What follows belongs to an exercise in optimizing a design on an open flow for small area, a short achievable clock period and few clock cycles; a production flow would make more cautious choices.
At most, simulation tests tie the RTL to the original design; equivalence was not proved.
The series may have gaps, and a smaller design here may also do less where the tests do not look.
Function not checked in runs 4 to 6: the RTL went through the layout flow alone.
Power and IR-drop figures of this design are not reliable: the tool's default activity estimate is inflated in some of its runs.

`flow/run.sh`:
```
#!/bin/bash
# synth_recipe.tcl (not shown) runs the flow's synth.tcl, then flattens the netlist and writes it again
# the make line also repeats each setting of config.mk as NAME=value (left out here)
make -C /OpenROAD-flow-scripts/flow DESIGN_CONFIG=/design/flow/config.mk WORK_HOME=/design/flow/orfs CLKGATE_MAP_FILE= SYNTH_SCRIPT=/design/flow/synth_recipe.tcl finish
```
`flow/config.mk`:
```
export PLATFORM = sky130hd
export DESIGN_NAME = physics_engine
export DESIGN_NICKNAME = physics_engine
export VERILOG_FILES = /design/flow/design.v
export SDC_FILE = /design/flow/constraint.sdc
export NUM_CORES = 4
export LEC_CHECK = 0
export CAP_MARGIN = 20
export CORE_MARGIN = 2
export CORE_UTILIZATION = 40
export SLEW_MARGIN = 20
```
`flow/constraint.sdc`:
```
create_clock -name core_clock -period 6.0 [get_ports {clk}]
set_input_delay 1.2000 -clock core_clock [delete_from_list [all_inputs] [get_ports {clk}]]
set_output_delay 1.2000 -clock core_clock [all_outputs]
set_load 0.01 [all_outputs]
```
`flow/design.v`:
```
`timescale 1ns / 1ps
module iterative_divider (
    input  wire        clk,
    input  wire        resetn,
    input  wire        start,           
    input  wire [23:0] dividend,        
    input  wire [15:0] divisor,         
    output reg         valid,           
    output reg [15:0]  quotient         
);
    localparam ST_IDLE = 2'd0;
    localparam ST_DIV  = 2'd1;
    localparam ST_DONE = 2'd2;
    reg [1:0]  state;
    reg [4:0]  count;
    reg [23:0] dividend_reg;
    reg [16:0] divisor_reg;
    reg [16:0] remainder_reg;
    reg [23:0] quotient_reg;
    wire [16:0] next_rem = {remainder_reg[15:0], dividend_reg[23]};
    always @(posedge clk) begin
        if (!resetn) begin
            state    <= ST_IDLE;
            valid    <= 1'b0;
            quotient <= 16'd0;
        end else begin
            valid <= 1'b0;  
            case (state)
                ST_IDLE: begin
                    if (start) begin
                        if (divisor == 16'd0) begin
                            quotient <= 16'd0;
                            valid    <= 1'b1;
                        end else begin
                            dividend_reg  <= dividend;
                            divisor_reg   <= {1'b0, divisor};
                            remainder_reg <= 17'd0;
                            quotient_reg  <= 24'd0;
                            count         <= 5'd24;
                            state         <= ST_DIV;
                        end
                    end
                end
                ST_DIV: begin
                    if (next_rem >= divisor_reg) begin
                        remainder_reg <= next_rem - divisor_reg;
                        quotient_reg  <= {quotient_reg[22:0], 1'b1};
                    end else begin
                        remainder_reg <= next_rem;
                        quotient_reg  <= {quotient_reg[22:0], 1'b0};
                    end
                    dividend_reg <= {dividend_reg[22:0], 1'b0};
                    if (count == 5'd1) begin
                        state <= ST_DONE;
                    end else begin
                        count <= count - 5'd1;
                    end
                end
                ST_DONE: begin
                    quotient <= quotient_reg[15:0];
                    valid    <= 1'b1;
                    state    <= ST_IDLE;
                end
                default: state <= ST_IDLE;
            endcase
        end
    end
endmodule
`timescale 1ns / 1ps
module physics_engine #(
    parameter SCREEN_WIDTH = 320,
    parameter SCREEN_HEIGHT = 240
    ) (
    input  wire        clk,
    input  wire        resetn,
    input  wire        fire,            
    input  wire [15:0] axi_Z_dist,      
    input  wire [15:0] axi_arrow_vel,   
    input  wire [7:0]  wind_x_in,
    input  wire [7:0]  wind_y_in,
    input  wire [8:0]  aim_x,           
    input  wire [7:0]  aim_y,           
    output reg         result_valid,
    output reg [8:0]   land_x,          
    output reg [7:0]   land_y           
);
    localparam CENTER_X = SCREEN_WIDTH / 2;
    localparam CENTER_Y = SCREEN_HEIGHT / 2;
wire        div_valid;
wire [15:0] div_quotient;
iterative_divider divider_inst (
    .clk(clk),
    .resetn(resetn),
    .start(fire),
    .dividend({axi_Z_dist, 8'd0}),
    .divisor(axi_arrow_vel),
    .valid(div_valid),
    .quotient(div_quotient)
);
reg [6:0] cap_wx_mag, cap_wy_mag;
reg       cap_wx_neg, cap_wy_neg;
reg [8:0] cap_aim_x;
reg [7:0] cap_aim_y;
always @(posedge clk) begin
    if (!resetn) begin
        cap_wx_mag <= 7'd0;
        cap_wy_mag <= 7'd0;
        cap_wx_neg <= 1'b0;
        cap_wy_neg <= 1'b0;
        cap_aim_x  <= 9'd0;
        cap_aim_y  <= 8'd0;
    end else if (fire) begin
        cap_wx_mag <= wind_x_in[6:0];
        cap_wy_mag <= wind_y_in[6:0];
        cap_wx_neg <= wind_x_in[7];
        cap_wy_neg <= wind_y_in[7];
        cap_aim_x  <= aim_x;
        cap_aim_y  <= aim_y;
    end
end
reg [15:0] s1_inv_v;
reg [6:0]  s1_wx_mag, s1_wy_mag;
reg        s1_wx_neg, s1_wy_neg;
reg [8:0]  s1_aim_x;
reg [7:0]  s1_aim_y;
reg        s1_valid;
always @(posedge clk) begin
    if (!resetn) begin
        s1_valid <= 1'b0;
    end else begin
        s1_valid  <= div_valid;
        if (div_valid) begin
            s1_inv_v  <= div_quotient;
            s1_wx_mag <= cap_wx_mag;
            s1_wy_mag <= cap_wy_mag;
            s1_wx_neg <= cap_wx_neg;
            s1_wy_neg <= cap_wy_neg;
            s1_aim_x  <= cap_aim_x;
            s1_aim_y  <= cap_aim_y;
        end
    end
end
wire [22:0] dx_prod = s1_wx_mag * s1_inv_v;   
reg [22:0] s2_delta_x;   
reg [6:0]  s2_wy_mag;
reg        s2_wy_neg, s2_wx_neg;
reg [15:0] s2_inv_v;
reg [8:0]  s2_aim_x;
reg [7:0]  s2_aim_y;
reg        s2_valid;
always @(posedge clk) begin
    if (!resetn) begin
        s2_valid <= 1'b0;
    end else begin
        s2_valid   <= s1_valid;
        s2_delta_x <= dx_prod;          
        s2_wy_mag  <= s1_wy_mag;
        s2_wy_neg  <= s1_wy_neg;
        s2_wx_neg  <= s1_wx_neg;
        s2_inv_v   <= s1_inv_v;
        s2_aim_x   <= s1_aim_x;
        s2_aim_y   <= s1_aim_y;
    end
end
wire [22:0] dy_prod = s2_wy_mag * s2_inv_v;
reg [22:0] s3_delta_x, s3_delta_y;
reg        s3_wx_neg,  s3_wy_neg;
reg [8:0]  s3_aim_x;
reg [7:0]  s3_aim_y;
reg        s3_valid;
always @(posedge clk) begin
    if (!resetn) begin
        s3_valid <= 1'b0;
    end else begin
        s3_valid   <= s2_valid;
        s3_delta_x <= s2_delta_x;
        s3_delta_y <= dy_prod;          
        s3_wx_neg  <= s2_wx_neg;
        s3_wy_neg  <= s2_wy_neg;
        s3_aim_x   <= s2_aim_x;
        s3_aim_y   <= s2_aim_y;
    end
end
wire [14:0] dx_px = s3_delta_x[22:8];
wire [14:0] dy_px = s3_delta_y[22:8];
wire [15:0] x_add = {7'd0, s3_aim_x} + {1'b0, dx_px};
wire [15:0] x_sub = ({7'd0, s3_aim_x} >= {1'b0, dx_px}) ?
                    ({7'd0, s3_aim_x} -  {1'b0, dx_px}) : 16'd0;
wire [15:0] land_x_raw = s3_wx_neg ? x_sub : x_add;
wire [15:0] y_add = {8'd0, s3_aim_y} + {1'b0, dy_px};
wire [15:0] y_sub = ({8'd0, s3_aim_y} >= {1'b0, dy_px}) ?
                    ({8'd0, s3_aim_y} -  {1'b0, dy_px}) : 16'd0;
wire [15:0] land_y_raw = s3_wy_neg ? y_sub : y_add;
always @(posedge clk) begin
    if (!resetn) begin
        result_valid <= 1'b0;
        land_x       <= 9'd0;
        land_y       <= 8'd0;
    end else begin
        result_valid <= s3_valid;
        land_x <= (land_x_raw >= SCREEN_WIDTH) ? (SCREEN_WIDTH - 1) : land_x_raw[8:0];
        land_y <= (land_y_raw >= SCREEN_HEIGHT) ? (SCREEN_HEIGHT - 1) : land_y_raw[7:0];
    end
end
endmodule
```
Figure 1. Layout detail (run 1).
Window x 142 to 192, y 142 to 192 microns. Cells in grey, sequential cells in the stronger grey; small squares are vias.
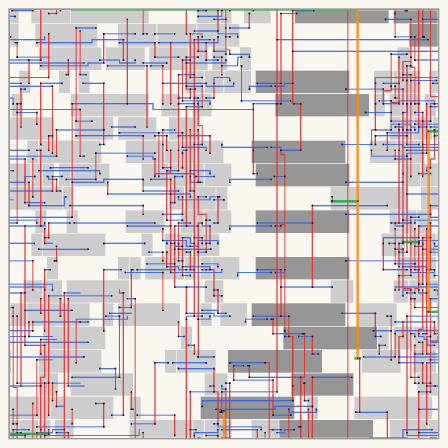
Key: red = met2; orange = met4; blue = met1; green = met3
Sequential cells in the window: 14. Netlist names of flops here include `s3_delta_y` (9), `cap_aim_y` (2). 150 logic cells have their middle in the window. Most frequent: inv_1 (24), fa_1 (15), ha_1 (15).

Figure 2. Static IR drop (run 1).
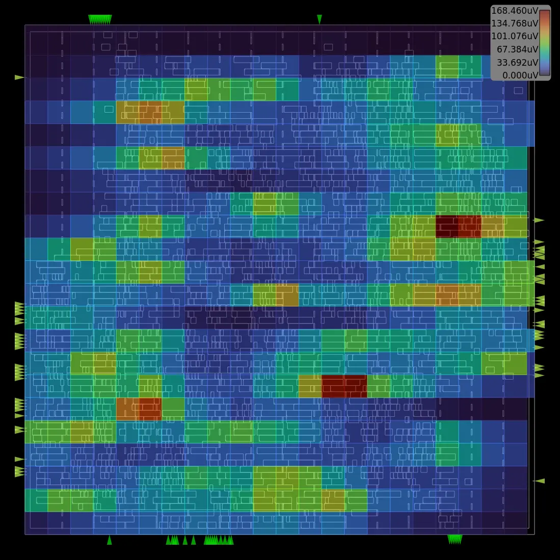

Figure 3. Signal wires by layer (run 1).
Scale: 2 px per micron.
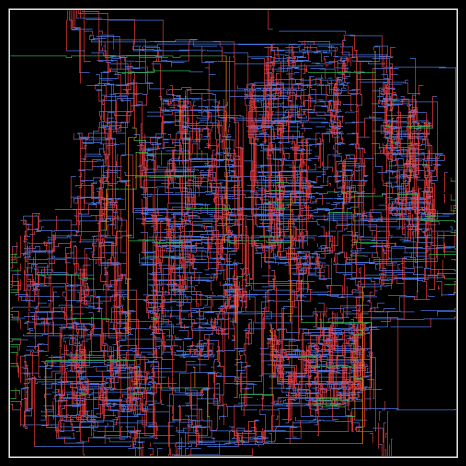
Key: blue = met1 [wire length 18300 microns]; orange = met4 [wire length 988 microns]; red = met2 [wire length 19400 microns]; green = met3 [wire length 1400 microns]
final routed wire length divided by cell count: 16.03 microns
overall global routing resource usage: 16.47%
routed wire length: 40040 microns
via count of the routed design: 12610

## run 1: layout by cell type, fill, tap and decap left out, types with 8 or more instances in the layout
cell	instances
sky130_fd_sc_hd__nor3_1	31
sky130_fd_sc_hd__o21a_1	14
sky130_fd_sc_hd__o21bai_1	8
sky130_fd_sc_hd__dfxtp_1	73
sky130_fd_sc_hd__nand2_1	154
sky130_fd_sc_hd__a22oi_1	16
sky130_fd_sc_hd__xnor2_1	34
sky130_fd_sc_hd__xor2_1	9
sky130_fd_sc_hd__nor2b_1	14
sky130_fd_sc_hd__nor2_1	117
sky130_fd_sc_hd__o21ai_0	25
sky130_fd_sc_hd__edfxtp_1	224
sky130_fd_sc_hd__nand3_1	22
sky130_fd_sc_hd__buf_4	16
sky130_fd_sc_hd__fa_1	141
sky130_fd_sc_hd__mux2i_1	37
sky130_fd_sc_hd__and4_1	9
sky130_fd_sc_hd__a21oi_1	64
sky130_fd_sc_hd__a31oi_1	12
sky130_fd_sc_hd__a21o_1	17
sky130_fd_sc_hd__nor4_1	8
sky130_fd_sc_hd__clkbuf_16	41
sky130_fd_sc_hd__ha_1	130
sky130_fd_sc_hd__or2_2	8
sky130_fd_sc_hd__o31a_1	9
sky130_fd_sc_hd__inv_1	217
sky130_fd_sc_hd__a211oi_1	10
sky130_fd_sc_hd__and2_1	192
sky130_fd_sc_hd__clkdlybuf4s50_1	83
## run 1: cell families (layout without fill, tap and decap cells)
group / after synthesis / count (layout)
simple gates: 602 / 602
flops: 297 / 297
buf+inv: 273 / 384
fa+ha+maj: 271 / 271
compound gates: 248 / 248
xor+xnor: 43 / 43
mux: 37 / 37
## run 1: area by class of cell
class	instances	area [sq um]	share of cell area [%]
multi-input combinational	1201	10040	45.52
sequential	297	8188	37.14
clock buffer	51	1104	5.005
timing repair buffer	100	955.9	4.336
inverter	218	818.3	3.711
tap	615	769.5	3.490
clock inverter	15	176.4	0.8002
==> notes.md, run 1 <==
- The run finished with no timing, DRC or antenna violations.
- The hold-critical path endpoint is s2_wy_neg.
- Summing the areas of all compound-gate instances in the mapped netlist gives a little under a tenth of the synthesized area.
- The tightest hold path in the finished design has a slack of between 0.4 and 0.5 ns.
- The xor and xnor fraction of the mapped netlist area is 1.959%.
- Static timing analysis puts the maximum clock frequency at about 180 MHz.
- The share of the clock period used by the worst path after layout is a little over nine tenths.
- The area fraction of the dominant cell type after synthesis is 34.99%.
- Cells fill between 40% and 50% of the core in the end.
- The number of gates resized after cts is 0.
- The number of diodes is 0.
- The detailed route wirelength on metal2 is just under 20000 microns.
- Setup repair after global routing left no endpoint under its margin.
- The worst setup slack after layout is between 0.3 and 0.4 ns.
- The start-to-end type of the worst setup path is reg -> reg.
- The type of element capturing the critical path is a flop.
- The commonest cells after synthesis are sky130_fd_sc_hd__edfxtp_1, sky130_fd_sc_hd__inv_1, sky130_fd_sc_hd__and2_1.
- The finished cells cover 22050 sq um.
- The setup skew after layout is 0.02088 ns.
- Among all stages on the critical path, the largest delay is contributed by sky130_fd_sc_hd__fa_1.
- The clock passes through at most 3 buffers.
- The maximum number of pins on one net before global-route repair is between 50 and 60.
- For met1 alone, demand over resource in global routing was 21.19%.
- The detailed router put a total of roughly 18000 microns of wire on met1.
- The number of levels the H-tree was split into is 2.
- The number of hold violations in the final report is 0.
- In this run the cell area of the synthesized design comes to 19220 sq um.
- From bottom edge to top edge, the die measures between 200 and 250 microns.
- The setup TNS is 0 ns.
- The relative max-transition margin is a little under half.
- The worst reg-to-reg setup slack is ~0.37 ns.
- The most instantiated flip-flop cell in the synthesis netlist is sky130_fd_sc_hd__edfxtp_1.
- The maximum fanout along the worst path is 12.
- The largest family of logic cells by synthesized area is adder cells.
- The most repeated cell in the gate-level netlist after synthesis is sky130_fd_sc_hd__edfxtp_1.
- After detailed routing, the number of remaining DRC violations is 0.
- The portion of synthesized area spent on multiplexers is between 1.5 and 2%.
- The clock insertion delay at the later pin of the skew report is 0.55 ns.
- The share of synthesized cell area in and, or, nand and nor gates is between 10% and 20%.
- The initial antenna violation count was 0.
- Detailed placement finished with a half-perimeter wire length of 29630 microns.
- The setup violation total in the final timing report is 0.
- The synthesis-to-finish area growth is 14.68%.
- Buffers inserted during clock tree synthesis total 36.
- Counting flops with a built-in enable in the synthesized netlist gives roughly 220.
- The CTS root buffer is sky130_fd_sc_hd__clkbuf_16.
- The global-route wire length before repair is roughly 66000 microns.
- The synthesized-area fraction occupied by adder cells is about 23%.
- Counting distinct cell types in the post-synthesis netlist gives 72.
- The number of warnings printed during yosys synthesis is 2.
- The final max-slew violation count is 0.
- The highest metal layer with signal wires is met4.
- The startpoint of the worst hold path is s1_wy_neg.
- Sorting the synthesized cells by area gives the leading types as sky130_fd_sc_hd__edfxtp_1, sky130_fd_sc_hd__fa_1, sky130_fd_sc_hd__ha_1.
- The buffer and inverter count on the worst path is 4.
- The average vias per placed instance is 5.050.
- The count of cells in the finished layout, fillers not included, comes to 2497.
Testbench counts for the RTL of run 1, summed over its fixed seeds: cycles 48,000.
==> run 2: a larger rewrite; changed files in full <==
==> flow/design.v <==
`timescale 1ns / 1ps
module iterative_divider (
    input  wire [16:0] t_in,
    input  wire        a_in,
    input  wire [15:0] v,
    input  wire [3:0]  cnt,        
    input  wire [6:0]  wx,
    input  wire [6:0]  wy,
    input  wire [16:0] px_in,
    input  wire        satx_in,
    input  wire [15:0] py_in,
    input  wire        saty_in,
    output wire [16:0] t_out,
    output wire [16:0] px_out,
    output wire        satx_out,
    output wire [15:0] py_out,
    output wire        saty_out
);
    wire [17:0] u  = {t_in, a_in};
    wire [18:0] v1 = {3'b0, v};
    wire [18:0] v2 = {2'b0, v, 1'b0};
    wire [18:0] e1 = {1'b0, u} - v1;
    wire [18:0] e2 = {1'b0, u} - v2;
    wire [18:0] na = ~v1;
    wire [18:0] nb = ~v2;
    wire [18:0] uu = {1'b0, u};
    wire [18:0] cs_s = uu ^ na ^ nb;
    wire [18:0] cs_c = {(uu[17:0] & na[17:0]) | (uu[17:0] & nb[17:0]) | (na[17:0] & nb[17:0]), 1'b0};
    wire [18:0] e3 = cs_s + cs_c + 19'd2;
    wire g1 = ~e1[18];
    wire g2 = ~e2[18];
    wire g3 = ~e3[18];
    wire s3 = g3;
    wire s2 = g2 & ~g3;
    wire s1 = g1 & ~g2;
    wire s0 = ~g1;
    wire [15:0] r = ({16{s3}} & e3[15:0]) | ({16{s2}} & e2[15:0]) |
                    ({16{s1}} & e1[15:0]) | ({16{s0}} & u[15:0]);
    assign t_out = {r, 1'b0};
    wire m = ~cnt[3];
    mac4 #(.W(17)) mx (
        .p(px_in), .sat(satx_in), .w(wx), .sh(cnt[2:0]),
        .s0(s0 | ~m), .s1(s1 & m), .s2(s2 & m), .s3(s3 & m),
        .p_out(px_out), .sat_out(satx_out));
    mac4 #(.W(16)) my (
        .p(py_in), .sat(saty_in), .w(wy), .sh(cnt[2:0]),
        .s0(s0 | ~m), .s1(s1 & m), .s2(s2 & m), .s3(s3 & m),
        .p_out(py_out), .sat_out(saty_out));
endmodule
module mac4 #(
    parameter W = 17
) (
    input  wire [W-1:0] p,
    input  wire         sat,
    input  wire [6:0]   w,
    input  wire [2:0]   sh,
    input  wire         s0, s1, s2, s3,
    output wire [W-1:0] p_out,
    output wire         sat_out
);
    wire [8:0]  w3 = {2'b0, w} + {1'b0, w, 1'b0};
    wire [23:0] m1 = {17'd0, w} << {sh, 1'b0};
    wire [23:0] m2 = {16'd0, w, 1'b0} << {sh, 1'b0};
    wire [23:0] m3 = {15'd0, w3} << {sh, 1'b0};
    wire [W:0]  a1 = {1'b0, p} + {1'b0, m1[W-1:0]};
    wire [W:0]  a2 = {1'b0, p} + {1'b0, m2[W-1:0]};
    wire [W:0]  a3 = {1'b0, p} + {1'b0, m3[W-1:0]};
    wire        o1 = a1[W] | (|m1[23:W]);
    wire        o2 = a2[W] | (|m2[23:W]);
    wire        o3 = a3[W] | (|m3[23:W]);
    assign p_out = ({W{s0}} & p) | ({W{s1}} & a1[W-1:0]) |
                   ({W{s2}} & a2[W-1:0]) | ({W{s3}} & a3[W-1:0]);
    assign sat_out = sat | (s1 & o1) | (s2 & o2) | (s3 & o3);
endmodule
`timescale 1ns / 1ps
module physics_engine #(
    parameter SCREEN_WIDTH = 320,
    parameter SCREEN_HEIGHT = 240
    ) (
    input  wire        clk,
    input  wire        resetn,
    input  wire        fire,
    input  wire [15:0] axi_Z_dist,
    input  wire [15:0] axi_arrow_vel,
    input  wire [7:0]  wind_x_in,
    input  wire [7:0]  wind_y_in,
    input  wire [8:0]  aim_x,
    input  wire [7:0]  aim_y,
    output wire        result_valid,
    output reg [8:0]   land_x,
    output reg [7:0]   land_y
);
    function [19:0] norm16;      
        input [15:0] x;
        reg   [15:0] y;
        reg   [3:0]  n;
        begin
            y = x; n = 4'd0;
            if (y[15:8] == 8'd0) begin y = {y[7:0], 8'd0};  n[3] = 1'b1; end
            if (y[15:12] == 4'd0) begin y = {y[11:0], 4'd0}; n[2] = 1'b1; end
            if (y[15:14] == 2'd0) begin y = {y[13:0], 2'd0}; n[1] = 1'b1; end
            if (y[15] == 1'b0)    begin y = {y[14:0], 1'b0}; n[0] = 1'b1; end
            norm16 = {n, y};
        end
    endfunction
    wire [19:0] nz = norm16(axi_Z_dist);
    wire [19:0] nv = norm16(axi_arrow_vel);
    wire [5:0]  s  = 6'd8 + {2'b0, nv[19:16]} - {2'b0, nz[19:16]};
    wire        zero_q = ~nv[15] | ~nz[15] | s[5];
    reg         busy;        
    reg         fin;         
    reg  [3:0]  cnt;         
    reg  [16:0] t;
    reg         a;
    reg  [14:0] vn;          
    reg  [6:0]  wxm, wym;
    reg         wxn, wyn;
    reg  [8:0]  ax;
    reg  [7:0]  ay;
    reg  [16:0] prx;         
    reg  [15:0] pry;
    reg         satx, saty;  
    wire [16:0] t_nx;
    wire [16:0] prx_nx;
    wire [15:0] pry_nx;
    wire        satx_nx, saty_nx;
    iterative_divider core (
        .t_in(t), .a_in(a), .v({1'b1, vn}), .cnt(cnt), .wx(wxm), .wy(wym),
        .px_in(prx), .satx_in(satx), .py_in(pry), .saty_in(saty),
        .t_out(t_nx), .px_out(prx_nx), .satx_out(satx_nx),
        .py_out(pry_nx), .saty_out(saty_nx));
    wire [10:0] qx = wxn ? {2'b0, ax} - {2'b0, prx[16:8]} : {2'b0, ax} + {2'b0, prx[16:8]};
    wire [9:0]  qy = wyn ? {2'b0, ay} - {2'b0, pry[15:8]} : {2'b0, ay} + {2'b0, pry[15:8]};
    wire x_lo = wxn & (satx | qx[10]);
    wire x_hi = ~x_lo & ((~wxn & satx) | qx >= SCREEN_WIDTH);
    wire y_lo = wyn & (saty | qy[9]);
    wire y_hi = ~y_lo & ((~wyn & saty) | qy >= SCREEN_HEIGHT);
    always @* begin
        land_x = x_lo ? 9'd0 : x_hi ? SCREEN_WIDTH - 1 : qx[8:0];
        land_y = y_lo ? 8'd0 : y_hi ? SCREEN_HEIGHT - 1 : qy[7:0];
    end
    wire det_x = (wxm == 7'd0) | (wxn ? (x_lo | qx == 11'd0) : x_hi);
    wire det_y = (wym == 7'd0) | (wyn ? (y_lo | qy == 10'd0) : y_hi);
    wire det   = det_x & det_y;
    assign result_valid = fin | (busy & det);
    always @(posedge clk) begin
        if (!resetn) begin
            busy <= 1'b0;
            fin  <= 1'b0;
        end else if (fire) begin
            busy <= ~zero_q;
            fin  <= zero_q;
        end else begin
            busy <= busy & ~det & (cnt != 4'd0);
            fin  <= busy & ~det & (cnt == 4'd0);
        end
    end
    always @(posedge clk) begin
        if (fire) begin
            vn   <= nv[14:0];
            wxm  <= wind_x_in[6:0];
            wym  <= wind_y_in[6:0];
            wxn  <= wind_x_in[7];
            wyn  <= wind_y_in[7];
            ax   <= aim_x;
            ay   <= aim_y;
        end
    end
    always @(posedge clk) begin
        if (fire) begin
            t    <= s[0] ? {1'b0, nz[15:0]} : {2'b0, nz[15:1]};
            a    <= ~s[0] & nz[0];
            cnt  <= s[4:1];
            prx  <= 17'd0;
            pry  <= 16'd0;
            satx <= 1'b0;
            saty <= 1'b0;
        end else begin
            t    <= t_nx;
            a    <= 1'b0;
            cnt  <= cnt - 4'd1;
            prx  <= prx_nx;
            pry  <= pry_nx;
            satx <= satx_nx;
            saty <= saty_nx;
        end
    end
endmodule
==> flow/config.mk <==
export PLATFORM = sky130hd
export DESIGN_NAME = physics_engine
export DESIGN_NICKNAME = physics_engine
export VERILOG_FILES = /design/flow/design.v
export SDC_FILE = /design/flow/constraint.sdc
export NUM_CORES = 4
export LEC_CHECK = 0
export ABC_CLOCK_PERIOD_IN_PS = 3000
export CAP_MARGIN = 20
export CORE_MARGIN = 2
export CORE_UTILIZATION = 40
export SETUP_SLACK_MARGIN = 2.0
export SLEW_MARGIN = 20
Figure 4. Static IR drop (run 2).
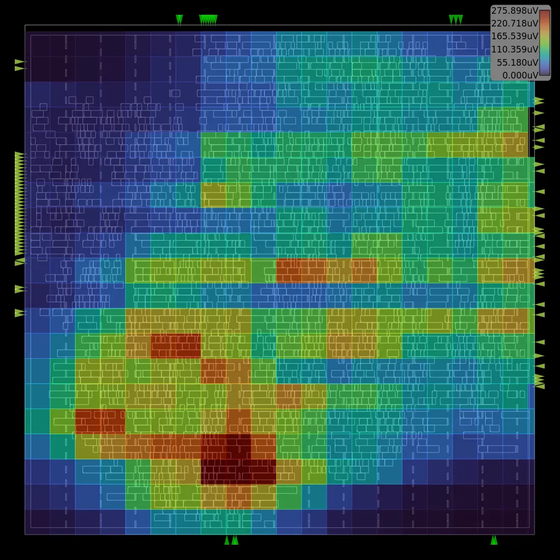

Figure 5. Signal wires on met2 (run 2).
Scale: 2 px per micron.
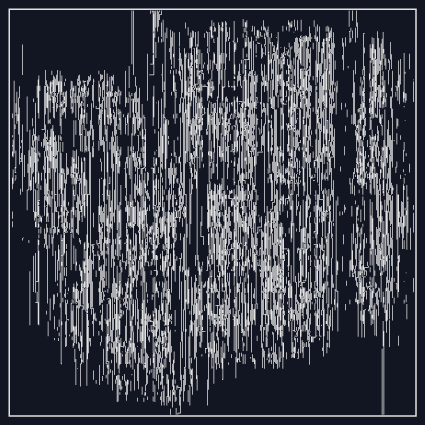
The longest straight run is 78.0 microns. 2154 nets have wire on it.
via count of the routed design: 16040
routed wire length: 52230 microns
met2 capacity usage during global routing: 42.93%

Figure 6. Metal 4 (run 2).
Scale: 2 px per micron. Supply wires on this layer in grey.
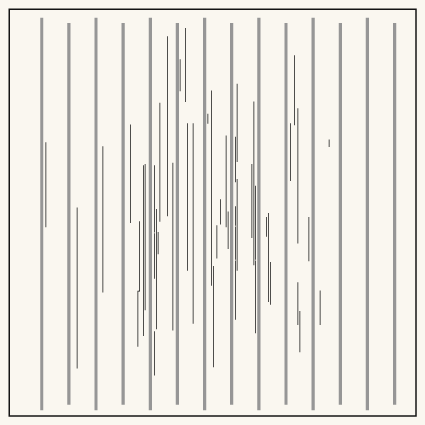
The longest straight run is 100 microns. The wires run mostly vertical. 38 nets have wire on it. The layer holds 3.8% of the routed length.

==> run 2 against run 1 <==
  * Still clean on timing, DRC and antenna
  * Clock skew decreased by 0.0051 ns
  * Fmax increased by 19%
  * First-iteration DRC count is 63% higher
  * Worst setup slack better by 0.92 ns
  * Synthesized cell count up 14%
  * Final area decreased by 6.8%
  * Wire length grew 30%
  * Area after synthesis fell by 18%
  * Sequential share of layout area is 24 points lower
  * Cell count is 10% higher
  * Highest routed layer is now met5
==> notes.md, run 2 <==
- The cell area that synthesis handed to floorplanning was around 16000 sq um.
- The TritonCTS clock tree is built.
- Once layout is done, the placed cells without fillers occupy 20550 sq um.
- From synthesis to final layout, the design area changed by 30.21%.
- The initial antenna violation count is 1.
- Among all stages on the critical path, the largest delay is contributed by sky130_fd_sc_hd__or4_1.
- Post-CTS repair changed the size of approximately 290 cells.
- The number of nets in the layout is ~2500.
- Counting the fill cells in the layout gives approximately 3600.
- Global routing used 29.05% of the available met1 tracks.
- Dividing the detail-routed via count by the number of cells gives 5.834.
- Entering global routing, the biggest net connects 77 pins.
- The most utilized layer in the global route result is met2.
- The horizontal extent of the die is around 200 microns.
- The repair_antennas step left the layout with diodes totalling 0.
- The final critical path takes up 78.53% of the cycle.
- The first TritonRoute pass finished after 6 iterations.
- The multi-input combinational cell area is approximately 14000 sq um.
- The distinct cell type count after synthesis is between 80 and 90.
- Leaving out fill and tap cells, the most frequent cells in the layout are sky130_fd_sc_hd__ha_1, sky130_fd_sc_hd__nand2_1, sky130_fd_sc_hd__a21oi_1.
- The worst setup slack after layout is 1.288 ns.
- In the post-synthesis netlist, the cell with the most instances is sky130_fd_sc_hd__ha_1.
- The type of element capturing the critical path is an output pin.
- The number of standard-cell rows in the floorplan is between 70 and 80.
- The clock insertion delay at the later pin of the skew report is about 0.4 ns.
- After clock tree synthesis, the flow added hold-fix buffers numbering 0.
- In this run the worst path has a maximum fanout of 3.
- The area fraction of the dominant cell type after synthesis is between 15 and 20%.
- The number of setup buffers added after CTS is 90.
- The reported max-cap violation count is 0.
- Counting along the longest clock path gives a buffer depth of 2.
- By startpoint and endpoint, the worst setup path is classified as reg -> out.
- The die covers between 40000 and 50000 sq um.
- The worst reg-to-reg setup slack is approximately 1.6 ns.
- The TritonCTS buffer count is 9.
- The clock arrives with around 0.016 ns of skew.
- For this run, the number of Yosys warnings is 1.
- The number of hold violations in the final report is 0.
- Setup violations remaining at the end of the flow were counted as 0.
- For this run, the leading register cell type out of synthesis is sky130_fd_sc_hd__dfxtp_1.
- The detailed placement HPWL is 37100 microns.
- Setup repair after global routing could not meet its margin everywhere.
- Leaving out fill and tap cells, the most frequent cell in the layout is sky130_fd_sc_hd__ha_1.
- The total area inside the core boundary comes to between 30000 and 40000 sq um.
- For this run, the total global-route usage over all layers was measured as 23.95%.
- By area the synthesized netlist is led by sky130_fd_sc_hd__ha_1, sky130_fd_sc_hd__edfxtp_1, sky130_fd_sc_hd__dfxtp_1.
- Clock-pin slew was measured on the worst setup and hold paths at roughly 0.080 ns.
- Based on the critical path, the design can be clocked at up to between 200 and 250 MHz.
- The number of synthesized flops with an enable pin is 48.
- The H-tree was split into 3 levels.
- The endpoint identified for the worst register-to-register timing path is prx[15].
- By count the netlist is led by sky130_fd_sc_hd__ha_1, sky130_fd_sc_hd__a21oi_1, sky130_fd_sc_hd__nand2_1.
- In this run the worst hold path is classified as reg -> reg.
- The run finished with no timing, DRC or antenna violations.
- Across the whole layout, storage elements account for approximately 2700 sq um.
- The library cell occupying the most area in the post-synthesis netlist is sky130_fd_sc_hd__ha_1.
- Dividing the detail-routed wire length by the instance count gives between 15 and 20 microns.
- The relative max-transition margin is ~30%.
- The first global-routing pass estimated approximately 80000 microns of wire.
- The critical path goes through inv_1, ha_1, inv_1, fa_2, a21o_1, a21oi_2, o21a_1, mux2i_1, xnor2_1, nand3_1, or4_1, a32oi_2, buf_4, a21o_1, buf_4.
- The via count of the first global-routing pass is between 15000 and 20000.
- After detailed routing, the number of remaining DRC violations is 0.
- Once detail routing completed, the nets flagged for antenna violations numbered 0.
- The setup TNS is 0 ns.
- The floorplan step set the die height to a little over 200 microns.
- Hold is met by around 0.48 ns.
- Clock tree synthesis found a total of around 110 sinks.
- The share of async-settable or async-resettable flops after synthesis is 0%.
- The final max-slew violation count came to 0.
- The starting density of the core is slightly above 40%.
- The count of state elements after synthesis is roughly 110.
- The weighted congestion reported at the end of routability-driven placement is approximately 0.93.
- The cell sitting at the root of the clock tree is a sky130_fd_sc_hd__clkbuf_16.
Testbench counts for the RTL of run 2, summed over its fixed seeds: cycles 7,520.
[run 2: changes by cell type after synthesis, sizes merged, moves of 33 or more]
cell,before,now
xnor2,34,91
nor2,117,158
a21oi,64,196
xor2,9,42
a21o,17,50
fa,141,30
o21ai,25,152
ha,130,225
edfxtp,224,48
inv,218,147
and2,193,19
[run 2: metrics by stage]
stage | instances | utilization (%)
3_5_place_dp | 2576 | 44.35
5_1_grt | 2749 | 52.92
2_1_floorplan | 2020 | -
6_report | 2749 | 52.92
4_1_cts | 2685 | 49.31
3_3_place_gp | 2576 | 44.35
[run 2: worst min-delay path by stage]
stage,start,end,cells after the start
after CTS,pry[0],pry[0],2
after global routing,pry[0],pry[0],2
after detailed placement,pry[0],pry[0],2
after global placement,pry[0],pry[0],2
after floorplan,prx[0],prx[0],2
final,pry[0],pry[0],2
[run 2: cell families (layout without fill, tap and decap cells)]
logic type               Yosys count  after routing  synth area share, %
AND/OR/NAND/NOR                  578            578                17.25
buffers and inverters            218            429                5.456
multiplexers                      68             68                4.377
flip-flops                       107            107                16.62
XOR/XNOR                         133            133                7.382
adder cells (fa/ha/maj)          255            255                21.65
AO/OA/AOI/OAI                    661            661                27.26
[run 2: per-layer routing]
layer	wire (microns)	vias to the layer above
li1	-	7820
met1	21880	7635
met2	25910	473
met3	2465	107
met4	1958	2
met5	12	-
[run 2: layout make-up]
cell class | count | area share [%]
multi-input cells | 1695 | 67.33
flip-flops and latches | 107 | 12.91
repair buffers | 264 | 12.33
well taps | 518 | 3.154
inverters | 149 | 2.777
clock buffers | 9 | 1.096
clock inverters | 7 | 0.4019
[run 2: critical path: cells and delay by family (launching register included)]
family,cells,cell delay (ns)
AO/OA/AOI/OAI,5,0.80
XOR/XNOR,1,0.24
adder cells (fa/ha/maj),2,0.52
buffers and inverters,4,0.45
flip-flops,1,0.41
multiplexers,1,0.08
AND/OR/NAND/NOR,2,0.61
--- run 3 (diff from run 2) ---
--- a/flow/config.mk
+++ b/flow/config.mk
@@ -7,3 +7,3 @@
 export LEC_CHECK = 0
-export ABC_CLOCK_PERIOD_IN_PS = 3000
+export ABC_CLOCK_PERIOD_IN_PS = 3500
 export CAP_MARGIN = 20
@@ -11,3 +11,3 @@
 export CORE_UTILIZATION = 40
-export SETUP_SLACK_MARGIN = 2.0
+export SETUP_SLACK_MARGIN = 1.5
 export SLEW_MARGIN = 20
Figure 7. Signal wires by layer (run 3).
Scale: 3 px per micron.
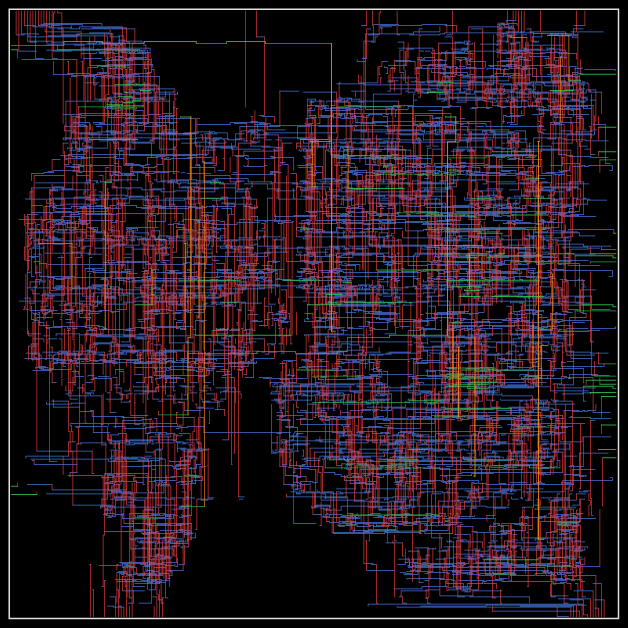
Key: green = met3 [wire length 1840 microns]; orange = met4 [wire length 889 microns]; red = met2 [wire length 22.5 mm]; blue = met1 [wire length 21.7 mm]
routed wire length: 46910 microns
final routed wire length divided by cell count: 17.59 microns
overall global routing resource usage: 22.17%

Figure 8. Signal wires on met2 (run 3).
Scale: 2 px per micron.
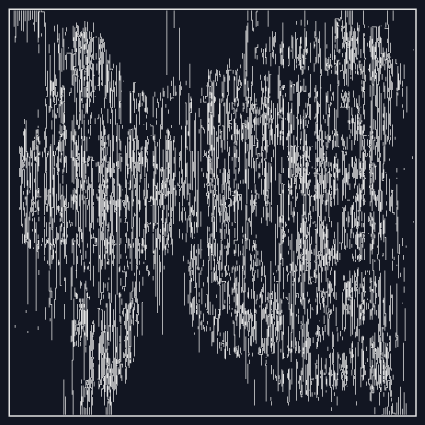
The longest straight run is 87.4 microns. 2046 nets have wire on it.
met2 capacity usage during global routing: 38.00%
via count of the routed design: 15380

Figure 9. Layout detail (run 3).
Window x 127 to 177, y 127 to 177 microns. Cells in grey, sequential cells in the stronger grey; small squares are vias.
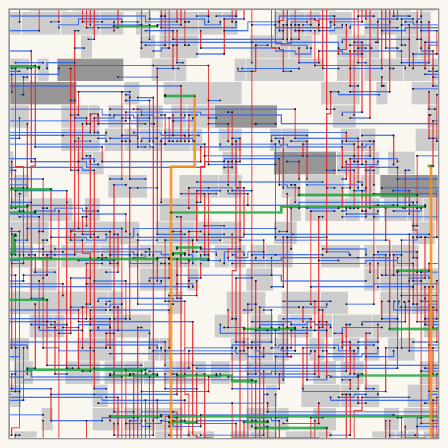
Key: orange = met4; blue = met1; red = met2; green = met3
187 logic cells have their middle in the window. Sequential cells in the window: 5. Most frequent: ha_1 (29), nor2_1 (18), a21oi_1 (17). Netlist names of flops here include `prx` (5).

==> run 3 against run 2 <==
  * Still clean on timing, DRC and antenna
  * Flip-flop and latch count unchanged
  * Cell count decreased by 3.0%
  * Count of clock-buffer cells in the layout up 3
  * Worst hold slack got worse by 0.0090 ns
  * Global-route usage decreased by 1.8 points
  * Critical endpoint unchanged
==> notes.md, run 3 <==
- The launch instance of the worst register-to-register path is wxm[1].
- The repair_antennas step left the layout with diodes totalling 0.
- The area of all sequential standard cells is about 2600 sq um.
- The share of the clock period used by the worst path after layout is 78.84%.
- For hold timing, the worst endpoint is fin.
- The floorplan has slightly above 70 rows.
- The sort of element at the start of the critical path is a flop.
- The buffer and inverter count on the worst path is 4.
- The number of cell instances on the worst register-to-register path is 20.
- The flow ran to the end and the layout has no timing, DRC or antenna violations.
- Derived from the worst setup path, the maximum achievable clock frequency is about 210 MHz.
- The number of buffers inserted to repair setup after CTS is 40.
- In this run the count of I/O pins placed on the die edge is between 80 and 90.
- Grouping stages by cell kind, the critical path spends the most delay in compound AO/OA/AOI/OAI gates.
- Across the routed clock network, the largest skew measured is approximately 0.014 ns.
- Sequential cells were found to cover between 15 and 20% of the synthesized design area.
- The count of buffers added on input and output ports is 85.
- The signal on the critical path passes through inv_2, ha_4, inv_2, fa_2, a21o_1, a21oi_2, o21a_1, mux2i_1, xnor2_1, nand3_1, buf_6, a211oi_4, or2_4, a32oi_4, a21o_1, buf_6.
- The die covers a little over 40000 sq um.
- The final routed DRC violation total is 0.
- The average vias per placed instance is 5.765.
- The area of placed instances is between 15000 and 20000 sq um.
- In this run, placement finished with an instance count of 2574.
- The cell sitting at the root of the clock tree is a sky130_fd_sc_hd__clkbuf_16.
- The finished layout holds ~2700 standard cells, fillers aside.
- On the critical path, the stage with the largest delay is an instance of sky130_fd_sc_hd__edfxtp_1.
- Subtracting the final worst setup slack from the clock period gives between 4 and 5 ns.
- The area growth from synthesis to layout is 18.03%.
- The largest registers in the layout are prx (17), t (17), pry (16).
- The via count of the first global-routing pass is 14510.
- For the worst setup path, the data required time is roughly 4.8 ns.
- The initial antenna violation count is 0.
- The clock sink total is approximately 110.
- For this run, the leading register cell type out of synthesis is sky130_fd_sc_hd__dfxtp_1.
- OpenSTA, run right after detailed placement, puts the worst setup slack at 0.6083 ns.
- The number of instances in the synthesized netlist is about 2000.
- In the layout the commonest cells are sky130_fd_sc_hd__ha_1, sky130_fd_sc_hd__a21oi_1, sky130_fd_sc_hd__nand2_1.
- The total overflow left after global routing is 0.
- Hold is met by around 0.48 ns.
- Of all nets on the critical path, the largest fanout is 2.
- The buffer depth of the longest clock path is 2.
- The start-to-end type of the worst setup path is reg -> out.
- After the first detailed-routing iteration, the DRC count stood at between 1000 and 1500.
- The floorplan step defined a core boundary enclosing 38830 sq um.
- The number of hold violations in the final report is 0.
- After clock tree synthesis, the clock-pin slew on the worst setup and hold paths is 0.08 ns.
- The number of detailed-route iterations in the first pass is 8.
- Measured along the x axis, the die boundary spans 202.6 microns.
- Across all setup checks in the final design, the least slack found is ~1.3 ns.
- Routability-driven placement finished with a final weighted congestion of approximately 0.88.
- The H-tree generated during clock tree synthesis spans 3 levels.
- The mapped netlist covers 15780 sq um.
- In this run the most used layer during global routing was met2.
- In the final layout, the share of cells above drive strength 1 is between 10% and 20%.
- The library cell used most frequently in the layout, excluding fill and tap cells, is sky130_fd_sc_hd__ha_1.
- The most repeated cell in the gate-level netlist after synthesis is sky130_fd_sc_hd__ha_1.
- For this run, asynchronously set or reset flops after synthesis account for 0%.
- Once layout is complete, the utilization of the core stands at 47.97%.
- The slew at the pin closest to its max-slew limit is a little under 0.9 ns.
- The floorplan step set the die height to 202.6 microns.
- The type of element capturing the critical path is an output pin.
- The peak per-stage delay on the critical path is between 0.4 and 0.5 ns.
- The average instance in the mapped netlist occupies about 7.8 sq um.
- The worst hold path depth is 2.
- The remaining antenna violation count is 0.
- The endpoint identified for the worst register-to-register timing path is prx[16].
- In the final layout, the multi-input gates occupy 12890 sq um.
- Sorting the synthesized cells by area gives the leading types as sky130_fd_sc_hd__ha_1, sky130_fd_sc_hd__edfxtp_1, sky130_fd_sc_hd__dfxtp_1.
- The startpoint of the worst hold path is busy.
- The detailed placement HPWL is ~35000 microns.
- The setup violation total in the final timing report is 0.
- The number of nets handed over by synthesis was 2343.
- Summed over all failing endpoints, the final setup total negative slack is 0 ns.
- For met3 alone, demand over resource in global routing was ~2.3%.
- TritonCTS built the clock tree.
- The TritonCTS buffer count is 9.
- The number of gates resized after cts is ~110.
- The final max-slew violation count is 0.
- The number of fill cells in the layout is approximately 3800.
- For this run, global-route usage on met1 was measured as between 20 and 30%.
- The reported max-cap violation count is 0.
- Summed over its instances, the top area cell type makes up 17.84% of the synthesized netlist area.
- The library cell occupying the most area in the post-synthesis netlist is sky130_fd_sc_hd__ha_1.
- The maximum number of pins on one net before global-route repair is between 60 and 70.
- The count of state elements after synthesis is approximately 110.
- The final design area excluding fillers is 18620 sq um.
- Counting distinct cell types in the post-synthesis netlist gives 87.
- The number of synthesized flops with an enable pin is 48.
- Counting buffers and inverters, the worst setup path is 16 cells deep.
- The relative max-transition margin is about two fifths.
- The number of hold buffers added after cts is 0.
- Counting instances in the post-synthesis netlist gives the leading cell types as sky130_fd_sc_hd__ha_1, sky130_fd_sc_hd__a21oi_1, sky130_fd_sc_hd__nand2_1.
- The global-route wire length before repair is 74640 microns.
- The starting density of the core is 40.64%.
- For this run, the number of Yosys warnings is 1.
- Setup repair after global routing could not meet its margin everywhere.
- In this run the worst hold path is classified as reg -> reg.
- The number of nets in the layout is approximately 2500.
- For flop-to-flop paths, the worst setup slack is approximately 1.6 ns.
- The clock insertion delay at the later pin of the skew report is a little under 0.4 ns.
- The critical path arrival is about 3.5 ns.
-- run 3: logic make-up after synthesis --
group           share of synthesized area, %
compound gates                         27.26
simple gates                           17.25
fa+ha+maj                              21.65
buf+inv                                5.456
xor+xnor                               7.382
flops                                  16.62
mux                                    4.377
-- run 3: metal layers --
metal	share of wire (%)	vias to the layer above	wire length [microns]
met1	46	7311	21720
met4	1.9	0	889
li1	-	7673	-
met3	3.9	48	1836
met2	48	344	22460
met5	0	-	0
-- run 3: worst reg2reg max path, cell delays in order (launching register included) --
cell and delay [ns]:
sky130_fd_sc_hd__edfxtp_1 0.48, sky130_fd_sc_hd__buf_6 0.17, sky130_fd_sc_hd__fa_2 0.39, sky130_fd_sc_hd__a21o_1 0.16
sky130_fd_sc_hd__a21o_1 0.20, sky130_fd_sc_hd__xor2_2 0.17, sky130_fd_sc_hd__mux2i_2 0.23, sky130_fd_sc_hd__nor2_1 0.08
sky130_fd_sc_hd__a21oi_2 0.16, sky130_fd_sc_hd__nor2_1 0.07, sky130_fd_sc_hd__ha_1 0.24, sky130_fd_sc_hd__nor3_1 0.26
sky130_fd_sc_hd__o21ai_0 0.18, sky130_fd_sc_hd__a31oi_1 0.30, sky130_fd_sc_hd__o21ai_1 0.18, sky130_fd_sc_hd__a31oi_2 0.21
sky130_fd_sc_hd__o21ai_0 0.12, sky130_fd_sc_hd__a21oi_1 0.19, sky130_fd_sc_hd__xnor2_1 0.08, sky130_fd_sc_hd__a222oi_1 0.22
sky130_fd_sc_hd__a31oi_1 0.13
-- run 3: how the worst max path moves through the flow --
stage,from,endpoint,slack (ns)
3_5_place_dp,axi_arrow_vel[12],fin,0.61
5_1_grt,ax[1],result_valid,1.03
4_1_cts,ax[0],result_valid,1.30
3_3_place_gp,pry[8],result_valid,0.64
2_1_floorplan,axi_arrow_vel[8],fin,1.56
6_report,ax[0],result_valid,1.27
-- run 3: area by class of cell --
cell class,count,area share [%]
clock buffers,12,1.270
well taps,518,3.480
clock inverters,4,0.1478
inverters,149,3.050
flip-flops and latches,107,14.18
repair buffers,182,8.646
multi-input cells,1695,69.22
## Run 4: files that changed since run 3, shown whole
==> flow/design.v <==
`timescale 1ns / 1ps
module iterative_divider (
    input  wire [16:0] t_in,
    input  wire        a_in,
    input  wire [15:0] v,
    input  wire        mask,       
    input  wire [6:0]  wx,
    input  wire [6:0]  wy,
    input  wire [16:0] accx_in,
    input  wire        satx_in,
    input  wire [15:0] accy_in,
    input  wire        saty_in,
    output wire [16:0] t_out,
    output wire [16:0] accx_out,
    output wire        satx_out,
    output wire [15:0] accy_out,
    output wire        saty_out
);
    wire [17:0] u  = {t_in, a_in};
    wire [18:0] v1 = {3'b0, v};
    wire [18:0] v2 = {2'b0, v, 1'b0};
    wire [18:0] e1 = {1'b0, u} - v1;
    wire [18:0] e2 = {1'b0, u} - v2;
    wire [18:0] na = ~v1;
    wire [18:0] nb = ~v2;
    wire [18:0] uu = {1'b0, u};
    wire [18:0] cs_s = uu ^ na ^ nb;
    wire [18:0] cs_c = {(uu[17:0] & na[17:0]) | (uu[17:0] & nb[17:0]) | (na[17:0] & nb[17:0]), 1'b0};
    wire [18:0] e3 = cs_s + cs_c + 19'd2;
    wire g1 = ~e1[18];
    wire g2 = ~e2[18];
    wire g3 = ~e3[18];
    wire [1:0] d = g3 ? 2'd3 : g2 ? 2'd2 : g1 ? 2'd1 : 2'd0;
    wire [15:0] r = g3 ? e3[15:0] : g2 ? e2[15:0] : g1 ? e1[15:0] : u[15:0];
    assign t_out = {r, 1'b0};
    wire [8:0] wx3 = {2'b0, wx} + {1'b0, wx, 1'b0};
    wire [8:0] wy3 = {2'b0, wy} + {1'b0, wy, 1'b0};
    wire [19:0] cx0 = {1'b0, accx_in, 2'b0};
    wire [19:0] cx1 = cx0 + {13'd0, wx};
    wire [19:0] cx2 = cx0 + {12'd0, wx, 1'b0};
    wire [19:0] cx3 = cx0 + {11'd0, wx3};
    wire [18:0] cy0 = {1'b0, accy_in, 2'b0};
    wire [18:0] cy1 = cy0 + {12'd0, wy};
    wire [18:0] cy2 = cy0 + {11'd0, wy, 1'b0};
    wire [18:0] cy3 = cy0 + {10'd0, wy3};
    wire [1:0] dm = mask ? 2'd0 : d;
    reg  [19:0] cx;
    reg  [18:0] cy;
    always @* begin
        case (dm)
            2'd0: begin cx = cx0; cy = cy0; end
            2'd1: begin cx = cx1; cy = cy1; end
            2'd2: begin cx = cx2; cy = cy2; end
            default: begin cx = cx3; cy = cy3; end
        endcase
    end
    assign accx_out = cx[16:0];
    assign satx_out = satx_in | (|cx[19:17]);
    assign accy_out = cy[15:0];
    assign saty_out = saty_in | (|cy[18:16]);
endmodule
`timescale 1ns / 1ps
module physics_engine #(
    parameter SCREEN_WIDTH = 320,
    parameter SCREEN_HEIGHT = 240
    ) (
    input  wire        clk,
    input  wire        resetn,
    input  wire        fire,
    input  wire [15:0] axi_Z_dist,
    input  wire [15:0] axi_arrow_vel,
    input  wire [7:0]  wind_x_in,
    input  wire [7:0]  wind_y_in,
    input  wire [8:0]  aim_x,
    input  wire [7:0]  aim_y,
    output reg         result_valid,
    output reg [8:0]   land_x,
    output reg [7:0]   land_y
);
    function [19:0] norm16;      
        input [15:0] x;
        reg   [15:0] y;
        reg   [3:0]  n;
        begin
            y = x; n = 4'd0;
            if (y[15:8] == 8'd0) begin y = {y[7:0], 8'd0};  n[3] = 1'b1; end
            if (y[15:12] == 4'd0) begin y = {y[11:0], 4'd0}; n[2] = 1'b1; end
            if (y[15:14] == 2'd0) begin y = {y[13:0], 2'd0}; n[1] = 1'b1; end
            if (y[15] == 1'b0)    begin y = {y[14:0], 1'b0}; n[0] = 1'b1; end
            norm16 = {n, y};
        end
    endfunction
    wire [19:0] nz = norm16(axi_Z_dist);
    wire [19:0] nv = norm16(axi_arrow_vel);
    wire [5:0]  s  = 6'd8 + {2'b0, nv[19:16]} - {2'b0, nz[19:16]};
    wire        zero_q = (axi_arrow_vel == 16'd0) || (axi_Z_dist == 16'd0) || s[5];
    reg         busy;
    reg  [3:0]  cnt;         
    reg  [16:0] t;
    reg         a;
    reg  [14:0] vn;          
    reg  [6:0]  wxm, wym;
    reg         wxn, wyn;
    reg  [8:0]  ax;
    reg  [7:0]  ay;
    reg  [16:0] accx;
    reg  [15:0] accy;
    reg         satx, saty;
    wire [16:0] t_nx;
    wire [16:0] accx_nx;
    wire [15:0] accy_nx;
    wire        satx_nx, saty_nx;
    iterative_divider core (
        .t_in(t), .a_in(a), .v({1'b1, vn}), .mask(cnt[3]), .wx(wxm), .wy(wym),
        .accx_in(accx), .satx_in(satx), .accy_in(accy), .saty_in(saty),
        .t_out(t_nx), .accx_out(accx_nx), .satx_out(satx_nx),
        .accy_out(accy_nx), .saty_out(saty_nx));
    always @(posedge clk) begin
        if (!resetn) begin
            busy         <= 1'b0;
            result_valid <= 1'b0;
        end else begin
            result_valid <= 1'b0;
            if (fire) begin
                busy         <= ~zero_q;
                result_valid <= zero_q;
            end else if (busy && cnt == 4'd0) begin
                busy         <= 1'b0;
                result_valid <= 1'b1;
            end
        end
    end
    always @(posedge clk) begin
        if (fire) begin
            t    <= s[0] ? {1'b0, nz[15:0]} : {2'b0, nz[15:1]};
            a    <= s[0] ? 1'b0 : nz[0];
            vn   <= nv[14:0];
            cnt  <= s[4:1];
            wxm  <= wind_x_in[6:0];
            wym  <= wind_y_in[6:0];
            wxn  <= wind_x_in[7];
            wyn  <= wind_y_in[7];
            ax   <= aim_x;
            ay   <= aim_y;
            accx <= 17'd0;
            accy <= 16'd0;
            satx <= 1'b0;
            saty <= 1'b0;
        end else if (busy) begin
            t    <= t_nx;
            a    <= 1'b0;
            cnt  <= cnt - 4'd1;
            accx <= accx_nx;
            accy <= accy_nx;
            satx <= satx_nx;
            saty <= saty_nx;
        end
    end
    wire [8:0] dx = accx[16:8];
    wire [7:0] dy = accy[15:8];
    wire [9:0] sum_x = {1'b0, ax} + {1'b0, dx};
    wire [8:0] sum_y = {1'b0, ay} + {1'b0, dy};
    wire [8:0] dif_x = ax - dx;
    wire [7:0] dif_y = ay - dy;
    always @* begin
        if (wxn)
            land_x = (satx || dx > ax) ? 9'd0 :
                     (dif_x >= SCREEN_WIDTH) ? SCREEN_WIDTH - 1 : dif_x;
        else
            land_x = (satx || sum_x >= SCREEN_WIDTH) ? SCREEN_WIDTH - 1 : sum_x[8:0];
        if (wyn)
            land_y = (saty || dy > ay) ? 8'd0 :
                     (dif_y >= SCREEN_HEIGHT) ? SCREEN_HEIGHT - 1 : dif_y;
        else
            land_y = (saty || sum_y >= SCREEN_HEIGHT) ? SCREEN_HEIGHT - 1 : sum_y[7:0];
    end
endmodule
==> flow/config.mk <==
export PLATFORM = sky130hd
export DESIGN_NAME = physics_engine
export DESIGN_NICKNAME = physics_engine
export VERILOG_FILES = /design/flow/design.v
export SDC_FILE = /design/flow/constraint.sdc
export NUM_CORES = 4
export LEC_CHECK = 0
export ABC_CLOCK_PERIOD_IN_PS = 2500
export CAP_MARGIN = 20
export CORE_MARGIN = 2
export CORE_UTILIZATION = 40
export SETUP_SLACK_MARGIN = 3.5
export SLEW_MARGIN = 20
Figure 10. Layout detail (run 4).
Window x 112 to 162, y 112 to 162 microns. Cells in grey, sequential cells in the stronger grey; small squares are vias.
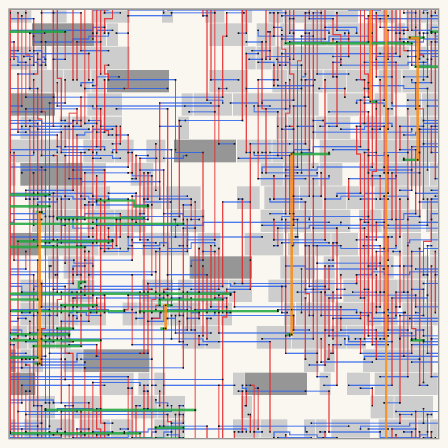
Key: blue = met1; red = met2; orange = met4; green = met3
208 logic cells have their middle in the window. Sequential cells in the window: 8. Netlist names of flops here include `accx` (6). Most frequent: buf_4 (26), inv_1 (19), ha_1 (13).

Figure 11. Signal wires on met2 (run 4).
Scale: 2 px per micron.
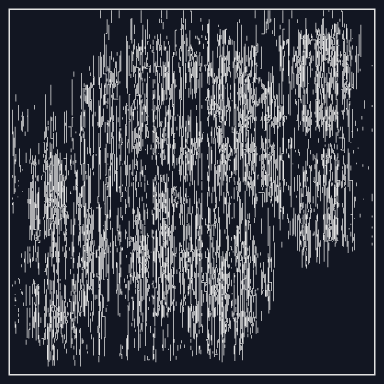
The layer carries 19400 microns of wire. The longest straight run is 62.6 microns. The wires run mostly vertical. The layer holds 48% of the routed length.
routed wire length: 40330 microns
via count of the routed design: 12520
met2 capacity usage during global routing: 40.44%

==> run 4 against run 3 <==
  * Still clean
  * Fmax is 15% lower
  * Final area is 6.8% lower
  * Area after synthesis fell by 20%
  * Worst setup slack worse by 0.81 ns
  * Flip-flop and latch count unchanged
  * Critical path depth increased by 10
  * Wire length decreased by 14%
  * Clock skew increased by 0.0037 ns
  * Critical path type is now reg -> reg
  * Largest cell class unchanged
==> notes.md, run 4 <==
- The run finished with no timing, DRC or antenna violations.
- The critical path arrival is between 5 and 6 ns.
- Max-cap violations in this run came to 0.
- The repair_antennas step left the layout with diodes totalling 0.
- In this run the worst hold path is classified as reg -> reg.
- The aggregate global routing overflow is 0.
- Counting every sink on the clock net gives 107.
- The number of buffers and inverters on the critical path is 5.
- The worst pin sits at a relative slew slack of a little under a fifth.
- The synthesis-to-finish area growth is 36.94%.
- Sequential cells were found to cover 22.42% of the synthesized design area.
- The area of all sequential standard cells is around 2900 sq um.
- The clock insertion delay at the later pin of the skew report is 0.38 ns.
- In this run the worst path has a maximum fanout of 7.
- The starting density of the core is 40.40%.
- In the post-synthesis netlist, the biggest area contributors are sky130_fd_sc_hd__edfxtp_1, sky130_fd_sc_hd__ha_1, sky130_fd_sc_hd__dfxtp_1.
- The start-to-end type of the worst setup path is reg -> reg.
- The via count of the first global-routing pass is around 12000.
- The startpoint of the worst hold path is accy[5].
- The setup skew after layout is about 0.018 ns.
- Setup slack closes at between 0.4 and 0.5 ns.
- The slowest stage of the critical path belongs to the cell sky130_fd_sc_hd__fa_1.
- The number of top-level design ports is between 80 and 90.
- The number of synthesized flops with an enable pin is 70.
- Yosys mapped the design onto 92 distinct sky130hd cell types.
- The launch instance of the worst register-to-register path is vn[2].
- Dividing the synthesized area by the synthesized cell count gives approximately 8.4 sq um.
- The number of detailed-route iterations in the first pass is 5.
- After the last flow step, the layout net total stands at around 2000.
- In this run the deepest clock path goes through 2 buffers.
- The multi-input combinational cells in the finished layout cover a total of between 10000 and 15000 sq um.
- In the final layout, the share of cells above drive strength 1 is about 30%.
- The number of cell instances on the worst register-to-register path is 26.
- The count of state elements after synthesis is 107.
- The worst register-to-register path has a setup slack of between 0.4 and 0.5 ns.
- Counting every net in the synthesized netlist gives between 1500 and 2000.
- The TritonCTS clock tree is built.
- The setup violation total in the final timing report is 0.
- Among all cell types in the netlist, the one instantiated most often is sky130_fd_sc_hd__ha_1.
- The clock-pin slew on the worst setup and hold paths is roughly 0.08 ns.
- The average vias per placed instance is approximately 5.8.
- Counting flops with an async set or reset pin after synthesis yields a share of 0%.
- The type of element capturing the critical path is a flop.
- The core utilization of the finished layout is 55.32%.
- The die is 182.1 microns tall.
- In this run the biggest area consumer among cell types represents between 10% and 20% of the synthesized area.
- By count the netlist is led by sky130_fd_sc_hd__ha_1, sky130_fd_sc_hd__inv_1, sky130_fd_sc_hd__nor2_1.
- The number of hold buffers added after cts is 0.
- The library cell occupying the most area in the post-synthesis netlist is sky130_fd_sc_hd__edfxtp_1.
- The largest registers in the layout are accx (17), t (17), accy (16).
- Prior to clock tree synthesis, the placed netlist has a worst setup slack of around 0.10 ns.
- The global-route wire length before repair is approximately 63000 microns.
- The destination of the worst register-to-register timing path is accx[14].
- The number of clock buffers added by TritonCTS is 9.
- On the worst path, the slowest cell contributes a delay of approximately 0.54 ns.
- Of the available clock period, the critical path in the final layout requires about 90%.
- The die is 182.1 microns wide.
- The cell area after synthesis is roughly 13000 sq um.
- For this run, the top clock speed supported by timing is between 150 and 200 MHz.
- For the finished layout, the period the worst path requires is around 5.5 ns.
- Counting the fill cells in the layout gives between 2000 and 3000.
- Leaving out fill and tap cells, the most frequent cell in the layout is sky130_fd_sc_hd__buf_4.
- The final hold slack is 0.5211 ns.
- The kind of cell with the highest combined delay along the critical path is compound AO/OA/AOI/OAI gates.
- In the routed design, unresolved DRC markers number 0.
- The final max-slew violation count is 0.
- Leaving out fill and tap cells, the most frequent cells in the layout are sky130_fd_sc_hd__buf_4, sky130_fd_sc_hd__inv_1, sky130_fd_sc_hd__ha_1.
- The core region is between 30000 and 40000 sq um.
- The remaining antenna violation count is 0.
- The number of warnings printed during yosys synthesis is 2.
- The slew at the pin closest to its max-slew limit is 1.215 ns.
- The weighted congestion reported at the end of routability-driven placement is between 0.9 and 1.
- In the final timing run, aggregate negative setup slack is 0 ns.
- Counting every instance in the synthesized netlist gives approximately 1500.
- The number of hold violations in the final report was 0.
- The sort of element at the start of the critical path is a flop.
- The initial antenna violation count was 0.
- The worst hold path was traced through 2 stages.
- The detailed placement HPWL is around 28000 microns.
- The hold-critical path endpoint is accy[7].
- Input and output buffers added on the ports amount to 85.
- The first routing iteration left approximately 750 violations.
- By instance count, the cell type seen most on the critical path is sky130_fd_sc_hd__ha_4.
- After floorplanning, the core was divided into 65 placement rows.
- Setup repair after global routing could not meet its margin everywhere.
- The maximum number of pins on one net before global-route repair is 56.
- The die area is ~33000 sq um.
- The number of levels the H-tree was split into is 3.
- The CTS root buffer is sky130_fd_sc_hd__clkbuf_16.
- The most instantiated flip-flop cell in the synthesis netlist is sky130_fd_sc_hd__edfxtp_1.
- Data on the critical path is required at its endpoint by around 6.3 ns.
Figure 12. Signal wires by layer (run 4).
Scale: 3 px per micron.
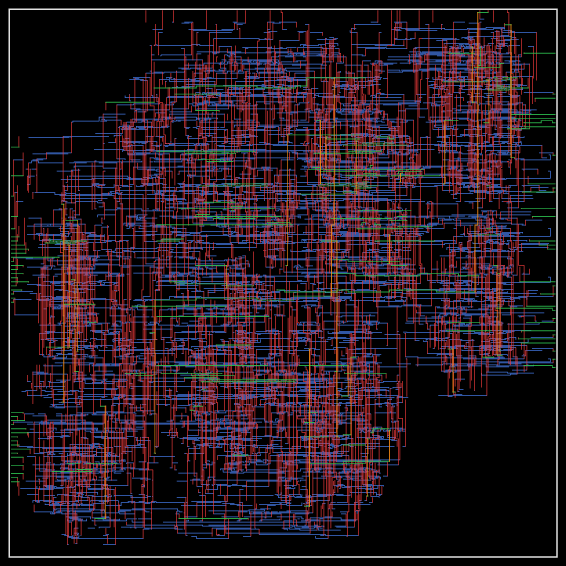
Key: blue = met1 [wire length 18100 microns]; red = met2 [wire length 19400 microns]; green = met3 [wire length 1950 microns]; orange = met4 [wire length 895 microns]
final routed wire length divided by cell count: 18.67 microns
overall global routing resource usage: 23.52%

-- run 4: how the worst max path moves through the flow --
stage,slack (ns),startpoint,cells after the start,to
2_1_floorplan,0.51,vn[1],26,accx[14]
3_3_place_gp,0.15,t[1],23,accx[13]
3_5_place_dp,0.10,t[1],23,accx[13]
4_1_cts,0.49,vn[2],25,accx[13]
5_1_grt,0.21,vn[0],28,accx[14]
6_report,0.46,vn[2],26,accx[14]
-- run 4: what timing repair did --
item                       in CTS  in global routing
resized for setup             247                160
setup endpoints to repair     113                 92
pin swaps                     112                104
buffers inserted              129                 59
gates cloned                    2                  0
-- run 4: logic make-up (layout without fill, tap and decap cells) --
logic type	Yosys count	after routing	synth area share (%)
and+or+nand+nor	391	391	15.15
buffers and inverters	203	459	6.324
muxes	58	58	4.745
DFF	107	107	22.42
AOI/OAI and AO/OA	495	495	26.89
xor gates and xnor gates	72	72	4.972
adders and majority gates	176	176	19.49
-- run 4: final cells by class --
class,instances,share of cell area [%]
inverter,146,3.372
multi-input combinational,1192,60.19
clock buffer,12,1.542
tap,402,2.896
clock inverter,4,0.1369
sequential,107,16.52
timing repair buffer,296,15.30
timing repair inverter,1,0.03602
-- run 4: per-layer routing --
metal | routed length (microns) | vias to the layer above | GRT usage, %
met2 | 19390 | 352 | 40.44
met4 | 894 | 0 | 6.032
met1 | 18100 | 6051 | 31.13
li1 | - | 6052 | -
met3 | 1954 | 61 | 3.253
met5 | 0 | - | 0
-- run 4: per-stage QoR --
step	std cells	cell area (sq um)
after global placement	1954	14310
after floorplan	1502	13090
after CTS	2101	16240
after detailed placement	1954	14310
after global routing	2160	17370
final	2160	17370
-- run 4: worst min-delay path, cell delays in order (launching register included) --
cell and delay, ns:
sky130_fd_sc_hd__dfxtp_1 0.34, sky130_fd_sc_hd__nand2_1 0.07, sky130_fd_sc_hd__a211oi_1 0.06
--- run 5 (diff from run 4) ---
--- a/flow/config.mk
+++ b/flow/config.mk
@@ -7,3 +7,3 @@
 export LEC_CHECK = 0
-export ABC_CLOCK_PERIOD_IN_PS = 2500
+export ABC_CLOCK_PERIOD_IN_PS = 3000
 export CAP_MARGIN = 20
@@ -11,3 +11,2 @@
 export CORE_UTILIZATION = 40
-export SETUP_SLACK_MARGIN = 3.5
 export SLEW_MARGIN = 20
==> run 5 against run 4 <==
  * Still clean on timing, DRC and antenna
  * Worst hold slack improved by 0.0019 ns
  * Critical endpoint is now accx[13]
  * Clock skew down 0.0020 ns
  * Highest routed layer unchanged
  * Count of clock-buffer cells in the layout is the same
  * Fmax is 4.5% lower
==> notes.md, run 5 <==
- The final hold slack is 0.5230 ns.
- Yosys mapped a number of flops with a built-in enable equal to 70.
- Sorting the synthesized cells by area gives the leading types as sky130_fd_sc_hd__edfxtp_1, sky130_fd_sc_hd__ha_1, sky130_fd_sc_hd__dfxtp_1.
- The share of the clock period used by the worst path after layout is a little under 100%.
- The TritonCTS clock tree is built.
- The Yosys step of the flow raised 2 warnings.
- The starting density of the core is 40.40%.
- In the routed design, unresolved DRC markers number 0.
- In the final layout, the registers with the most flip-flops are accx (17), t (17), accy (16).
- The final critical-path required period is approximately 5.8 ns.
- The clock insertion delay at the later pin of the skew report is approximately 0.39 ns.
- The slew at the pin closest to its max-slew limit is 0.9580 ns.
- The final max-slew violation count came to 0.
- Timing analysis after detailed placement gives a worst setup slack of -0.05955 ns.
- The CTS root buffer is sky130_fd_sc_hd__clkbuf_16.
- After detailed routing, no signal wire sits above met4.
- The required time of the worst setup path is around 6.3 ns.
- The remaining antenna violation count is 0.
- Of all nets on the critical path, the largest fanout is 4.
- The commonest non-fill, non-tap cell in the layout is sky130_fd_sc_hd__inv_1.
- The most repeated cell in the gate-level netlist after synthesis is sky130_fd_sc_hd__ha_1.
- The H-tree generated during clock tree synthesis spans 3 levels.
- The library cell occupying the most area in the post-synthesis netlist is sky130_fd_sc_hd__edfxtp_1.
- The relative max-transition margin is a little over a third.
- Before antenna repair, the detailed router went through 5 iterations.
- Among all flip-flop cells after synthesis, the most frequent one is sky130_fd_sc_hd__edfxtp_1.
- The worst setup path is captured at a flop.
- In this run, the number of DRC markers left after iteration 0 of detailed routing was ~700.
- The die is 182.1 microns tall.
- In the global route stage, met3 resource usage came out at between 3 and 4%.
- After synthesis, the most frequently instantiated cells are sky130_fd_sc_hd__ha_1, sky130_fd_sc_hd__inv_1, sky130_fd_sc_hd__nor2_1.
- The maximum clock frequency is around 170 MHz.
- The number of diodes is 0.
- Synthesis instantiated 92 different standard cells from the library.
- The area fraction of the dominant cell type after synthesis is between 10% and 20%.
- By startpoint and endpoint, the worst setup path is classified as reg -> reg.
- The number of standard-cell rows in the floorplan is 65.
- The number of hold buffers added after cts is 0.
- The weighted congestion reported at the end of routability-driven placement is between 0.9 and 1.
- Global routing consumed, on the met2 layer, a little over a third of the routing resources.
- The count of buffers added on input and output ports is 85.
- Clock tree synthesis found a total of 107 sinks.
- For this block, wires on met1 add up to 17330 microns.
- The cell count after placement is slightly below 2000.
- The number of nets in the layout is between 1500 and 2000.
- The class of the tightest hold or removal check is reg -> reg.
- The clock-pin slew on the worst setup and hold paths is ~0.080 ns.
- The run finished with no timing, DRC or antenna violations.
- The floorplan step defined a core boundary enclosing 31390 sq um.
- Gates resized during post-CTS repair numbered 1.
- The sequential-to-total area share from yosys stat is between 20 and 25%.
- In the layout the commonest cells are sky130_fd_sc_hd__inv_1, sky130_fd_sc_hd__ha_1, sky130_fd_sc_hd__nor2_1.
- After technology mapping, the gate count stands at ~1500.
- Post-CTS timing repair inserted 0 buffers for setup.
- After detailed routing, the met2 layer carries roughly 17000 microns of wire.
- The mean cell area of the mapped netlist is 8.444 sq um.
- The average vias per placed instance is between 5 and 6.
- The critical path arrival is 6.07 ns.
- The setup TNS is 0 ns.
- After routing the design area is roughly 15000 sq um.
- STA classifies the critical path startpoint as a flop.
- The number of hold violations in the final report is 0.
- The length of routed met3 wiring is 1832 microns.
- Setup violations remaining at the end of the flow were counted as 0.
- The net count after synthesis is 1746.
- The count of cells in the finished layout, fillers not included, comes to 1997.
- The global-route wire length before repair is between 50000 and 60000 microns.
- Clock tree synthesis inserted a total of 9 buffers.
- Setup repair after global routing could not meet its margin everywhere.
- The post-route netlist has 10.16% of its cells at a drive strength greater than 1.
- The horizontal extent of the die is 182.1 microns.
- The maximum number of pins on one net before global-route repair is 40.
- For this design the top-level I/O count stands at 86.
- Between clock sinks in the finished design, the worst skew comes to approximately 0.016 ns.
- The count of state elements after synthesis is 107.
- Once detailed placement completed, the half-perimeter wirelength came to about 28000 microns.
- The clock passes through at most 2 buffers.
- The initial antenna violation count came to 0.
- The floorplan step defined a die boundary enclosing between 30000 and 40000 sq um.
- The aggregate global routing overflow is 0.
- Setup slack on the critical path of the routed design comes to 0.2007 ns.
- The most utilized layer in the global route result is met2.
- The cell area after synthesis is 12680 sq um.
- From synthesis to final layout, the design area changed by 15.95%.
- Global routing consumed, on the met1 layer, slightly below 30% of the routing resources.
- The via count of the first global-routing pass was 11190.
- Counting flops with an async set or reset pin after synthesis yields a share of 0%.
- The reported max-cap violation count is 0.
- In this run the cell area measured after placement is 14040 sq um.
- Once layout is complete, the utilization of the core stands at between 40% and 50%.
## run 5: area by class of cell
class | instances | area, sq um
clock buffers | 12 | 267.8
well taps | 402 | 503.0
fillers | 3085 | 16690
multi-input cells | 1192 | 9274
flip-flops and latches | 107 | 2843
inverters | 146 | 550.5
repair buffers | 134 | 1220
clock inverters | 4 | 47.55
## run 5: worst max-delay path, stage by stage, from the launching register on
cell and delay, ns:
sky130_fd_sc_hd__edfxtp_1 0.46, sky130_fd_sc_hd__fa_1 0.58, sky130_fd_sc_hd__inv_2 0.05, sky130_fd_sc_hd__ha_4 0.21
sky130_fd_sc_hd__ha_4 0.16, sky130_fd_sc_hd__fa_2 0.36, sky130_fd_sc_hd__a211oi_2 0.26, sky130_fd_sc_hd__o21ai_1 0.10
sky130_fd_sc_hd__a31oi_2 0.24, sky130_fd_sc_hd__o21a_1 0.21, sky130_fd_sc_hd__o22ai_2 0.09, sky130_fd_sc_hd__or2_4 0.27
sky130_fd_sc_hd__nor3_4 0.24, sky130_fd_sc_hd__buf_4 0.18, sky130_fd_sc_hd__mux2_2 0.34, sky130_fd_sc_hd__ha_1 0.28
sky130_fd_sc_hd__a21o_1 0.19, sky130_fd_sc_hd__a21o_1 0.20, sky130_fd_sc_hd__a2111oi_4 0.35, sky130_fd_sc_hd__buf_4 0.18
sky130_fd_sc_hd__nor3_4 0.05, sky130_fd_sc_hd__and3_1 0.22, sky130_fd_sc_hd__nand4_1 0.09, sky130_fd_sc_hd__a21oi_1 0.08
sky130_fd_sc_hd__a311o_1 0.32
## run 5: cell families (layout without fill, tap and decap cells)
group,Yosys count,after routing,share of synthesized area (%)
xor+xnor,72,72,4.972
mux,58,58,4.745
flops,107,107,22.42
compound gates,495,495,26.89
buf+inv,203,296,6.324
fa+ha+maj,176,176,19.49
simple gates,391,391,15.15
## run 5: path summary, 6_finish.rpt
path                            slack (ns)  depth (start not counted)       end    start
worst max register to register        0.20                         24  accx[13]    vn[1]
worst max-delay path                  0.20                         24  accx[13]    vn[1]
worst min register to register        0.52                          2   accy[7]  accy[5]
worst min-delay path                  0.52                          2   accy[7]  accy[5]
Figure 13. Metal 4 (run 5).
Scale: 2 px per micron. Supply wires on this layer in grey.
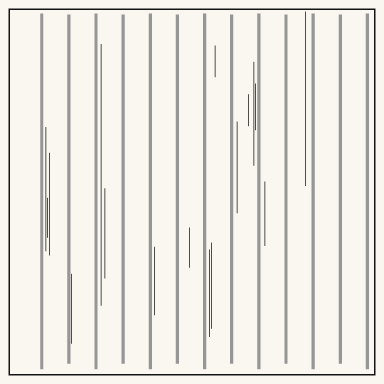
The layer carries 753 microns of wire. The layer holds 2.1% of the routed length.
routed wire length: 36480 microns
via count of the routed design: 11660

Figure 14. Signal wires by layer (run 5).
Scale: 3 px per micron.
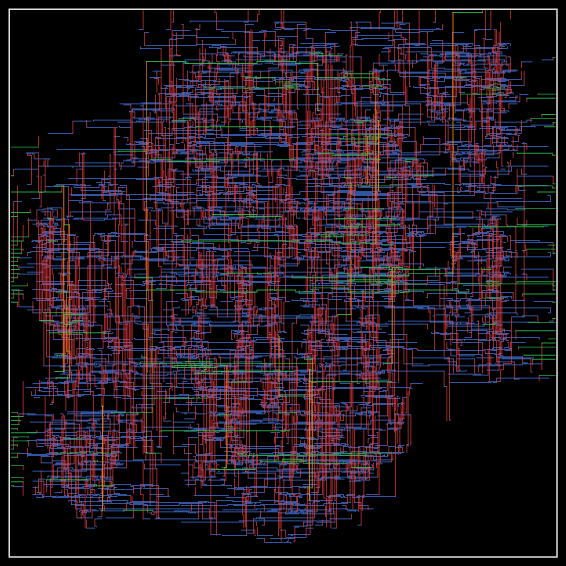
Key: red = met2 [wire length 16600 microns]; green = met3 [wire length 1830 microns]; blue = met1 [wire length 17300 microns]; orange = met4 [wire length 753 microns]
final routed wire length divided by cell count: 18.27 microns
overall global routing resource usage: 21.71%

Figure 15. Static IR drop (run 5).
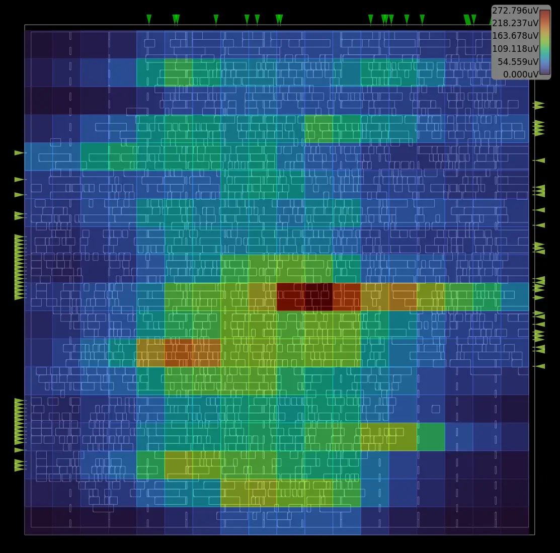

==> run 6: a larger rewrite; changed files in full <==
==> flow/design.v <==
`timescale 1ns / 1ps
module iterative_divider #(
    parameter K = 2
) (
    input  wire [16:0] t_in,       
    input  wire [15:0] v,          
    input  wire [4:0]  pos,        
    input  wire [6:0]  wx,
    input  wire [6:0]  wy,
    input  wire [16:0] accx_in,
    input  wire        satx_in,
    input  wire [15:0] accy_in,
    input  wire        saty_in,
    output reg  [16:0] t_out,
    output reg  [16:0] accx_out,
    output reg         satx_out,
    output reg  [15:0] accy_out,
    output reg         saty_out
);
    integer i;
    reg [17:0] d;
    reg        q, qa;
    reg [18:0] ax;
    reg [17:0] ay;
    always @* begin
        t_out    = t_in;
        accx_out = accx_in;
        satx_out = satx_in;
        accy_out = accy_in;
        saty_out = saty_in;
        for (i = 0; i < K; i = i + 1) begin
            d  = {1'b0, t_out} - {2'b0, v};
            q  = ~d[17];
            t_out = q ? {d[15:0], 1'b0} : {t_out[15:0], 1'b0};
            qa = q & (pos < 5'd16 + i);
            ax = {1'b0, accx_out, 1'b0} + (qa ? {12'd0, wx} : 19'd0);
            ay = {1'b0, accy_out, 1'b0} + (qa ? {11'd0, wy} : 18'd0);
            if (pos >= i) begin
                accx_out = ax[16:0];
                satx_out = satx_out | (|ax[18:17]);
                accy_out = ay[15:0];
                saty_out = saty_out | (|ay[17:16]);
            end
        end
    end
endmodule
`timescale 1ns / 1ps
module physics_engine #(
    parameter SCREEN_WIDTH = 320,
    parameter SCREEN_HEIGHT = 240
    ) (
    input  wire        clk,
    input  wire        resetn,
    input  wire        fire,
    input  wire [15:0] axi_Z_dist,
    input  wire [15:0] axi_arrow_vel,
    input  wire [7:0]  wind_x_in,
    input  wire [7:0]  wind_y_in,
    input  wire [8:0]  aim_x,
    input  wire [7:0]  aim_y,
    output reg         result_valid,
    output reg [8:0]   land_x,
    output reg [7:0]   land_y
);
    localparam K = 3;
    function [19:0] norm16;      
        input [15:0] x;
        reg   [15:0] y;
        reg   [3:0]  n;
        begin
            y = x; n = 4'd0;
            if (y[15:8] == 8'd0) begin y = {y[7:0], 8'd0};  n[3] = 1'b1; end
            if (y[15:12] == 4'd0) begin y = {y[11:0], 4'd0}; n[2] = 1'b1; end
            if (y[15:14] == 2'd0) begin y = {y[13:0], 2'd0}; n[1] = 1'b1; end
            if (y[15] == 1'b0)    begin y = {y[14:0], 1'b0}; n[0] = 1'b1; end
            norm16 = {n, y};
        end
    endfunction
    wire [19:0] nz = norm16(axi_Z_dist);
    wire [19:0] nv = norm16(axi_arrow_vel);
    wire [5:0]  s  = 6'd8 + {2'b0, nv[19:16]} - {2'b0, nz[19:16]};
    wire        zero_q = (axi_arrow_vel == 16'd0) || (axi_Z_dist == 16'd0) || s[5];
    reg         busy;
    reg  [4:0]  pos;
    reg  [16:0] t;
    reg  [15:0] vn;
    reg  [6:0]  wxm, wym;
    reg         wxn, wyn;
    reg  [8:0]  ax;
    reg  [7:0]  ay;
    reg  [16:0] accx;
    reg  [15:0] accy;
    reg         satx, saty;
    wire [16:0] t_nx;
    wire [16:0] accx_nx;
    wire [15:0] accy_nx;
    wire        satx_nx, saty_nx;
    iterative_divider #(.K(K)) core (
        .t_in(t), .v(vn), .pos(pos), .wx(wxm), .wy(wym),
        .accx_in(accx), .satx_in(satx), .accy_in(accy), .saty_in(saty),
        .t_out(t_nx), .accx_out(accx_nx), .satx_out(satx_nx),
        .accy_out(accy_nx), .saty_out(saty_nx));
    wire last = (pos < K);
    always @(posedge clk) begin
        if (!resetn) begin
            busy         <= 1'b0;
            result_valid <= 1'b0;
        end else begin
            result_valid <= 1'b0;
            if (fire) begin
                busy         <= ~zero_q;
                result_valid <= zero_q;
            end else if (busy) begin
                if (last) begin
                    busy         <= 1'b0;
                    result_valid <= 1'b1;
                end
            end
        end
    end
    always @(posedge clk) begin
        if (fire) begin
            t    <= {1'b0, nz[15:0]};
            vn   <= nv[15:0];
            pos  <= s[4:0];
            wxm  <= wind_x_in[6:0];
            wym  <= wind_y_in[6:0];
            wxn  <= wind_x_in[7];
            wyn  <= wind_y_in[7];
            ax   <= aim_x;
            ay   <= aim_y;
            accx <= 17'd0;
            accy <= 16'd0;
            satx <= 1'b0;
            saty <= 1'b0;
        end else if (busy) begin
            t    <= t_nx;
            pos  <= pos - K;
            accx <= accx_nx;
            accy <= accy_nx;
            satx <= satx_nx;
            saty <= saty_nx;
        end
    end
    wire [8:0] dx = accx[16:8];
    wire [7:0] dy = accy[15:8];
    wire [9:0] sum_x = {1'b0, ax} + {1'b0, dx};
    wire [8:0] sum_y = {1'b0, ay} + {1'b0, dy};
    wire [8:0] dif_x = ax - dx;
    wire [7:0] dif_y = ay - dy;
    always @* begin
        if (wxn)
            land_x = (satx || dx > ax) ? 9'd0 :
                     (dif_x >= SCREEN_WIDTH) ? SCREEN_WIDTH - 1 : dif_x;
        else
            land_x = (satx || sum_x >= SCREEN_WIDTH) ? SCREEN_WIDTH - 1 : sum_x[8:0];
        if (wyn)
            land_y = (saty || dy > ay) ? 8'd0 :
                     (dif_y >= SCREEN_HEIGHT) ? SCREEN_HEIGHT - 1 : dif_y;
        else
            land_y = (saty || sum_y >= SCREEN_HEIGHT) ? SCREEN_HEIGHT - 1 : sum_y[7:0];
    end
endmodule
==> flow/config.mk <==
export PLATFORM = sky130hd
export DESIGN_NAME = physics_engine
export DESIGN_NICKNAME = physics_engine
export VERILOG_FILES = /design/flow/design.v
export SDC_FILE = /design/flow/constraint.sdc
export NUM_CORES = 4
export LEC_CHECK = 0
export CAP_MARGIN = 20
export CORE_MARGIN = 2
export CORE_UTILIZATION = 40
export SLEW_MARGIN = 20
Figure 16. Signal wires on met2 (run 6).
Scale: 2 px per micron.
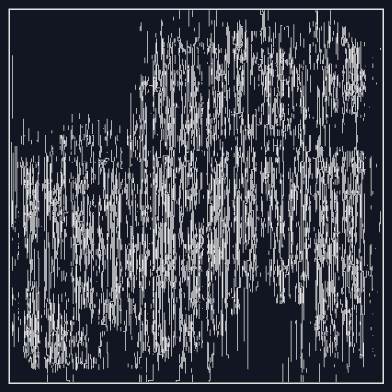
The layer holds 50% of the routed length. The layer carries 21.5 mm of wire. The longest straight run is 78.4 microns.
via count of the routed design: 14010
routed wire length: 42760 microns

Figure 17. Signal wires by layer (run 6).
Scale: 3 px per micron.
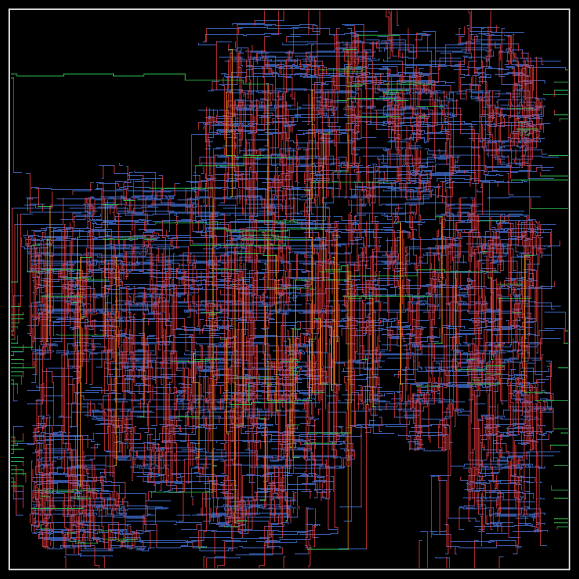
Key: orange = met4 [wire length 1850 microns]; red = met2 [wire length 21.5 mm]; blue = met1 [wire length 18000 microns]; green = met3 [wire length 1410 microns]
final routed wire length divided by cell count: 17.23 microns
overall global routing resource usage: 24.78%

Figure 18. Layout detail (run 6).
Window x 115 to 165, y 115 to 165 microns. Cells in grey, sequential cells in the stronger grey; small squares are vias.
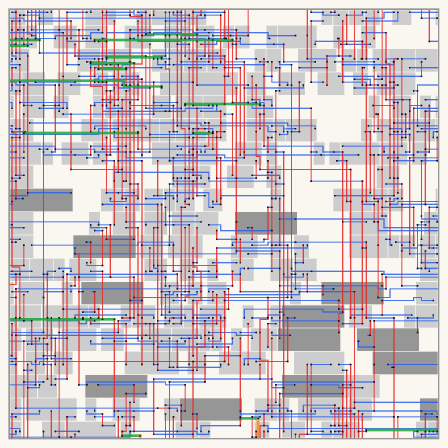
Key: red = met2; orange = met4; blue = met1; green = met3
Most frequent: nor2_1 (23), buf_4 (18). 214 logic cells have their middle in the window. Sequential cells in the window: 12. Netlist names of flops here include `accy` (7), `accx` (3).

==> run 6 against run 5 <==
  * The layout now fails its checks (negative setup slack)
  * Final area up 25%
  * Critical path depth up 12
  * Non-clock buffer count up 289
  * Fmax down 26%
  * Register-to-register slack worse by 2.1 ns
  * Worst hold slack worse by 0.040 ns
  * Clock skew about the same
  * First-iteration DRC count down 4.2%
  * Flip-flop and latch count up 1
==> notes.md, run 6 <==
- The met2 capacity usage during global routing is a little under half.
- The most repeated cell in the gate-level netlist after synthesis is sky130_fd_sc_hd__a21oi_1.
- The destination of the worst register-to-register timing path is satx.
- The number of standard-cell rows in the floorplan is 66.
- For this configuration, the core starts out at a cell density of between 40% and 50%.
- The library cell used most frequently in the layout, excluding fill and tap cells, is sky130_fd_sc_hd__buf_4.
- The layout has about 3000 filler cells.
- The first global-routing pass estimated ~68000 microns of wire.
- The detail route stage leaves a number of antenna-violating nets equal to 0.
- The flow ran to the end, but the layout failed its checks.
- The sort of element at the start of the critical path is a flop.
- Excluding fillers, the count of instances in the completed layout stands at 2481.
- The setup violation total in the final timing report is 48.
- The most instantiated flip-flop cell in the synthesis netlist is sky130_fd_sc_hd__edfxtp_1.
- The number of hold buffers added after cts is 0.
- After clock tree synthesis, the clock-pin slew on the worst setup and hold paths is 0.09 ns.
- After global routing, the most crowded layer is met2.
- The area of all sequential standard cells is 2864 sq um.
- For the final database, setup skew stands at 0.01616 ns.
- The weighted congestion reported at the end of routability-driven placement is between 0.8 and 0.9.
- The final design area excluding fillers is approximately 18000 sq um.
- The TritonCTS buffer count is 9.
- For the worst-skew pair, the clock arrives at the later sink with an insertion delay of 0.40 ns.
- The buffer and inverter count on the worst path is 2.
- The number of nets in the layout is about 2200.
- Setup repair after global routing could not meet its margin everywhere.
- The family with the most delay on the worst path is compound AO/OA/AOI/OAI gates.
- The peak per-stage delay on the critical path is around 0.52 ns.
- The layout checks failed on negative setup slack.
- The critical path crosses 36 cells after its start point.
- The min-delay analysis places its worst path in the category reg -> reg.
- In the layout the commonest cells are sky130_fd_sc_hd__buf_4, sky130_fd_sc_hd__nand2_1, sky130_fd_sc_hd__nor2_1.
- TritonCTS built the clock tree.
- The detailed placement HPWL is ~32000 microns.
- The number of levels the H-tree was split into is 3.
- The most common cell type on the critical path is sky130_fd_sc_hd__a21o_1.
- The root buffer cell chosen for the clock tree is sky130_fd_sc_hd__clkbuf_16.
- Entering global routing, the biggest net connects 73 pins.
- Data arrives at the worst endpoint at 8.10 ns.
- The largest registers in the layout are accx (17), t (17).
- The end point of the critical path is satx.
- STA classifies the critical path endpoint as a flop.
- In this run the cell area of the synthesized design comes to ~13000 sq um.
- The core region area is around 33000 sq um.
- The fraction of met1 tracks used by global routing is between 20 and 30%.
- The aggregate global routing overflow is 0.
- In the routed design, unresolved DRC markers number 0.
- The die covers roughly 35000 sq um.
- Dividing the detail-routed via count by the number of cells gives 5.645.
- Counting flops with a built-in enable in the synthesized netlist gives 70.
- The longest clock path from root to sink contains 2 buffers.
- Yosys printed 2 warnings.
- Relative to the synthesized area, the layout overhead comes to 38.34%.
- The final max-slew violation count is 0.
- The cell count after placement is between 2000 and 2500.
- By count the netlist is led by sky130_fd_sc_hd__a21oi_1, sky130_fd_sc_hd__nand2_1, sky130_fd_sc_hd__nor2_1.
- By area the synthesized netlist is led by sky130_fd_sc_hd__edfxtp_1, sky130_fd_sc_hd__ha_1, sky130_fd_sc_hd__dfxtp_1.
- In this run the tool buffered the top-level ports with 85 buffer cells.
- The critical path launch point is t[5].
- Across all register-to-register paths, the minimum setup slack is -1.87 ns.
- The tree built by TritonCTS fans out to roughly 110 sinks.
- The area of placed instances is around 17000 sq um.
- The number of top-level design ports is between 80 and 90.
- The multi-input combinational cell area is approximately 11000 sq um.
- For the pin with the worst max-slew slack, the measured transition is 1.110 ns.
- For this run, the detailed router's first-pass iteration total came to 5.
- The launch instance of the worst register-to-register path is t[5].
- The initial antenna violation count was 0.
- The number of antenna diodes in the final layout is 0.
- The post-route netlist has between 20 and 30% of its cells at a drive strength greater than 1.
- Headroom to the max-slew limit came out at 25.50%.
- Counting flops and latches in the post-synthesis netlist gives roughly 110.
- The die is between 150 and 200 microns wide.
- The start-to-end type of the worst setup path is reg -> reg.
- The vertical die dimension is 186.2 microns.
- The worst setup slack after layout is -1.874 ns.
- The number of cell instances on the worst register-to-register path is 36.
run 6: metrics by stage:
stage / utilization (%) / setup WS, ns / TNS (ns) / hold WS (ns)
2_1_floorplan: - / -1.923 / -43.93 / 0.4315
3_3_place_gp: 51.83 / -2.082 / -58.50 / 0.4634
3_5_place_dp: 51.83 / -2.262 / -66.08 / 0.4741
4_1_cts: 55.38 / -1.742 / -42.28 / 0.4860
5_1_grt: 56.33 / -2.168 / -61.84 / 0.5176
6_report: 56.33 / -1.874 / -46.97 / 0.4829
run 6: cell type report:
cell class / instances / area share [%]
clock buffer: 9 / 1.226
multi-input combinational: 1392 / 59.03
timing repair buffer: 423 / 18.82
sequential: 108 / 15.59
clock inverter: 7 / 0.2792
tap: 442 / 3.010
inverter: 100 / 2.043
run 6: worst min-delay path by stage:
stage,from,depth (start not counted),end
6_report,accx[2],2,accx[2]
3_5_place_dp,accy[0],2,accy[0]
3_3_place_gp,accy[0],2,accy[0]
4_1_cts,accy[0],2,accy[0]
5_1_grt,accx[2],2,accx[2]
2_1_floorplan,accx[0],2,accx[0]
run 6: timing repair:
| action | CTS | global route |
|---|---|---|
| gates resized for setup | 95 | 69 |
| buffers inserted | 58 | 15 |
| setup endpoints to repair | 51 | 51 |
| gates cloned | 1 | 0 |
| pin swaps | 75 | 70 |
run 6: kinds of logic after synthesis:
group           synth area share [%]
compound gates                 27.82
xor+xnor                       6.453
buf+inv                        4.861
simple gates                   19.53
flops                          21.55
mux                            5.860
fa+ha+maj                      13.92
run 6: per-layer routing:
metal / vias to the layer above / share of wire [%]
li1: 6934 / -
met1: 6640 / 42
met2: 339 / 50
met3: 93 / 3.3
met4: 0 / 4.3
met5: - / 0
run 6: worst register-to-register path, delay by kind of cell (launching register included):
| kind | cells | cell delay [ns] |
|---|---|---|
| AOI/OAI and AO/OA | 19 | 3.12 |
| adders and majority gates | 4 | 0.93 |
| buffers and inverters | 2 | 0.28 |
| DFF | 1 | 0.42 |
| muxes | 2 | 0.65 |
| and+or+nand+nor | 9 | 2.31 |
==> run 7: a larger rewrite; changed files in full <==
==> flow/design.v <==
`timescale 1ns / 1ps
module iterative_divider (
    input  wire [16:0] t_in,
    input  wire        a_in,
    input  wire [15:0] v,
    input  wire        mask,       
    input  wire [6:0]  wx,
    input  wire [6:0]  wy,
    input  wire [16:0] accx_in,
    input  wire        satx_in,
    input  wire [15:0] accy_in,
    input  wire        saty_in,
    output wire [16:0] t_out,
    output wire [16:0] accx_out,
    output wire        satx_out,
    output wire [15:0] accy_out,
    output wire        saty_out
);
    wire [17:0] u  = {t_in, a_in};
    wire [18:0] v1 = {3'b0, v};
    wire [18:0] v2 = {2'b0, v, 1'b0};
    wire [18:0] e1 = {1'b0, u} - v1;
    wire [18:0] e2 = {1'b0, u} - v2;
    wire [18:0] na = ~v1;
    wire [18:0] nb = ~v2;
    wire [18:0] uu = {1'b0, u};
    wire [18:0] cs_s = uu ^ na ^ nb;
    wire [18:0] cs_c = {(uu[17:0] & na[17:0]) | (uu[17:0] & nb[17:0]) | (na[17:0] & nb[17:0]), 1'b0};
    wire [18:0] e3 = cs_s + cs_c + 19'd2;
    wire g1 = ~e1[18];
    wire g2 = ~e2[18];
    wire g3 = ~e3[18];
    wire s3 = g3;
    wire s2 = g2 & ~g3;
    wire s1 = g1 & ~g2;
    wire s0 = ~g1;
    wire [15:0] r = ({16{s3}} & e3[15:0]) | ({16{s2}} & e2[15:0]) |
                    ({16{s1}} & e1[15:0]) | ({16{s0}} & u[15:0]);
    assign t_out = {r, 1'b0};
    wire m = ~mask;
    horner4 #(.W(17)) hx (
        .acc(accx_in), .sat(satx_in), .w(wx),
        .s0(s0 | mask), .s1(s1 & m), .s2(s2 & m), .s3(s3 & m),
        .acc_out(accx_out), .sat_out(satx_out));
    horner4 #(.W(16)) hy (
        .acc(accy_in), .sat(saty_in), .w(wy),
        .s0(s0 | mask), .s1(s1 & m), .s2(s2 & m), .s3(s3 & m),
        .acc_out(accy_out), .sat_out(saty_out));
endmodule
module horner4 #(
    parameter W = 17
) (
    input  wire [W-1:0] acc,
    input  wire         sat,
    input  wire [6:0]   w,
    input  wire         s0, s1, s2, s3,
    output wire [W-1:0] acc_out,
    output wire         sat_out
);
    localparam H = W - 7;                     
    wire [8:0]   w1 = {2'b0, w};
    wire [8:0]   w2 = {1'b0, w, 1'b0};
    wire [8:0]   w3 = w1 + w2;
    wire [7:0]   l1 = {1'b0, acc[6:0]} + {3'b0, w1[8:2]};
    wire [7:0]   l2 = {1'b0, acc[6:0]} + {2'b0, w2[8:2]};
    wire [7:0]   l3 = {1'b0, acc[6:0]} + {1'b0, w3[8:2]};
    wire [H-1:0] hi  = acc[W-1:7];
    wire [H-1:0] hi1 = hi + 1'b1;
    wire top = |hi[H-1:H-2];
    wire all1 = &hi[H-3:0];
    wire [W-1:0] c0 = {hi[H-3:0], acc[6:0], 2'b00};
    wire [W-1:0] c1 = {l1[7] ? hi1[H-3:0] : hi[H-3:0], l1[6:0], w1[1:0]};
    wire [W-1:0] c2 = {l2[7] ? hi1[H-3:0] : hi[H-3:0], l2[6:0], w2[1:0]};
    wire [W-1:0] c3 = {l3[7] ? hi1[H-3:0] : hi[H-3:0], l3[6:0], w3[1:0]};
    assign acc_out = ({W{s0}} & c0) | ({W{s1}} & c1) | ({W{s2}} & c2) | ({W{s3}} & c3);
    assign sat_out = sat | top | (all1 & ((s1 & l1[7]) | (s2 & l2[7]) | (s3 & l3[7])));
endmodule
`timescale 1ns / 1ps
module physics_engine #(
    parameter SCREEN_WIDTH = 320,
    parameter SCREEN_HEIGHT = 240
    ) (
    input  wire        clk,
    input  wire        resetn,
    input  wire        fire,
    input  wire [15:0] axi_Z_dist,
    input  wire [15:0] axi_arrow_vel,
    input  wire [7:0]  wind_x_in,
    input  wire [7:0]  wind_y_in,
    input  wire [8:0]  aim_x,
    input  wire [7:0]  aim_y,
    output reg         result_valid,
    output reg [8:0]   land_x,
    output reg [7:0]   land_y
);
    function [19:0] norm16;      
        input [15:0] x;
        reg   [15:0] y;
        reg   [3:0]  n;
        begin
            y = x; n = 4'd0;
            if (y[15:8] == 8'd0) begin y = {y[7:0], 8'd0};  n[3] = 1'b1; end
            if (y[15:12] == 4'd0) begin y = {y[11:0], 4'd0}; n[2] = 1'b1; end
            if (y[15:14] == 2'd0) begin y = {y[13:0], 2'd0}; n[1] = 1'b1; end
            if (y[15] == 1'b0)    begin y = {y[14:0], 1'b0}; n[0] = 1'b1; end
            norm16 = {n, y};
        end
    endfunction
    wire [19:0] nz = norm16(axi_Z_dist);
    wire [19:0] nv = norm16(axi_arrow_vel);
    wire [5:0]  s  = 6'd8 + {2'b0, nv[19:16]} - {2'b0, nz[19:16]};
    wire        zero_q = ~nv[15] | ~nz[15] | s[5];
    reg         busy;
    reg  [3:0]  cnt;         
    reg  [16:0] t;
    reg         a;
    reg  [14:0] vn;          
    reg  [6:0]  wxm, wym;
    reg         wxn, wyn;
    reg  [8:0]  ax;
    reg  [7:0]  ay;
    reg  [16:0] accx;
    reg  [15:0] accy;
    reg         satx, saty;
    wire [16:0] t_nx;
    wire [16:0] accx_nx;
    wire [15:0] accy_nx;
    wire        satx_nx, saty_nx;
    iterative_divider core (
        .t_in(t), .a_in(a), .v({1'b1, vn}), .mask(cnt[3]), .wx(wxm), .wy(wym),
        .accx_in(accx), .satx_in(satx), .accy_in(accy), .saty_in(saty),
        .t_out(t_nx), .accx_out(accx_nx), .satx_out(satx_nx),
        .accy_out(accy_nx), .saty_out(saty_nx));
    always @(posedge clk) begin
        if (!resetn) begin
            busy         <= 1'b0;
            result_valid <= 1'b0;
        end else begin
            result_valid <= 1'b0;
            if (fire) begin
                busy         <= ~zero_q;
                result_valid <= zero_q;
            end else if (busy && cnt == 4'd0) begin
                busy         <= 1'b0;
                result_valid <= 1'b1;
            end
        end
    end
    always @(posedge clk) begin
        if (fire) begin
            vn   <= nv[14:0];
            wxm  <= wind_x_in[6:0];
            wym  <= wind_y_in[6:0];
            wxn  <= wind_x_in[7];
            wyn  <= wind_y_in[7];
            ax   <= aim_x;
            ay   <= aim_y;
        end
    end
    always @(posedge clk) begin
        if (fire) begin
            t    <= s[0] ? {1'b0, nz[15:0]} : {2'b0, nz[15:1]};
            a    <= ~s[0] & nz[0];
            cnt  <= s[4:1];
            accx <= 17'd0;
            accy <= 16'd0;
            satx <= 1'b0;
            saty <= 1'b0;
        end else begin
            t    <= t_nx;
            a    <= 1'b0;
            cnt  <= cnt - 4'd1;
            accx <= accx_nx;
            accy <= accy_nx;
            satx <= satx_nx;
            saty <= saty_nx;
        end
    end
    wire [10:0] px = wxn ? {2'b0, ax} - {2'b0, accx[16:8]} : {2'b0, ax} + {2'b0, accx[16:8]};
    wire [9:0]  py = wyn ? {2'b0, ay} - {2'b0, accy[15:8]} : {2'b0, ay} + {2'b0, accy[15:8]};
    always @* begin
        if (satx)
            land_x = wxn ? 9'd0 : SCREEN_WIDTH - 1;
        else if (px[10])
            land_x = 9'd0;
        else if (px >= SCREEN_WIDTH)
            land_x = SCREEN_WIDTH - 1;
        else
            land_x = px[8:0];
        if (saty)
            land_y = wyn ? 8'd0 : SCREEN_HEIGHT - 1;
        else if (py[9])
            land_y = 8'd0;
        else if (py >= SCREEN_HEIGHT)
            land_y = SCREEN_HEIGHT - 1;
        else
            land_y = py[7:0];
    end
endmodule
==> flow/config.mk <==
export PLATFORM = sky130hd
export DESIGN_NAME = physics_engine
export DESIGN_NICKNAME = physics_engine
export VERILOG_FILES = /design/flow/design.v
export SDC_FILE = /design/flow/constraint.sdc
export NUM_CORES = 4
export LEC_CHECK = 0
export ABC_CLOCK_PERIOD_IN_PS = 3500
export CAP_MARGIN = 20
export CORE_MARGIN = 2
export CORE_UTILIZATION = 40
export SLEW_MARGIN = 20
Figure 19. Layout detail (run 7).
Window x 109 to 159, y 109 to 159 microns. Cells in grey, sequential cells in the stronger grey; small squares are vias.
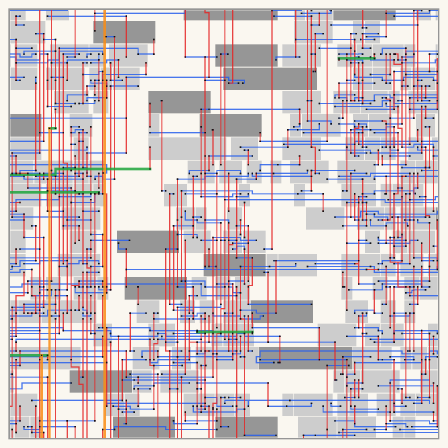
Key: green = met3; blue = met1; red = met2; orange = met4
Netlist names of flops here include `accx` (9), `accy` (3), `ax` (2). 170 logic cells have their middle in the window. Sequential cells in the window: 14. Most frequent: ha_1 (23), a21oi_1 (20), inv_1 (17).

Figure 20. Congestion heat map (run 7).
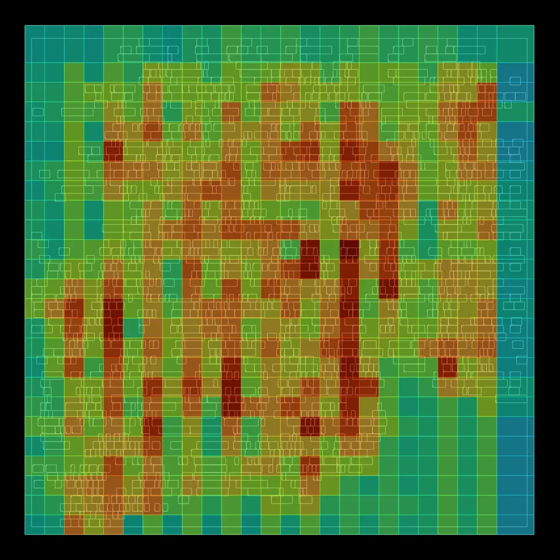
utilization of the core after routing: 46.03%
met2 capacity usage during global routing: 35.07%
met1 global-route usage: 26.69%
Most Crowded Layer GR: met2

==> run 7 against run 6 <==
  * The run now finishes clean
  * Sequential share of layout area grew 3.5 points
  * Fmax rose by 53%
  * Wire length is 26% lower
  * Register-to-register slack improved by 3.2 ns
  * First-iteration DRC count down 4.3%
  * Non-clock buffer count decreased by 328
  * Critical path depth is 24 lower
  * Synthesized cell count shrank 12%
==> notes.md, run 7 <==
- The floorplan has 63 rows.
- The clock-pin slew on the worst setup and hold paths is 0.07 ns.
- TritonCTS built the clock tree.
- The tool flagged a number of max-cap violations equal to 0.
- Walking the worst path, the cells encountered are inv_1, fa_1, a21o_1, a21o_1, a21o_1, a21oi_1, nor2b_1, o311a_1, a211oi_2, o21ba_2, o21ai_0, clkdlybuf4s50_1.
- The slowest stage of the critical path is the sky130_fd_sc_hd__clkdlybuf4s50_1 cell.
- After detailed routing, the number of remaining DRC violations is 0.
- At the end of routability-driven placement, the weighted congestion stood at slightly above 0.9.
- The die area is roughly 32000 sq um.
- The net count after synthesis is between 1500 and 2000.
- After filler insertion, the fill cell instance count of the layout stands at between 2000 and 3000.
- The distinct cell type count after synthesis is slightly above 90.
- The final max-slew violation count is 0.
- The relative max-transition margin is between 30% and 40%.
- During placement, the flow inserted port buffers numbering 85.
- The share of final-layout standard cells stronger than drive strength 1 is under 10%.
- The maximum fanout along the worst path is 8.
- The class of the tightest hold or removal check is reg -> reg.
- The most instantiated flip-flop cell in the synthesis netlist is sky130_fd_sc_hd__dfxtp_1.
- In this design, the stage delay of the slowest critical-path cell is 0.56 ns.
- The mean cell area of the mapped netlist is 8.354 sq um.
- The clock insertion delay at the later pin of the skew report is between 0.3 and 0.4 ns.
- In this run, synthesis inferred between 40 and 50 flip-flops with an integrated enable.
- Using the TritonRoute via totals, the vias-per-cell ratio works out to between 5 and 6.
- For this configuration, the core starts out at a cell density of 40.93%.
- In this run the remaining antenna-violating nets after routing total 0.
- The most common cell type on the critical path is sky130_fd_sc_hd__a21o_1.
- The area of placed instances is around 13000 sq um.
- For this run the aggregate overflow at the end of global routing stands at 0.
- The area fraction of the dominant cell type after synthesis is between 10% and 20%.
- The largest registers in the layout are accx (17), t (17), accy (16).
- The family with the most delay on the worst path is compound AO/OA/AOI/OAI gates.
- In the post-synthesis netlist, the biggest area contributors are sky130_fd_sc_hd__ha_1, sky130_fd_sc_hd__edfxtp_1, sky130_fd_sc_hd__dfxtp_1.
- The first global-routing pass estimated between 50000 and 60000 microns of wire.
- Setup violations remaining at the end of the flow were counted as 0.
- The pre-antenna-repair detailed-routing pass consisted of 5 iterations.
- Of the available clock period, the critical path in the final layout requires between 80% and 90%.
- Leaving out fill and tap cells, the most frequent cell in the layout is sky130_fd_sc_hd__ha_1.
- The number of hold violations in the final report was 0.
- In this run, synthesis produced a sequential element count of approximately 110.
- The initial antenna violation count is 0.
- The via count of the first global-routing pass is 10530.
- The overall fraction of global-route tracks in use is between 20% and 30%.
- By count the netlist is led by sky130_fd_sc_hd__ha_1, sky130_fd_sc_hd__inv_1, sky130_fd_sc_hd__o21ai_0.
- The number of levels the H-tree was split into is 3.
- The routed length per placed instance is roughly 17 microns.
- The horizontal extent of the die is 178.6 microns.
- The area of all sequential standard cells is roughly 2600 sq um.
- The number of hold buffers added after cts is 0.
- In this run the count of I/O pins placed on the die edge is between 80 and 90.
- The number of instances in the synthesized netlist is around 1500.
- The share of async-settable or async-resettable flops after synthesis is 0%.
- For this block, the initial DRC count from the detailed router was 640.
- The maximum clock frequency is 194.9 MHz.
- The core region area is ~30000 sq um.
- The flow ran to the end and the layout has no timing, DRC or antenna violations.
- The slew at the pin closest to its max-slew limit is 0.9642 ns.
- Across the routed clock network, the largest skew measured is between 0.01 and 0.015 ns.
- Entering global routing, the biggest net connects 66 pins.
- The clock sink total is between 100 and 150.
- The worst setup path is launched from a flop.
- STA puts the critical path data required time at around 4.8 ns.
- The final design area excluding fillers is around 14000 sq um.
- The detailed placement HPWL is around 25000 microns.
- Summing the sequential cell areas from Yosys gives a little over a fifth of the chip area.
- Setup repair after global routing left no endpoint under its margin.
- The cell area after synthesis is around 12000 sq um.
- In this run the post-CTS setup repair buffer count came out at 0.
- The most repeated cell in the gate-level netlist after synthesis is sky130_fd_sc_hd__ha_1.
- The buffer depth of the longest clock path is 2.
- In this run, CTS created clock tree buffers numbering 9.
- Together, buffers and inverters on the worst path number 2.
- The library cell occupying the most area in the post-synthesis netlist is sky130_fd_sc_hd__ha_1.
- Post-CTS repair changed the size of 0 cells.
- Counting I/O delays and the setup requirement, the final critical path takes between 5 and 6 ns.
- The floorplan step set the die height to between 150 and 200 microns.
- The CTS root buffer is sky130_fd_sc_hd__clkbuf_16.
- In the layout the commonest cells are sky130_fd_sc_hd__ha_1, sky130_fd_sc_hd__inv_1, sky130_fd_sc_hd__o21ai_0.
- The multi-input combinational cell area is around 8800 sq um.
- The number of warnings printed during yosys synthesis is 1.
- The worst register-to-register path has a setup slack of approximately 1.3 ns.
- From synthesis to final layout, the design area changed by 12.45%.
- The critical path arrival is 3.93 ns.
- In the final timing run, aggregate negative setup slack is 0 ns.
- The worst setup path is captured at an output pin.
- The critical path in this run is classified as reg -> out.
- The number of antenna diodes in the final layout is 0.
- The number of nets in the layout is around 1800.
Testbench counts for the RTL of run 7, summed over its fixed seeds: cycles 10,198.
Figure 21. Metal 4 (run 7).
Scale: 3 px per micron. Supply wires on this layer in grey.
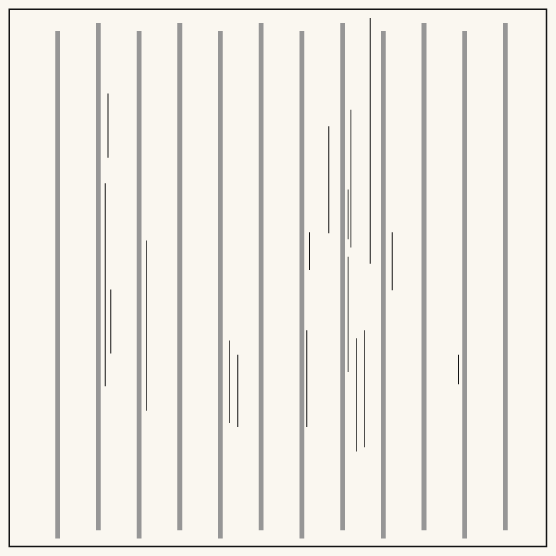
The wires run mostly vertical. The layer carries 583 microns of wire.
via count of the routed design: 10840
routed wire length: 31710 microns

==> run 7: area by class of cell <==
cell class	instances	area share [%]
Clock inverter	7	0.5473
Tap cell	390	3.558
Inverter	143	3.914
Sequential cell	107	19.12
Multi-Input combinational cell	1166	64.49
Timing Repair Buffer	95	6.732
Clock buffer	9	1.642
==> run 7: through the flow <==
| step | setup slack (ns) | std cells | hold WS, ns | util (%) |
|---|---|---|---|---|
| finish | 0.8698 | 1917 | 0.4880 | 46.03 |
| global route | 0.5514 | 1917 | 0.5452 | 46.03 |
| CTS | 0.8461 | 1917 | 0.4917 | 46.03 |
| detailed placement | 0.9294 | 1901 | 0.4785 | 45.02 |
| global placement | 1.072 | 1901 | 0.4832 | 45.00 |
| floorplan | 1.755 | 1460 | 0.4499 | - |
==> run 7: cells by family (layout without fill, tap and decap cells) <==
family,count (synthesis),in the layout,synth area share (%)
flip-flops,107,107,21.50
XOR/XNOR,80,80,5.745
adder cells (fa/ha/maj),192,192,21.54
AO/OA/AOI/OAI,478,478,25.96
buffers and inverters,187,254,6.093
multiplexers,36,36,3.211
AND/OR/NAND/NOR,380,380,15.94
==> run 7: per-layer routing <==
layer / up-vias / GRT usage (%) / routed length [microns]
met5: - / 0 / 0
met4: 0 / 5.285 / 582
met3: 36 / 2.792 / 1482
met2: 260 / 35.07 / 14830
met1: 5072 / 26.69 / 14820
li1: 5468 / - / -
==> run 7: worst paths after layout <==
path,endpoint,start,depth (start not counted)
hold reg to reg,cnt[0],cnt[0],1
setup / recovery,land_y[5],accy[9],12
setup reg to reg,satx,vn[1],17
hold / removal,cnt[0],cnt[0],1
--- run 8 (diff from run 7) ---
--- a/flow/config.mk
+++ b/flow/config.mk
@@ -11,2 +11,3 @@
 export CORE_UTILIZATION = 40
+export SETUP_SLACK_MARGIN = 3.0
 export SLEW_MARGIN = 20
Figure 22. Signal wires on met2 (run 8).
Scale: 2 px per micron.
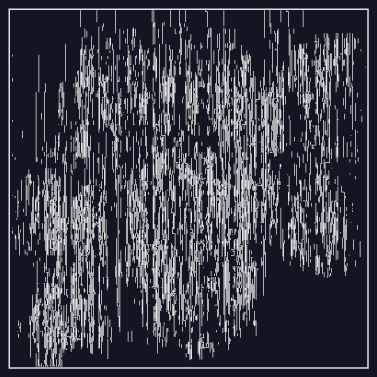
1633 nets have wire on it. The wires run mostly vertical. The layer carries 17800 microns of wire. The longest straight run is 63.9 microns.
routed wire length: 37150 microns
via count of the routed design: 11800
met2 capacity usage during global routing: 38.63%

Figure 23. Congestion heat map (run 8).
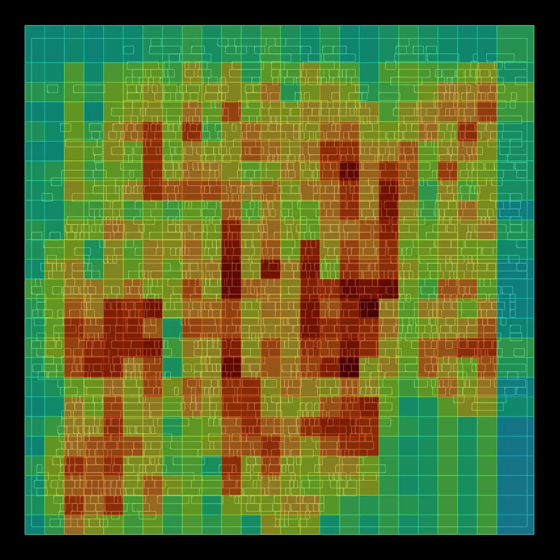
met3 Resource Use GR: 2.387%
final routed wire length divided by cell count: 18.05 microns
overall global routing resource usage: 22.87%

==> run 8 against run 7 <==
  * Area after synthesis unchanged
  * Via count increased by 8.9%
  * Cell count increased by 7.4%
  * Critical path type unchanged
  * Non-clock buffer count increased by 138
  * Clock skew increased by 0.0089 ns
  * Die area unchanged
  * Register-to-register slack improved by 0.51 ns
==> notes.md, run 8 <==
- The flow ran to the end and the layout has no timing, DRC or antenna violations.
- After synthesis, the mean cell area works out to between 8 and 9 sq um.
- Timing would allow up to 210.4 MHz.
- In this run the worst path has a maximum fanout of 6.
- STA classifies the critical path startpoint as a flop.
- Summing all non-filler instances in the final layout gives an area of around 17000 sq um.
- Counting every sink on the clock net gives 107.
- The via count of the first global-routing pass is 11460.
- The longest clock path from root to sink contains 2 buffers.
- At the later pin of the worst-skew pair, clock insertion delay measures between 0.3 and 0.4 ns.
- Setup repair after global routing could not meet its margin everywhere.
- In this run, distinct cell masters in the synthesized netlist total between 90 and 100.
- The slew at the pin closest to its max-slew limit is 1.002 ns.
- The setup violation total in the final timing report is 0.
- Using the TritonRoute via totals, the vias-per-cell ratio works out to between 5 and 6.
- The number of top-level design ports is 86.
- The first TritonRoute pass finished after 5 iterations.
- Between clock sinks in the finished design, the worst skew comes to roughly 0.019 ns.
- After global routing the overflow that remains totals 0.
- Input and output buffers added on the ports amount to between 80 and 90.
- Counting flops with an async set or reset pin after synthesis yields a share of 0%.
- The number of antenna diodes in the final layout is 0.
- The signal on the critical path passes through inv_1, ha_2, inv_2, fa_2, a21oi_2, o21bai_1, a21oi_1, nor2b_1, o311a_1, or4_4, o311ai_4, a41oi_2, buf_6, buf_4, o21bai_4, buf_6.
- The type of element capturing the critical path is an output pin.
- The critical path arrival is ~3.6 ns.
- By instance count, the leading cell after synthesis is sky130_fd_sc_hd__ha_1.
- The biggest area contributor in the post-synthesis netlist is sky130_fd_sc_hd__ha_1.
- The most used flip-flop cell after synthesis is sky130_fd_sc_hd__dfxtp_1.
- The post-route netlist has between 20% and 30% of its cells at a drive strength greater than 1.
- For this run, design rule violations remaining after detail routing come to 0.
- The peak per-stage delay on the critical path is between 0.5 and 0.6 ns.
- The class of the tightest hold or removal check is reg -> reg.
- In this run, synthesis produced a sequential element count of about 110.
- The TritonCTS buffer count is 9.
- The final critical-path required period is 4.753 ns.
- The number of standard-cell rows in the floorplan is between 60 and 70.
- The initial antenna violation count came to 0.
- After clock tree synthesis, the clock-pin slew on the worst setup and hold paths is around 0.090 ns.
- The area growth from synthesis to layout is 36.63%.
- The detailed placement HPWL is 25750 microns.
- The maximum number of pins on one net before global-route repair is 60.
- The worst hold path was traced through 2 stages.
- The relative max-transition margin is between 30% and 40%.
- The top cell type by area accounts for 16.62% of the synthesized area.
- Synthesis handed over a netlist of between 1000 and 1500 instances.
- The detail route stage leaves a number of antenna-violating nets equal to 0.
- For the worst flop-to-flop path, the logic depth is 19.
- The cell area after synthesis is 12200 sq um.
- The sequential-to-total area share from yosys stat is approximately 22%.
- The area of placed instances is about 14000 sq um.
- The number of levels the H-tree was split into is 3.
- In the layout the commonest cells are sky130_fd_sc_hd__ha_1, sky130_fd_sc_hd__inv_1, sky130_fd_sc_hd__a21oi_1.
- In the finished design, the share of the clock period the worst path needs comes to roughly four fifths.
- Counting the fill cells in the layout gives between 2000 and 3000.
- The CTS root buffer is sky130_fd_sc_hd__clkbuf_16.
Figure 24. Signal wires by layer (run 8).
Scale: 3 px per micron.
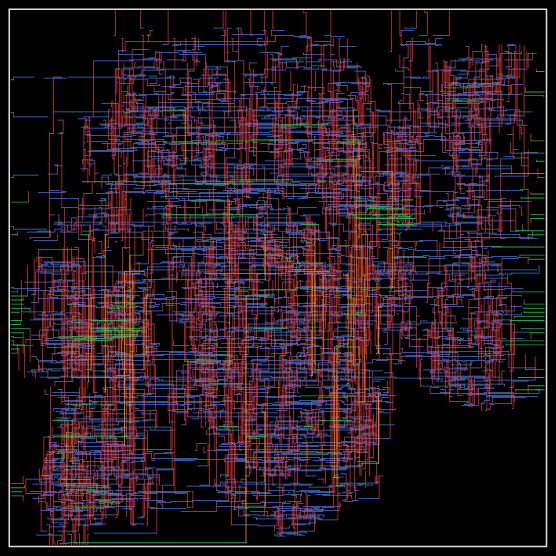
Key: orange = met4 [wire length 1190 microns]; green = met3 [wire length 1540 microns]; blue = met1 [wire length 16600 microns]; red = met2 [wire length 17800 microns]

-- run 8: final timing paths --
check / startpoint / endpoint / slack [ns]
setup / recovery: ax[0] / land_x[0] / 1.25
hold / removal: busy / result_valid / 0.50
setup reg to reg: vn[1] / accx[12] / 1.83
hold reg to reg: busy / result_valid / 0.50
-- run 8: kinds of logic (layout without fill, tap and decap cells) --
kind of cell / count (synthesis) / count (layout) / share of synthesized area, %
AO/OA/AOI/OAI: 478 / 481 / 25.96
adder cells (fa/ha/maj): 192 / 192 / 21.54
buffers and inverters: 187 / 392 / 6.093
XOR/XNOR: 80 / 80 / 5.745
flip-flops: 107 / 107 / 21.50
AND/OR/NAND/NOR: 380 / 380 / 15.94
multiplexers: 36 / 36 / 3.211
-- run 8: cell type report --
class	count	area, sq um	area share, %
inverters	143	544.3	3.266
clock buffers	10	250.2	1.502
flip-flops and latches	107	2634	15.80
multi-input cells	1169	10400	62.38
well taps	390	488.0	2.928
repair buffers	233	2290	13.74
clock inverters	6	62.56	0.3754
-- run 8: through the flow --
step	util (%)	worst slack [ns]	instances
after global routing	55.93	1.116	2058
after floorplan	-	2.136	1460
final	55.93	1.247	2058
after detailed placement	46.48	1.299	1903
after CTS	53.36	1.252	2017
after global placement	46.48	1.366	1903
-- run 8: worst max-delay path: cells and delay by family, from the launching register on --
family	cells	cell delay (ns)
adder cells (fa/ha/maj)	2	0.54
buffers and inverters	5	0.53
AND/OR/NAND/NOR	2	0.62
AO/OA/AOI/OAI	7	1.10
flip-flops	1	0.40
-- run 8: timing repair --
item / in CTS / in global routing
endpoints found under the setup margin: 91 / 91
gates cloned: 8 / 1
gates resized for setup: 336 / 90
pin swaps: 113 / 70
setup buffers: 90 / 40
hold buffers: 0 / 0
-- run 8: metal layers --
layer	vias to the layer above	global-route usage [%]	share of wire, %
li1	5779	-	-
met1	5608	29.95	45
met2	334	38.63	48
met3	74	2.387	4.1
met4	0	8.875	3.2
met5	-	0	0

==> screenshots <==
Layout detail.
image #1
Window x 127 to 177, y 127 to 177 microns. Cells in grey, sequential cells in the stronger grey; small squares are vias.
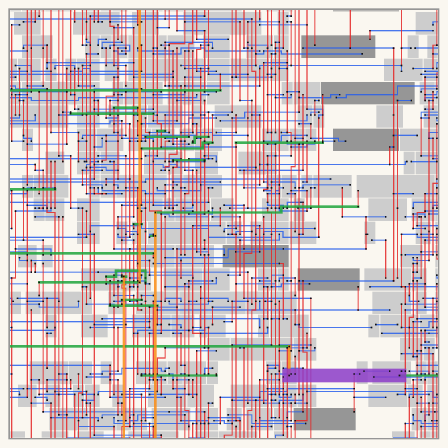
image #2
Window x 112 to 162, y 112 to 162 microns. Cells in grey, sequential cells in the stronger grey; small squares are vias.
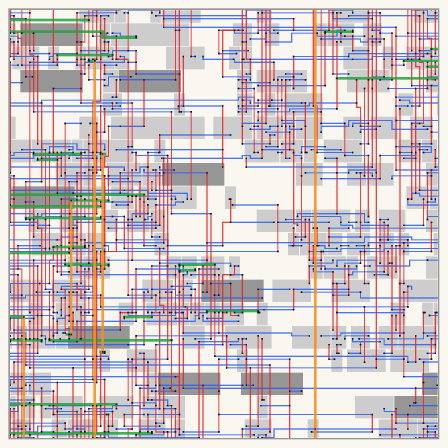
image #3
Window x 109 to 159, y 109 to 159 microns. Cells in grey, sequential cells in the stronger grey; small squares are vias.
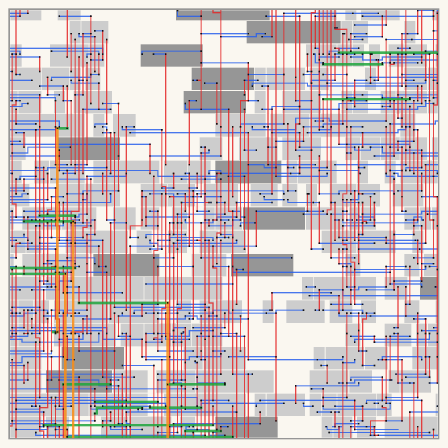
Run 5 is image #2.
Run 2 is image #1.
Run 8 is image #3.

Key to image #1:
Key: blue = met1; orange = met4; purple = met5; green = met3; red = met2
185 logic cells have their middle in the window. Most frequent: ha_1 (25), nor2_1 (18), nand2_1 (16). Sequential cells in the window: 6. Netlist names of flops here include `prx` (5), `ax` (1).


==> layout pictures side by side <==
Metal 4.
picture 1
Scale: 2 px per micron. Supply wires on this layer in grey.
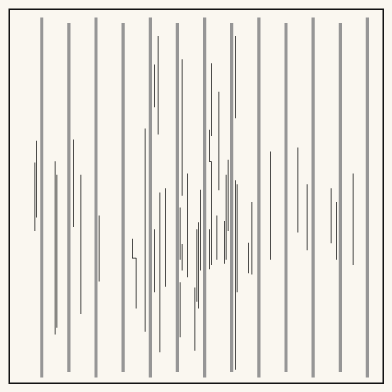
picture 2
Scale: 2 px per micron. Supply wires on this layer in grey.
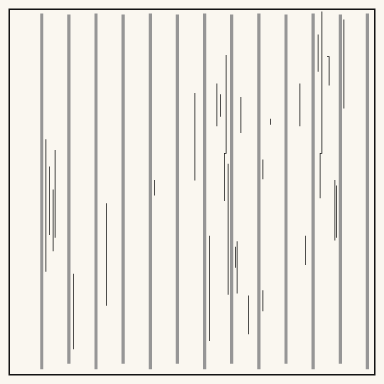
picture 3
Scale: 3 px per micron. Supply wires on this layer in grey.
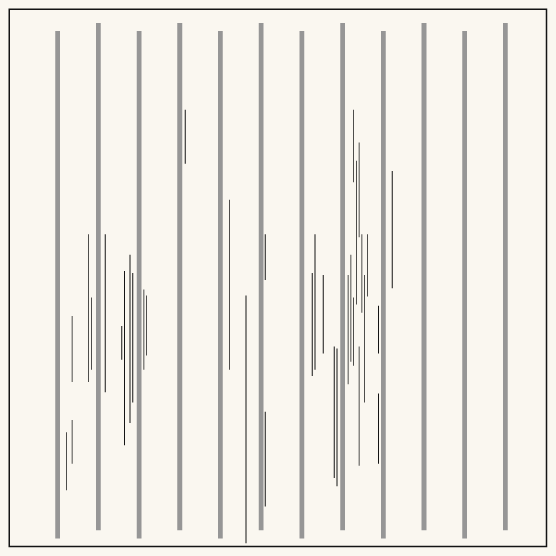
picture 4
Scale: 2 px per micron. Supply wires on this layer in grey.
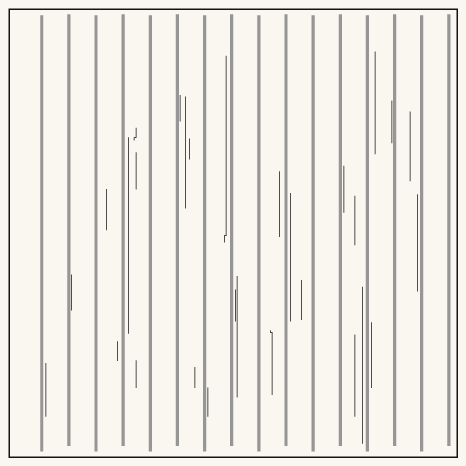
picture 5
Scale: 2 px per micron. Supply wires on this layer in grey.
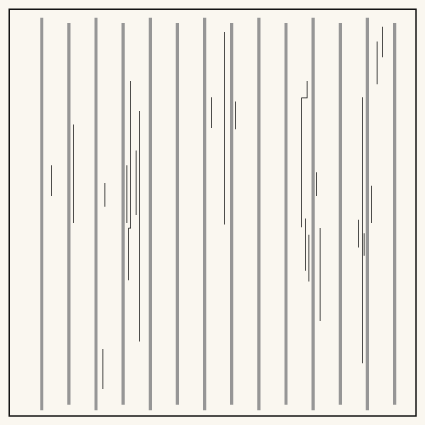
Of these, largest die: picture 4
Picture 1 is run 6.
Picture 5 is run 3.
Picture 4 is run 1.
Picture 3 is run 8.
Picture 2 is run 4.

-- port drivers added, routing unchanged --
How much do the figures lean on ideal ports? The routed layouts below were timed once more, with nothing changed but the port constraints. Step 1, drivers: a clkbuf_16 drives clk and a buf_2 each remaining input, both assumed. Step 2 adds t to the input delays and takes it off the output delays; t is the mean of the earliest and latest rising clock arrival at the registers after step 1. Input paths then give back, and output paths get back, about the clock's delay inside the block. Three values: ideal, step 1, step 2; two values: the first two.
run	t, ns	setup slack, ns	worst setup path at the end	slew at the worst register clock pin (ns)	pins driven straight from the clock port
run 1	0.589	0.372 / 0.372 / 0.372	register to register	0.06 / 0.06	1
run 2	0.437	1.288 / 1.236 / 1.579	register to register	0.09 / 0.09	1
run 3	0.439	1.270 / 1.213 / 1.236	input to register	0.08 / 0.08	1
run 4	0.430	0.459 / 0.459 / 0.459	register to register	0.08 / 0.08	1
run 5	0.430	0.201 / 0.201 / 0.201	register to register	0.09 / 0.09	1
run 6	0.444	-1.874 / -1.874 / -1.874	register to register	0.09 / 0.09	1
run 7	0.413	0.870 / 0.823 / 0.928	input to register	0.08 / 0.08	1
run 8	0.414	1.247 / 1.200 / 1.614	register to output	0.09 / 0.09	1
For run 3, which loses most, drivers alone change the setup slack by -0.057 ns; drivers and shift together by -0.034 ns.
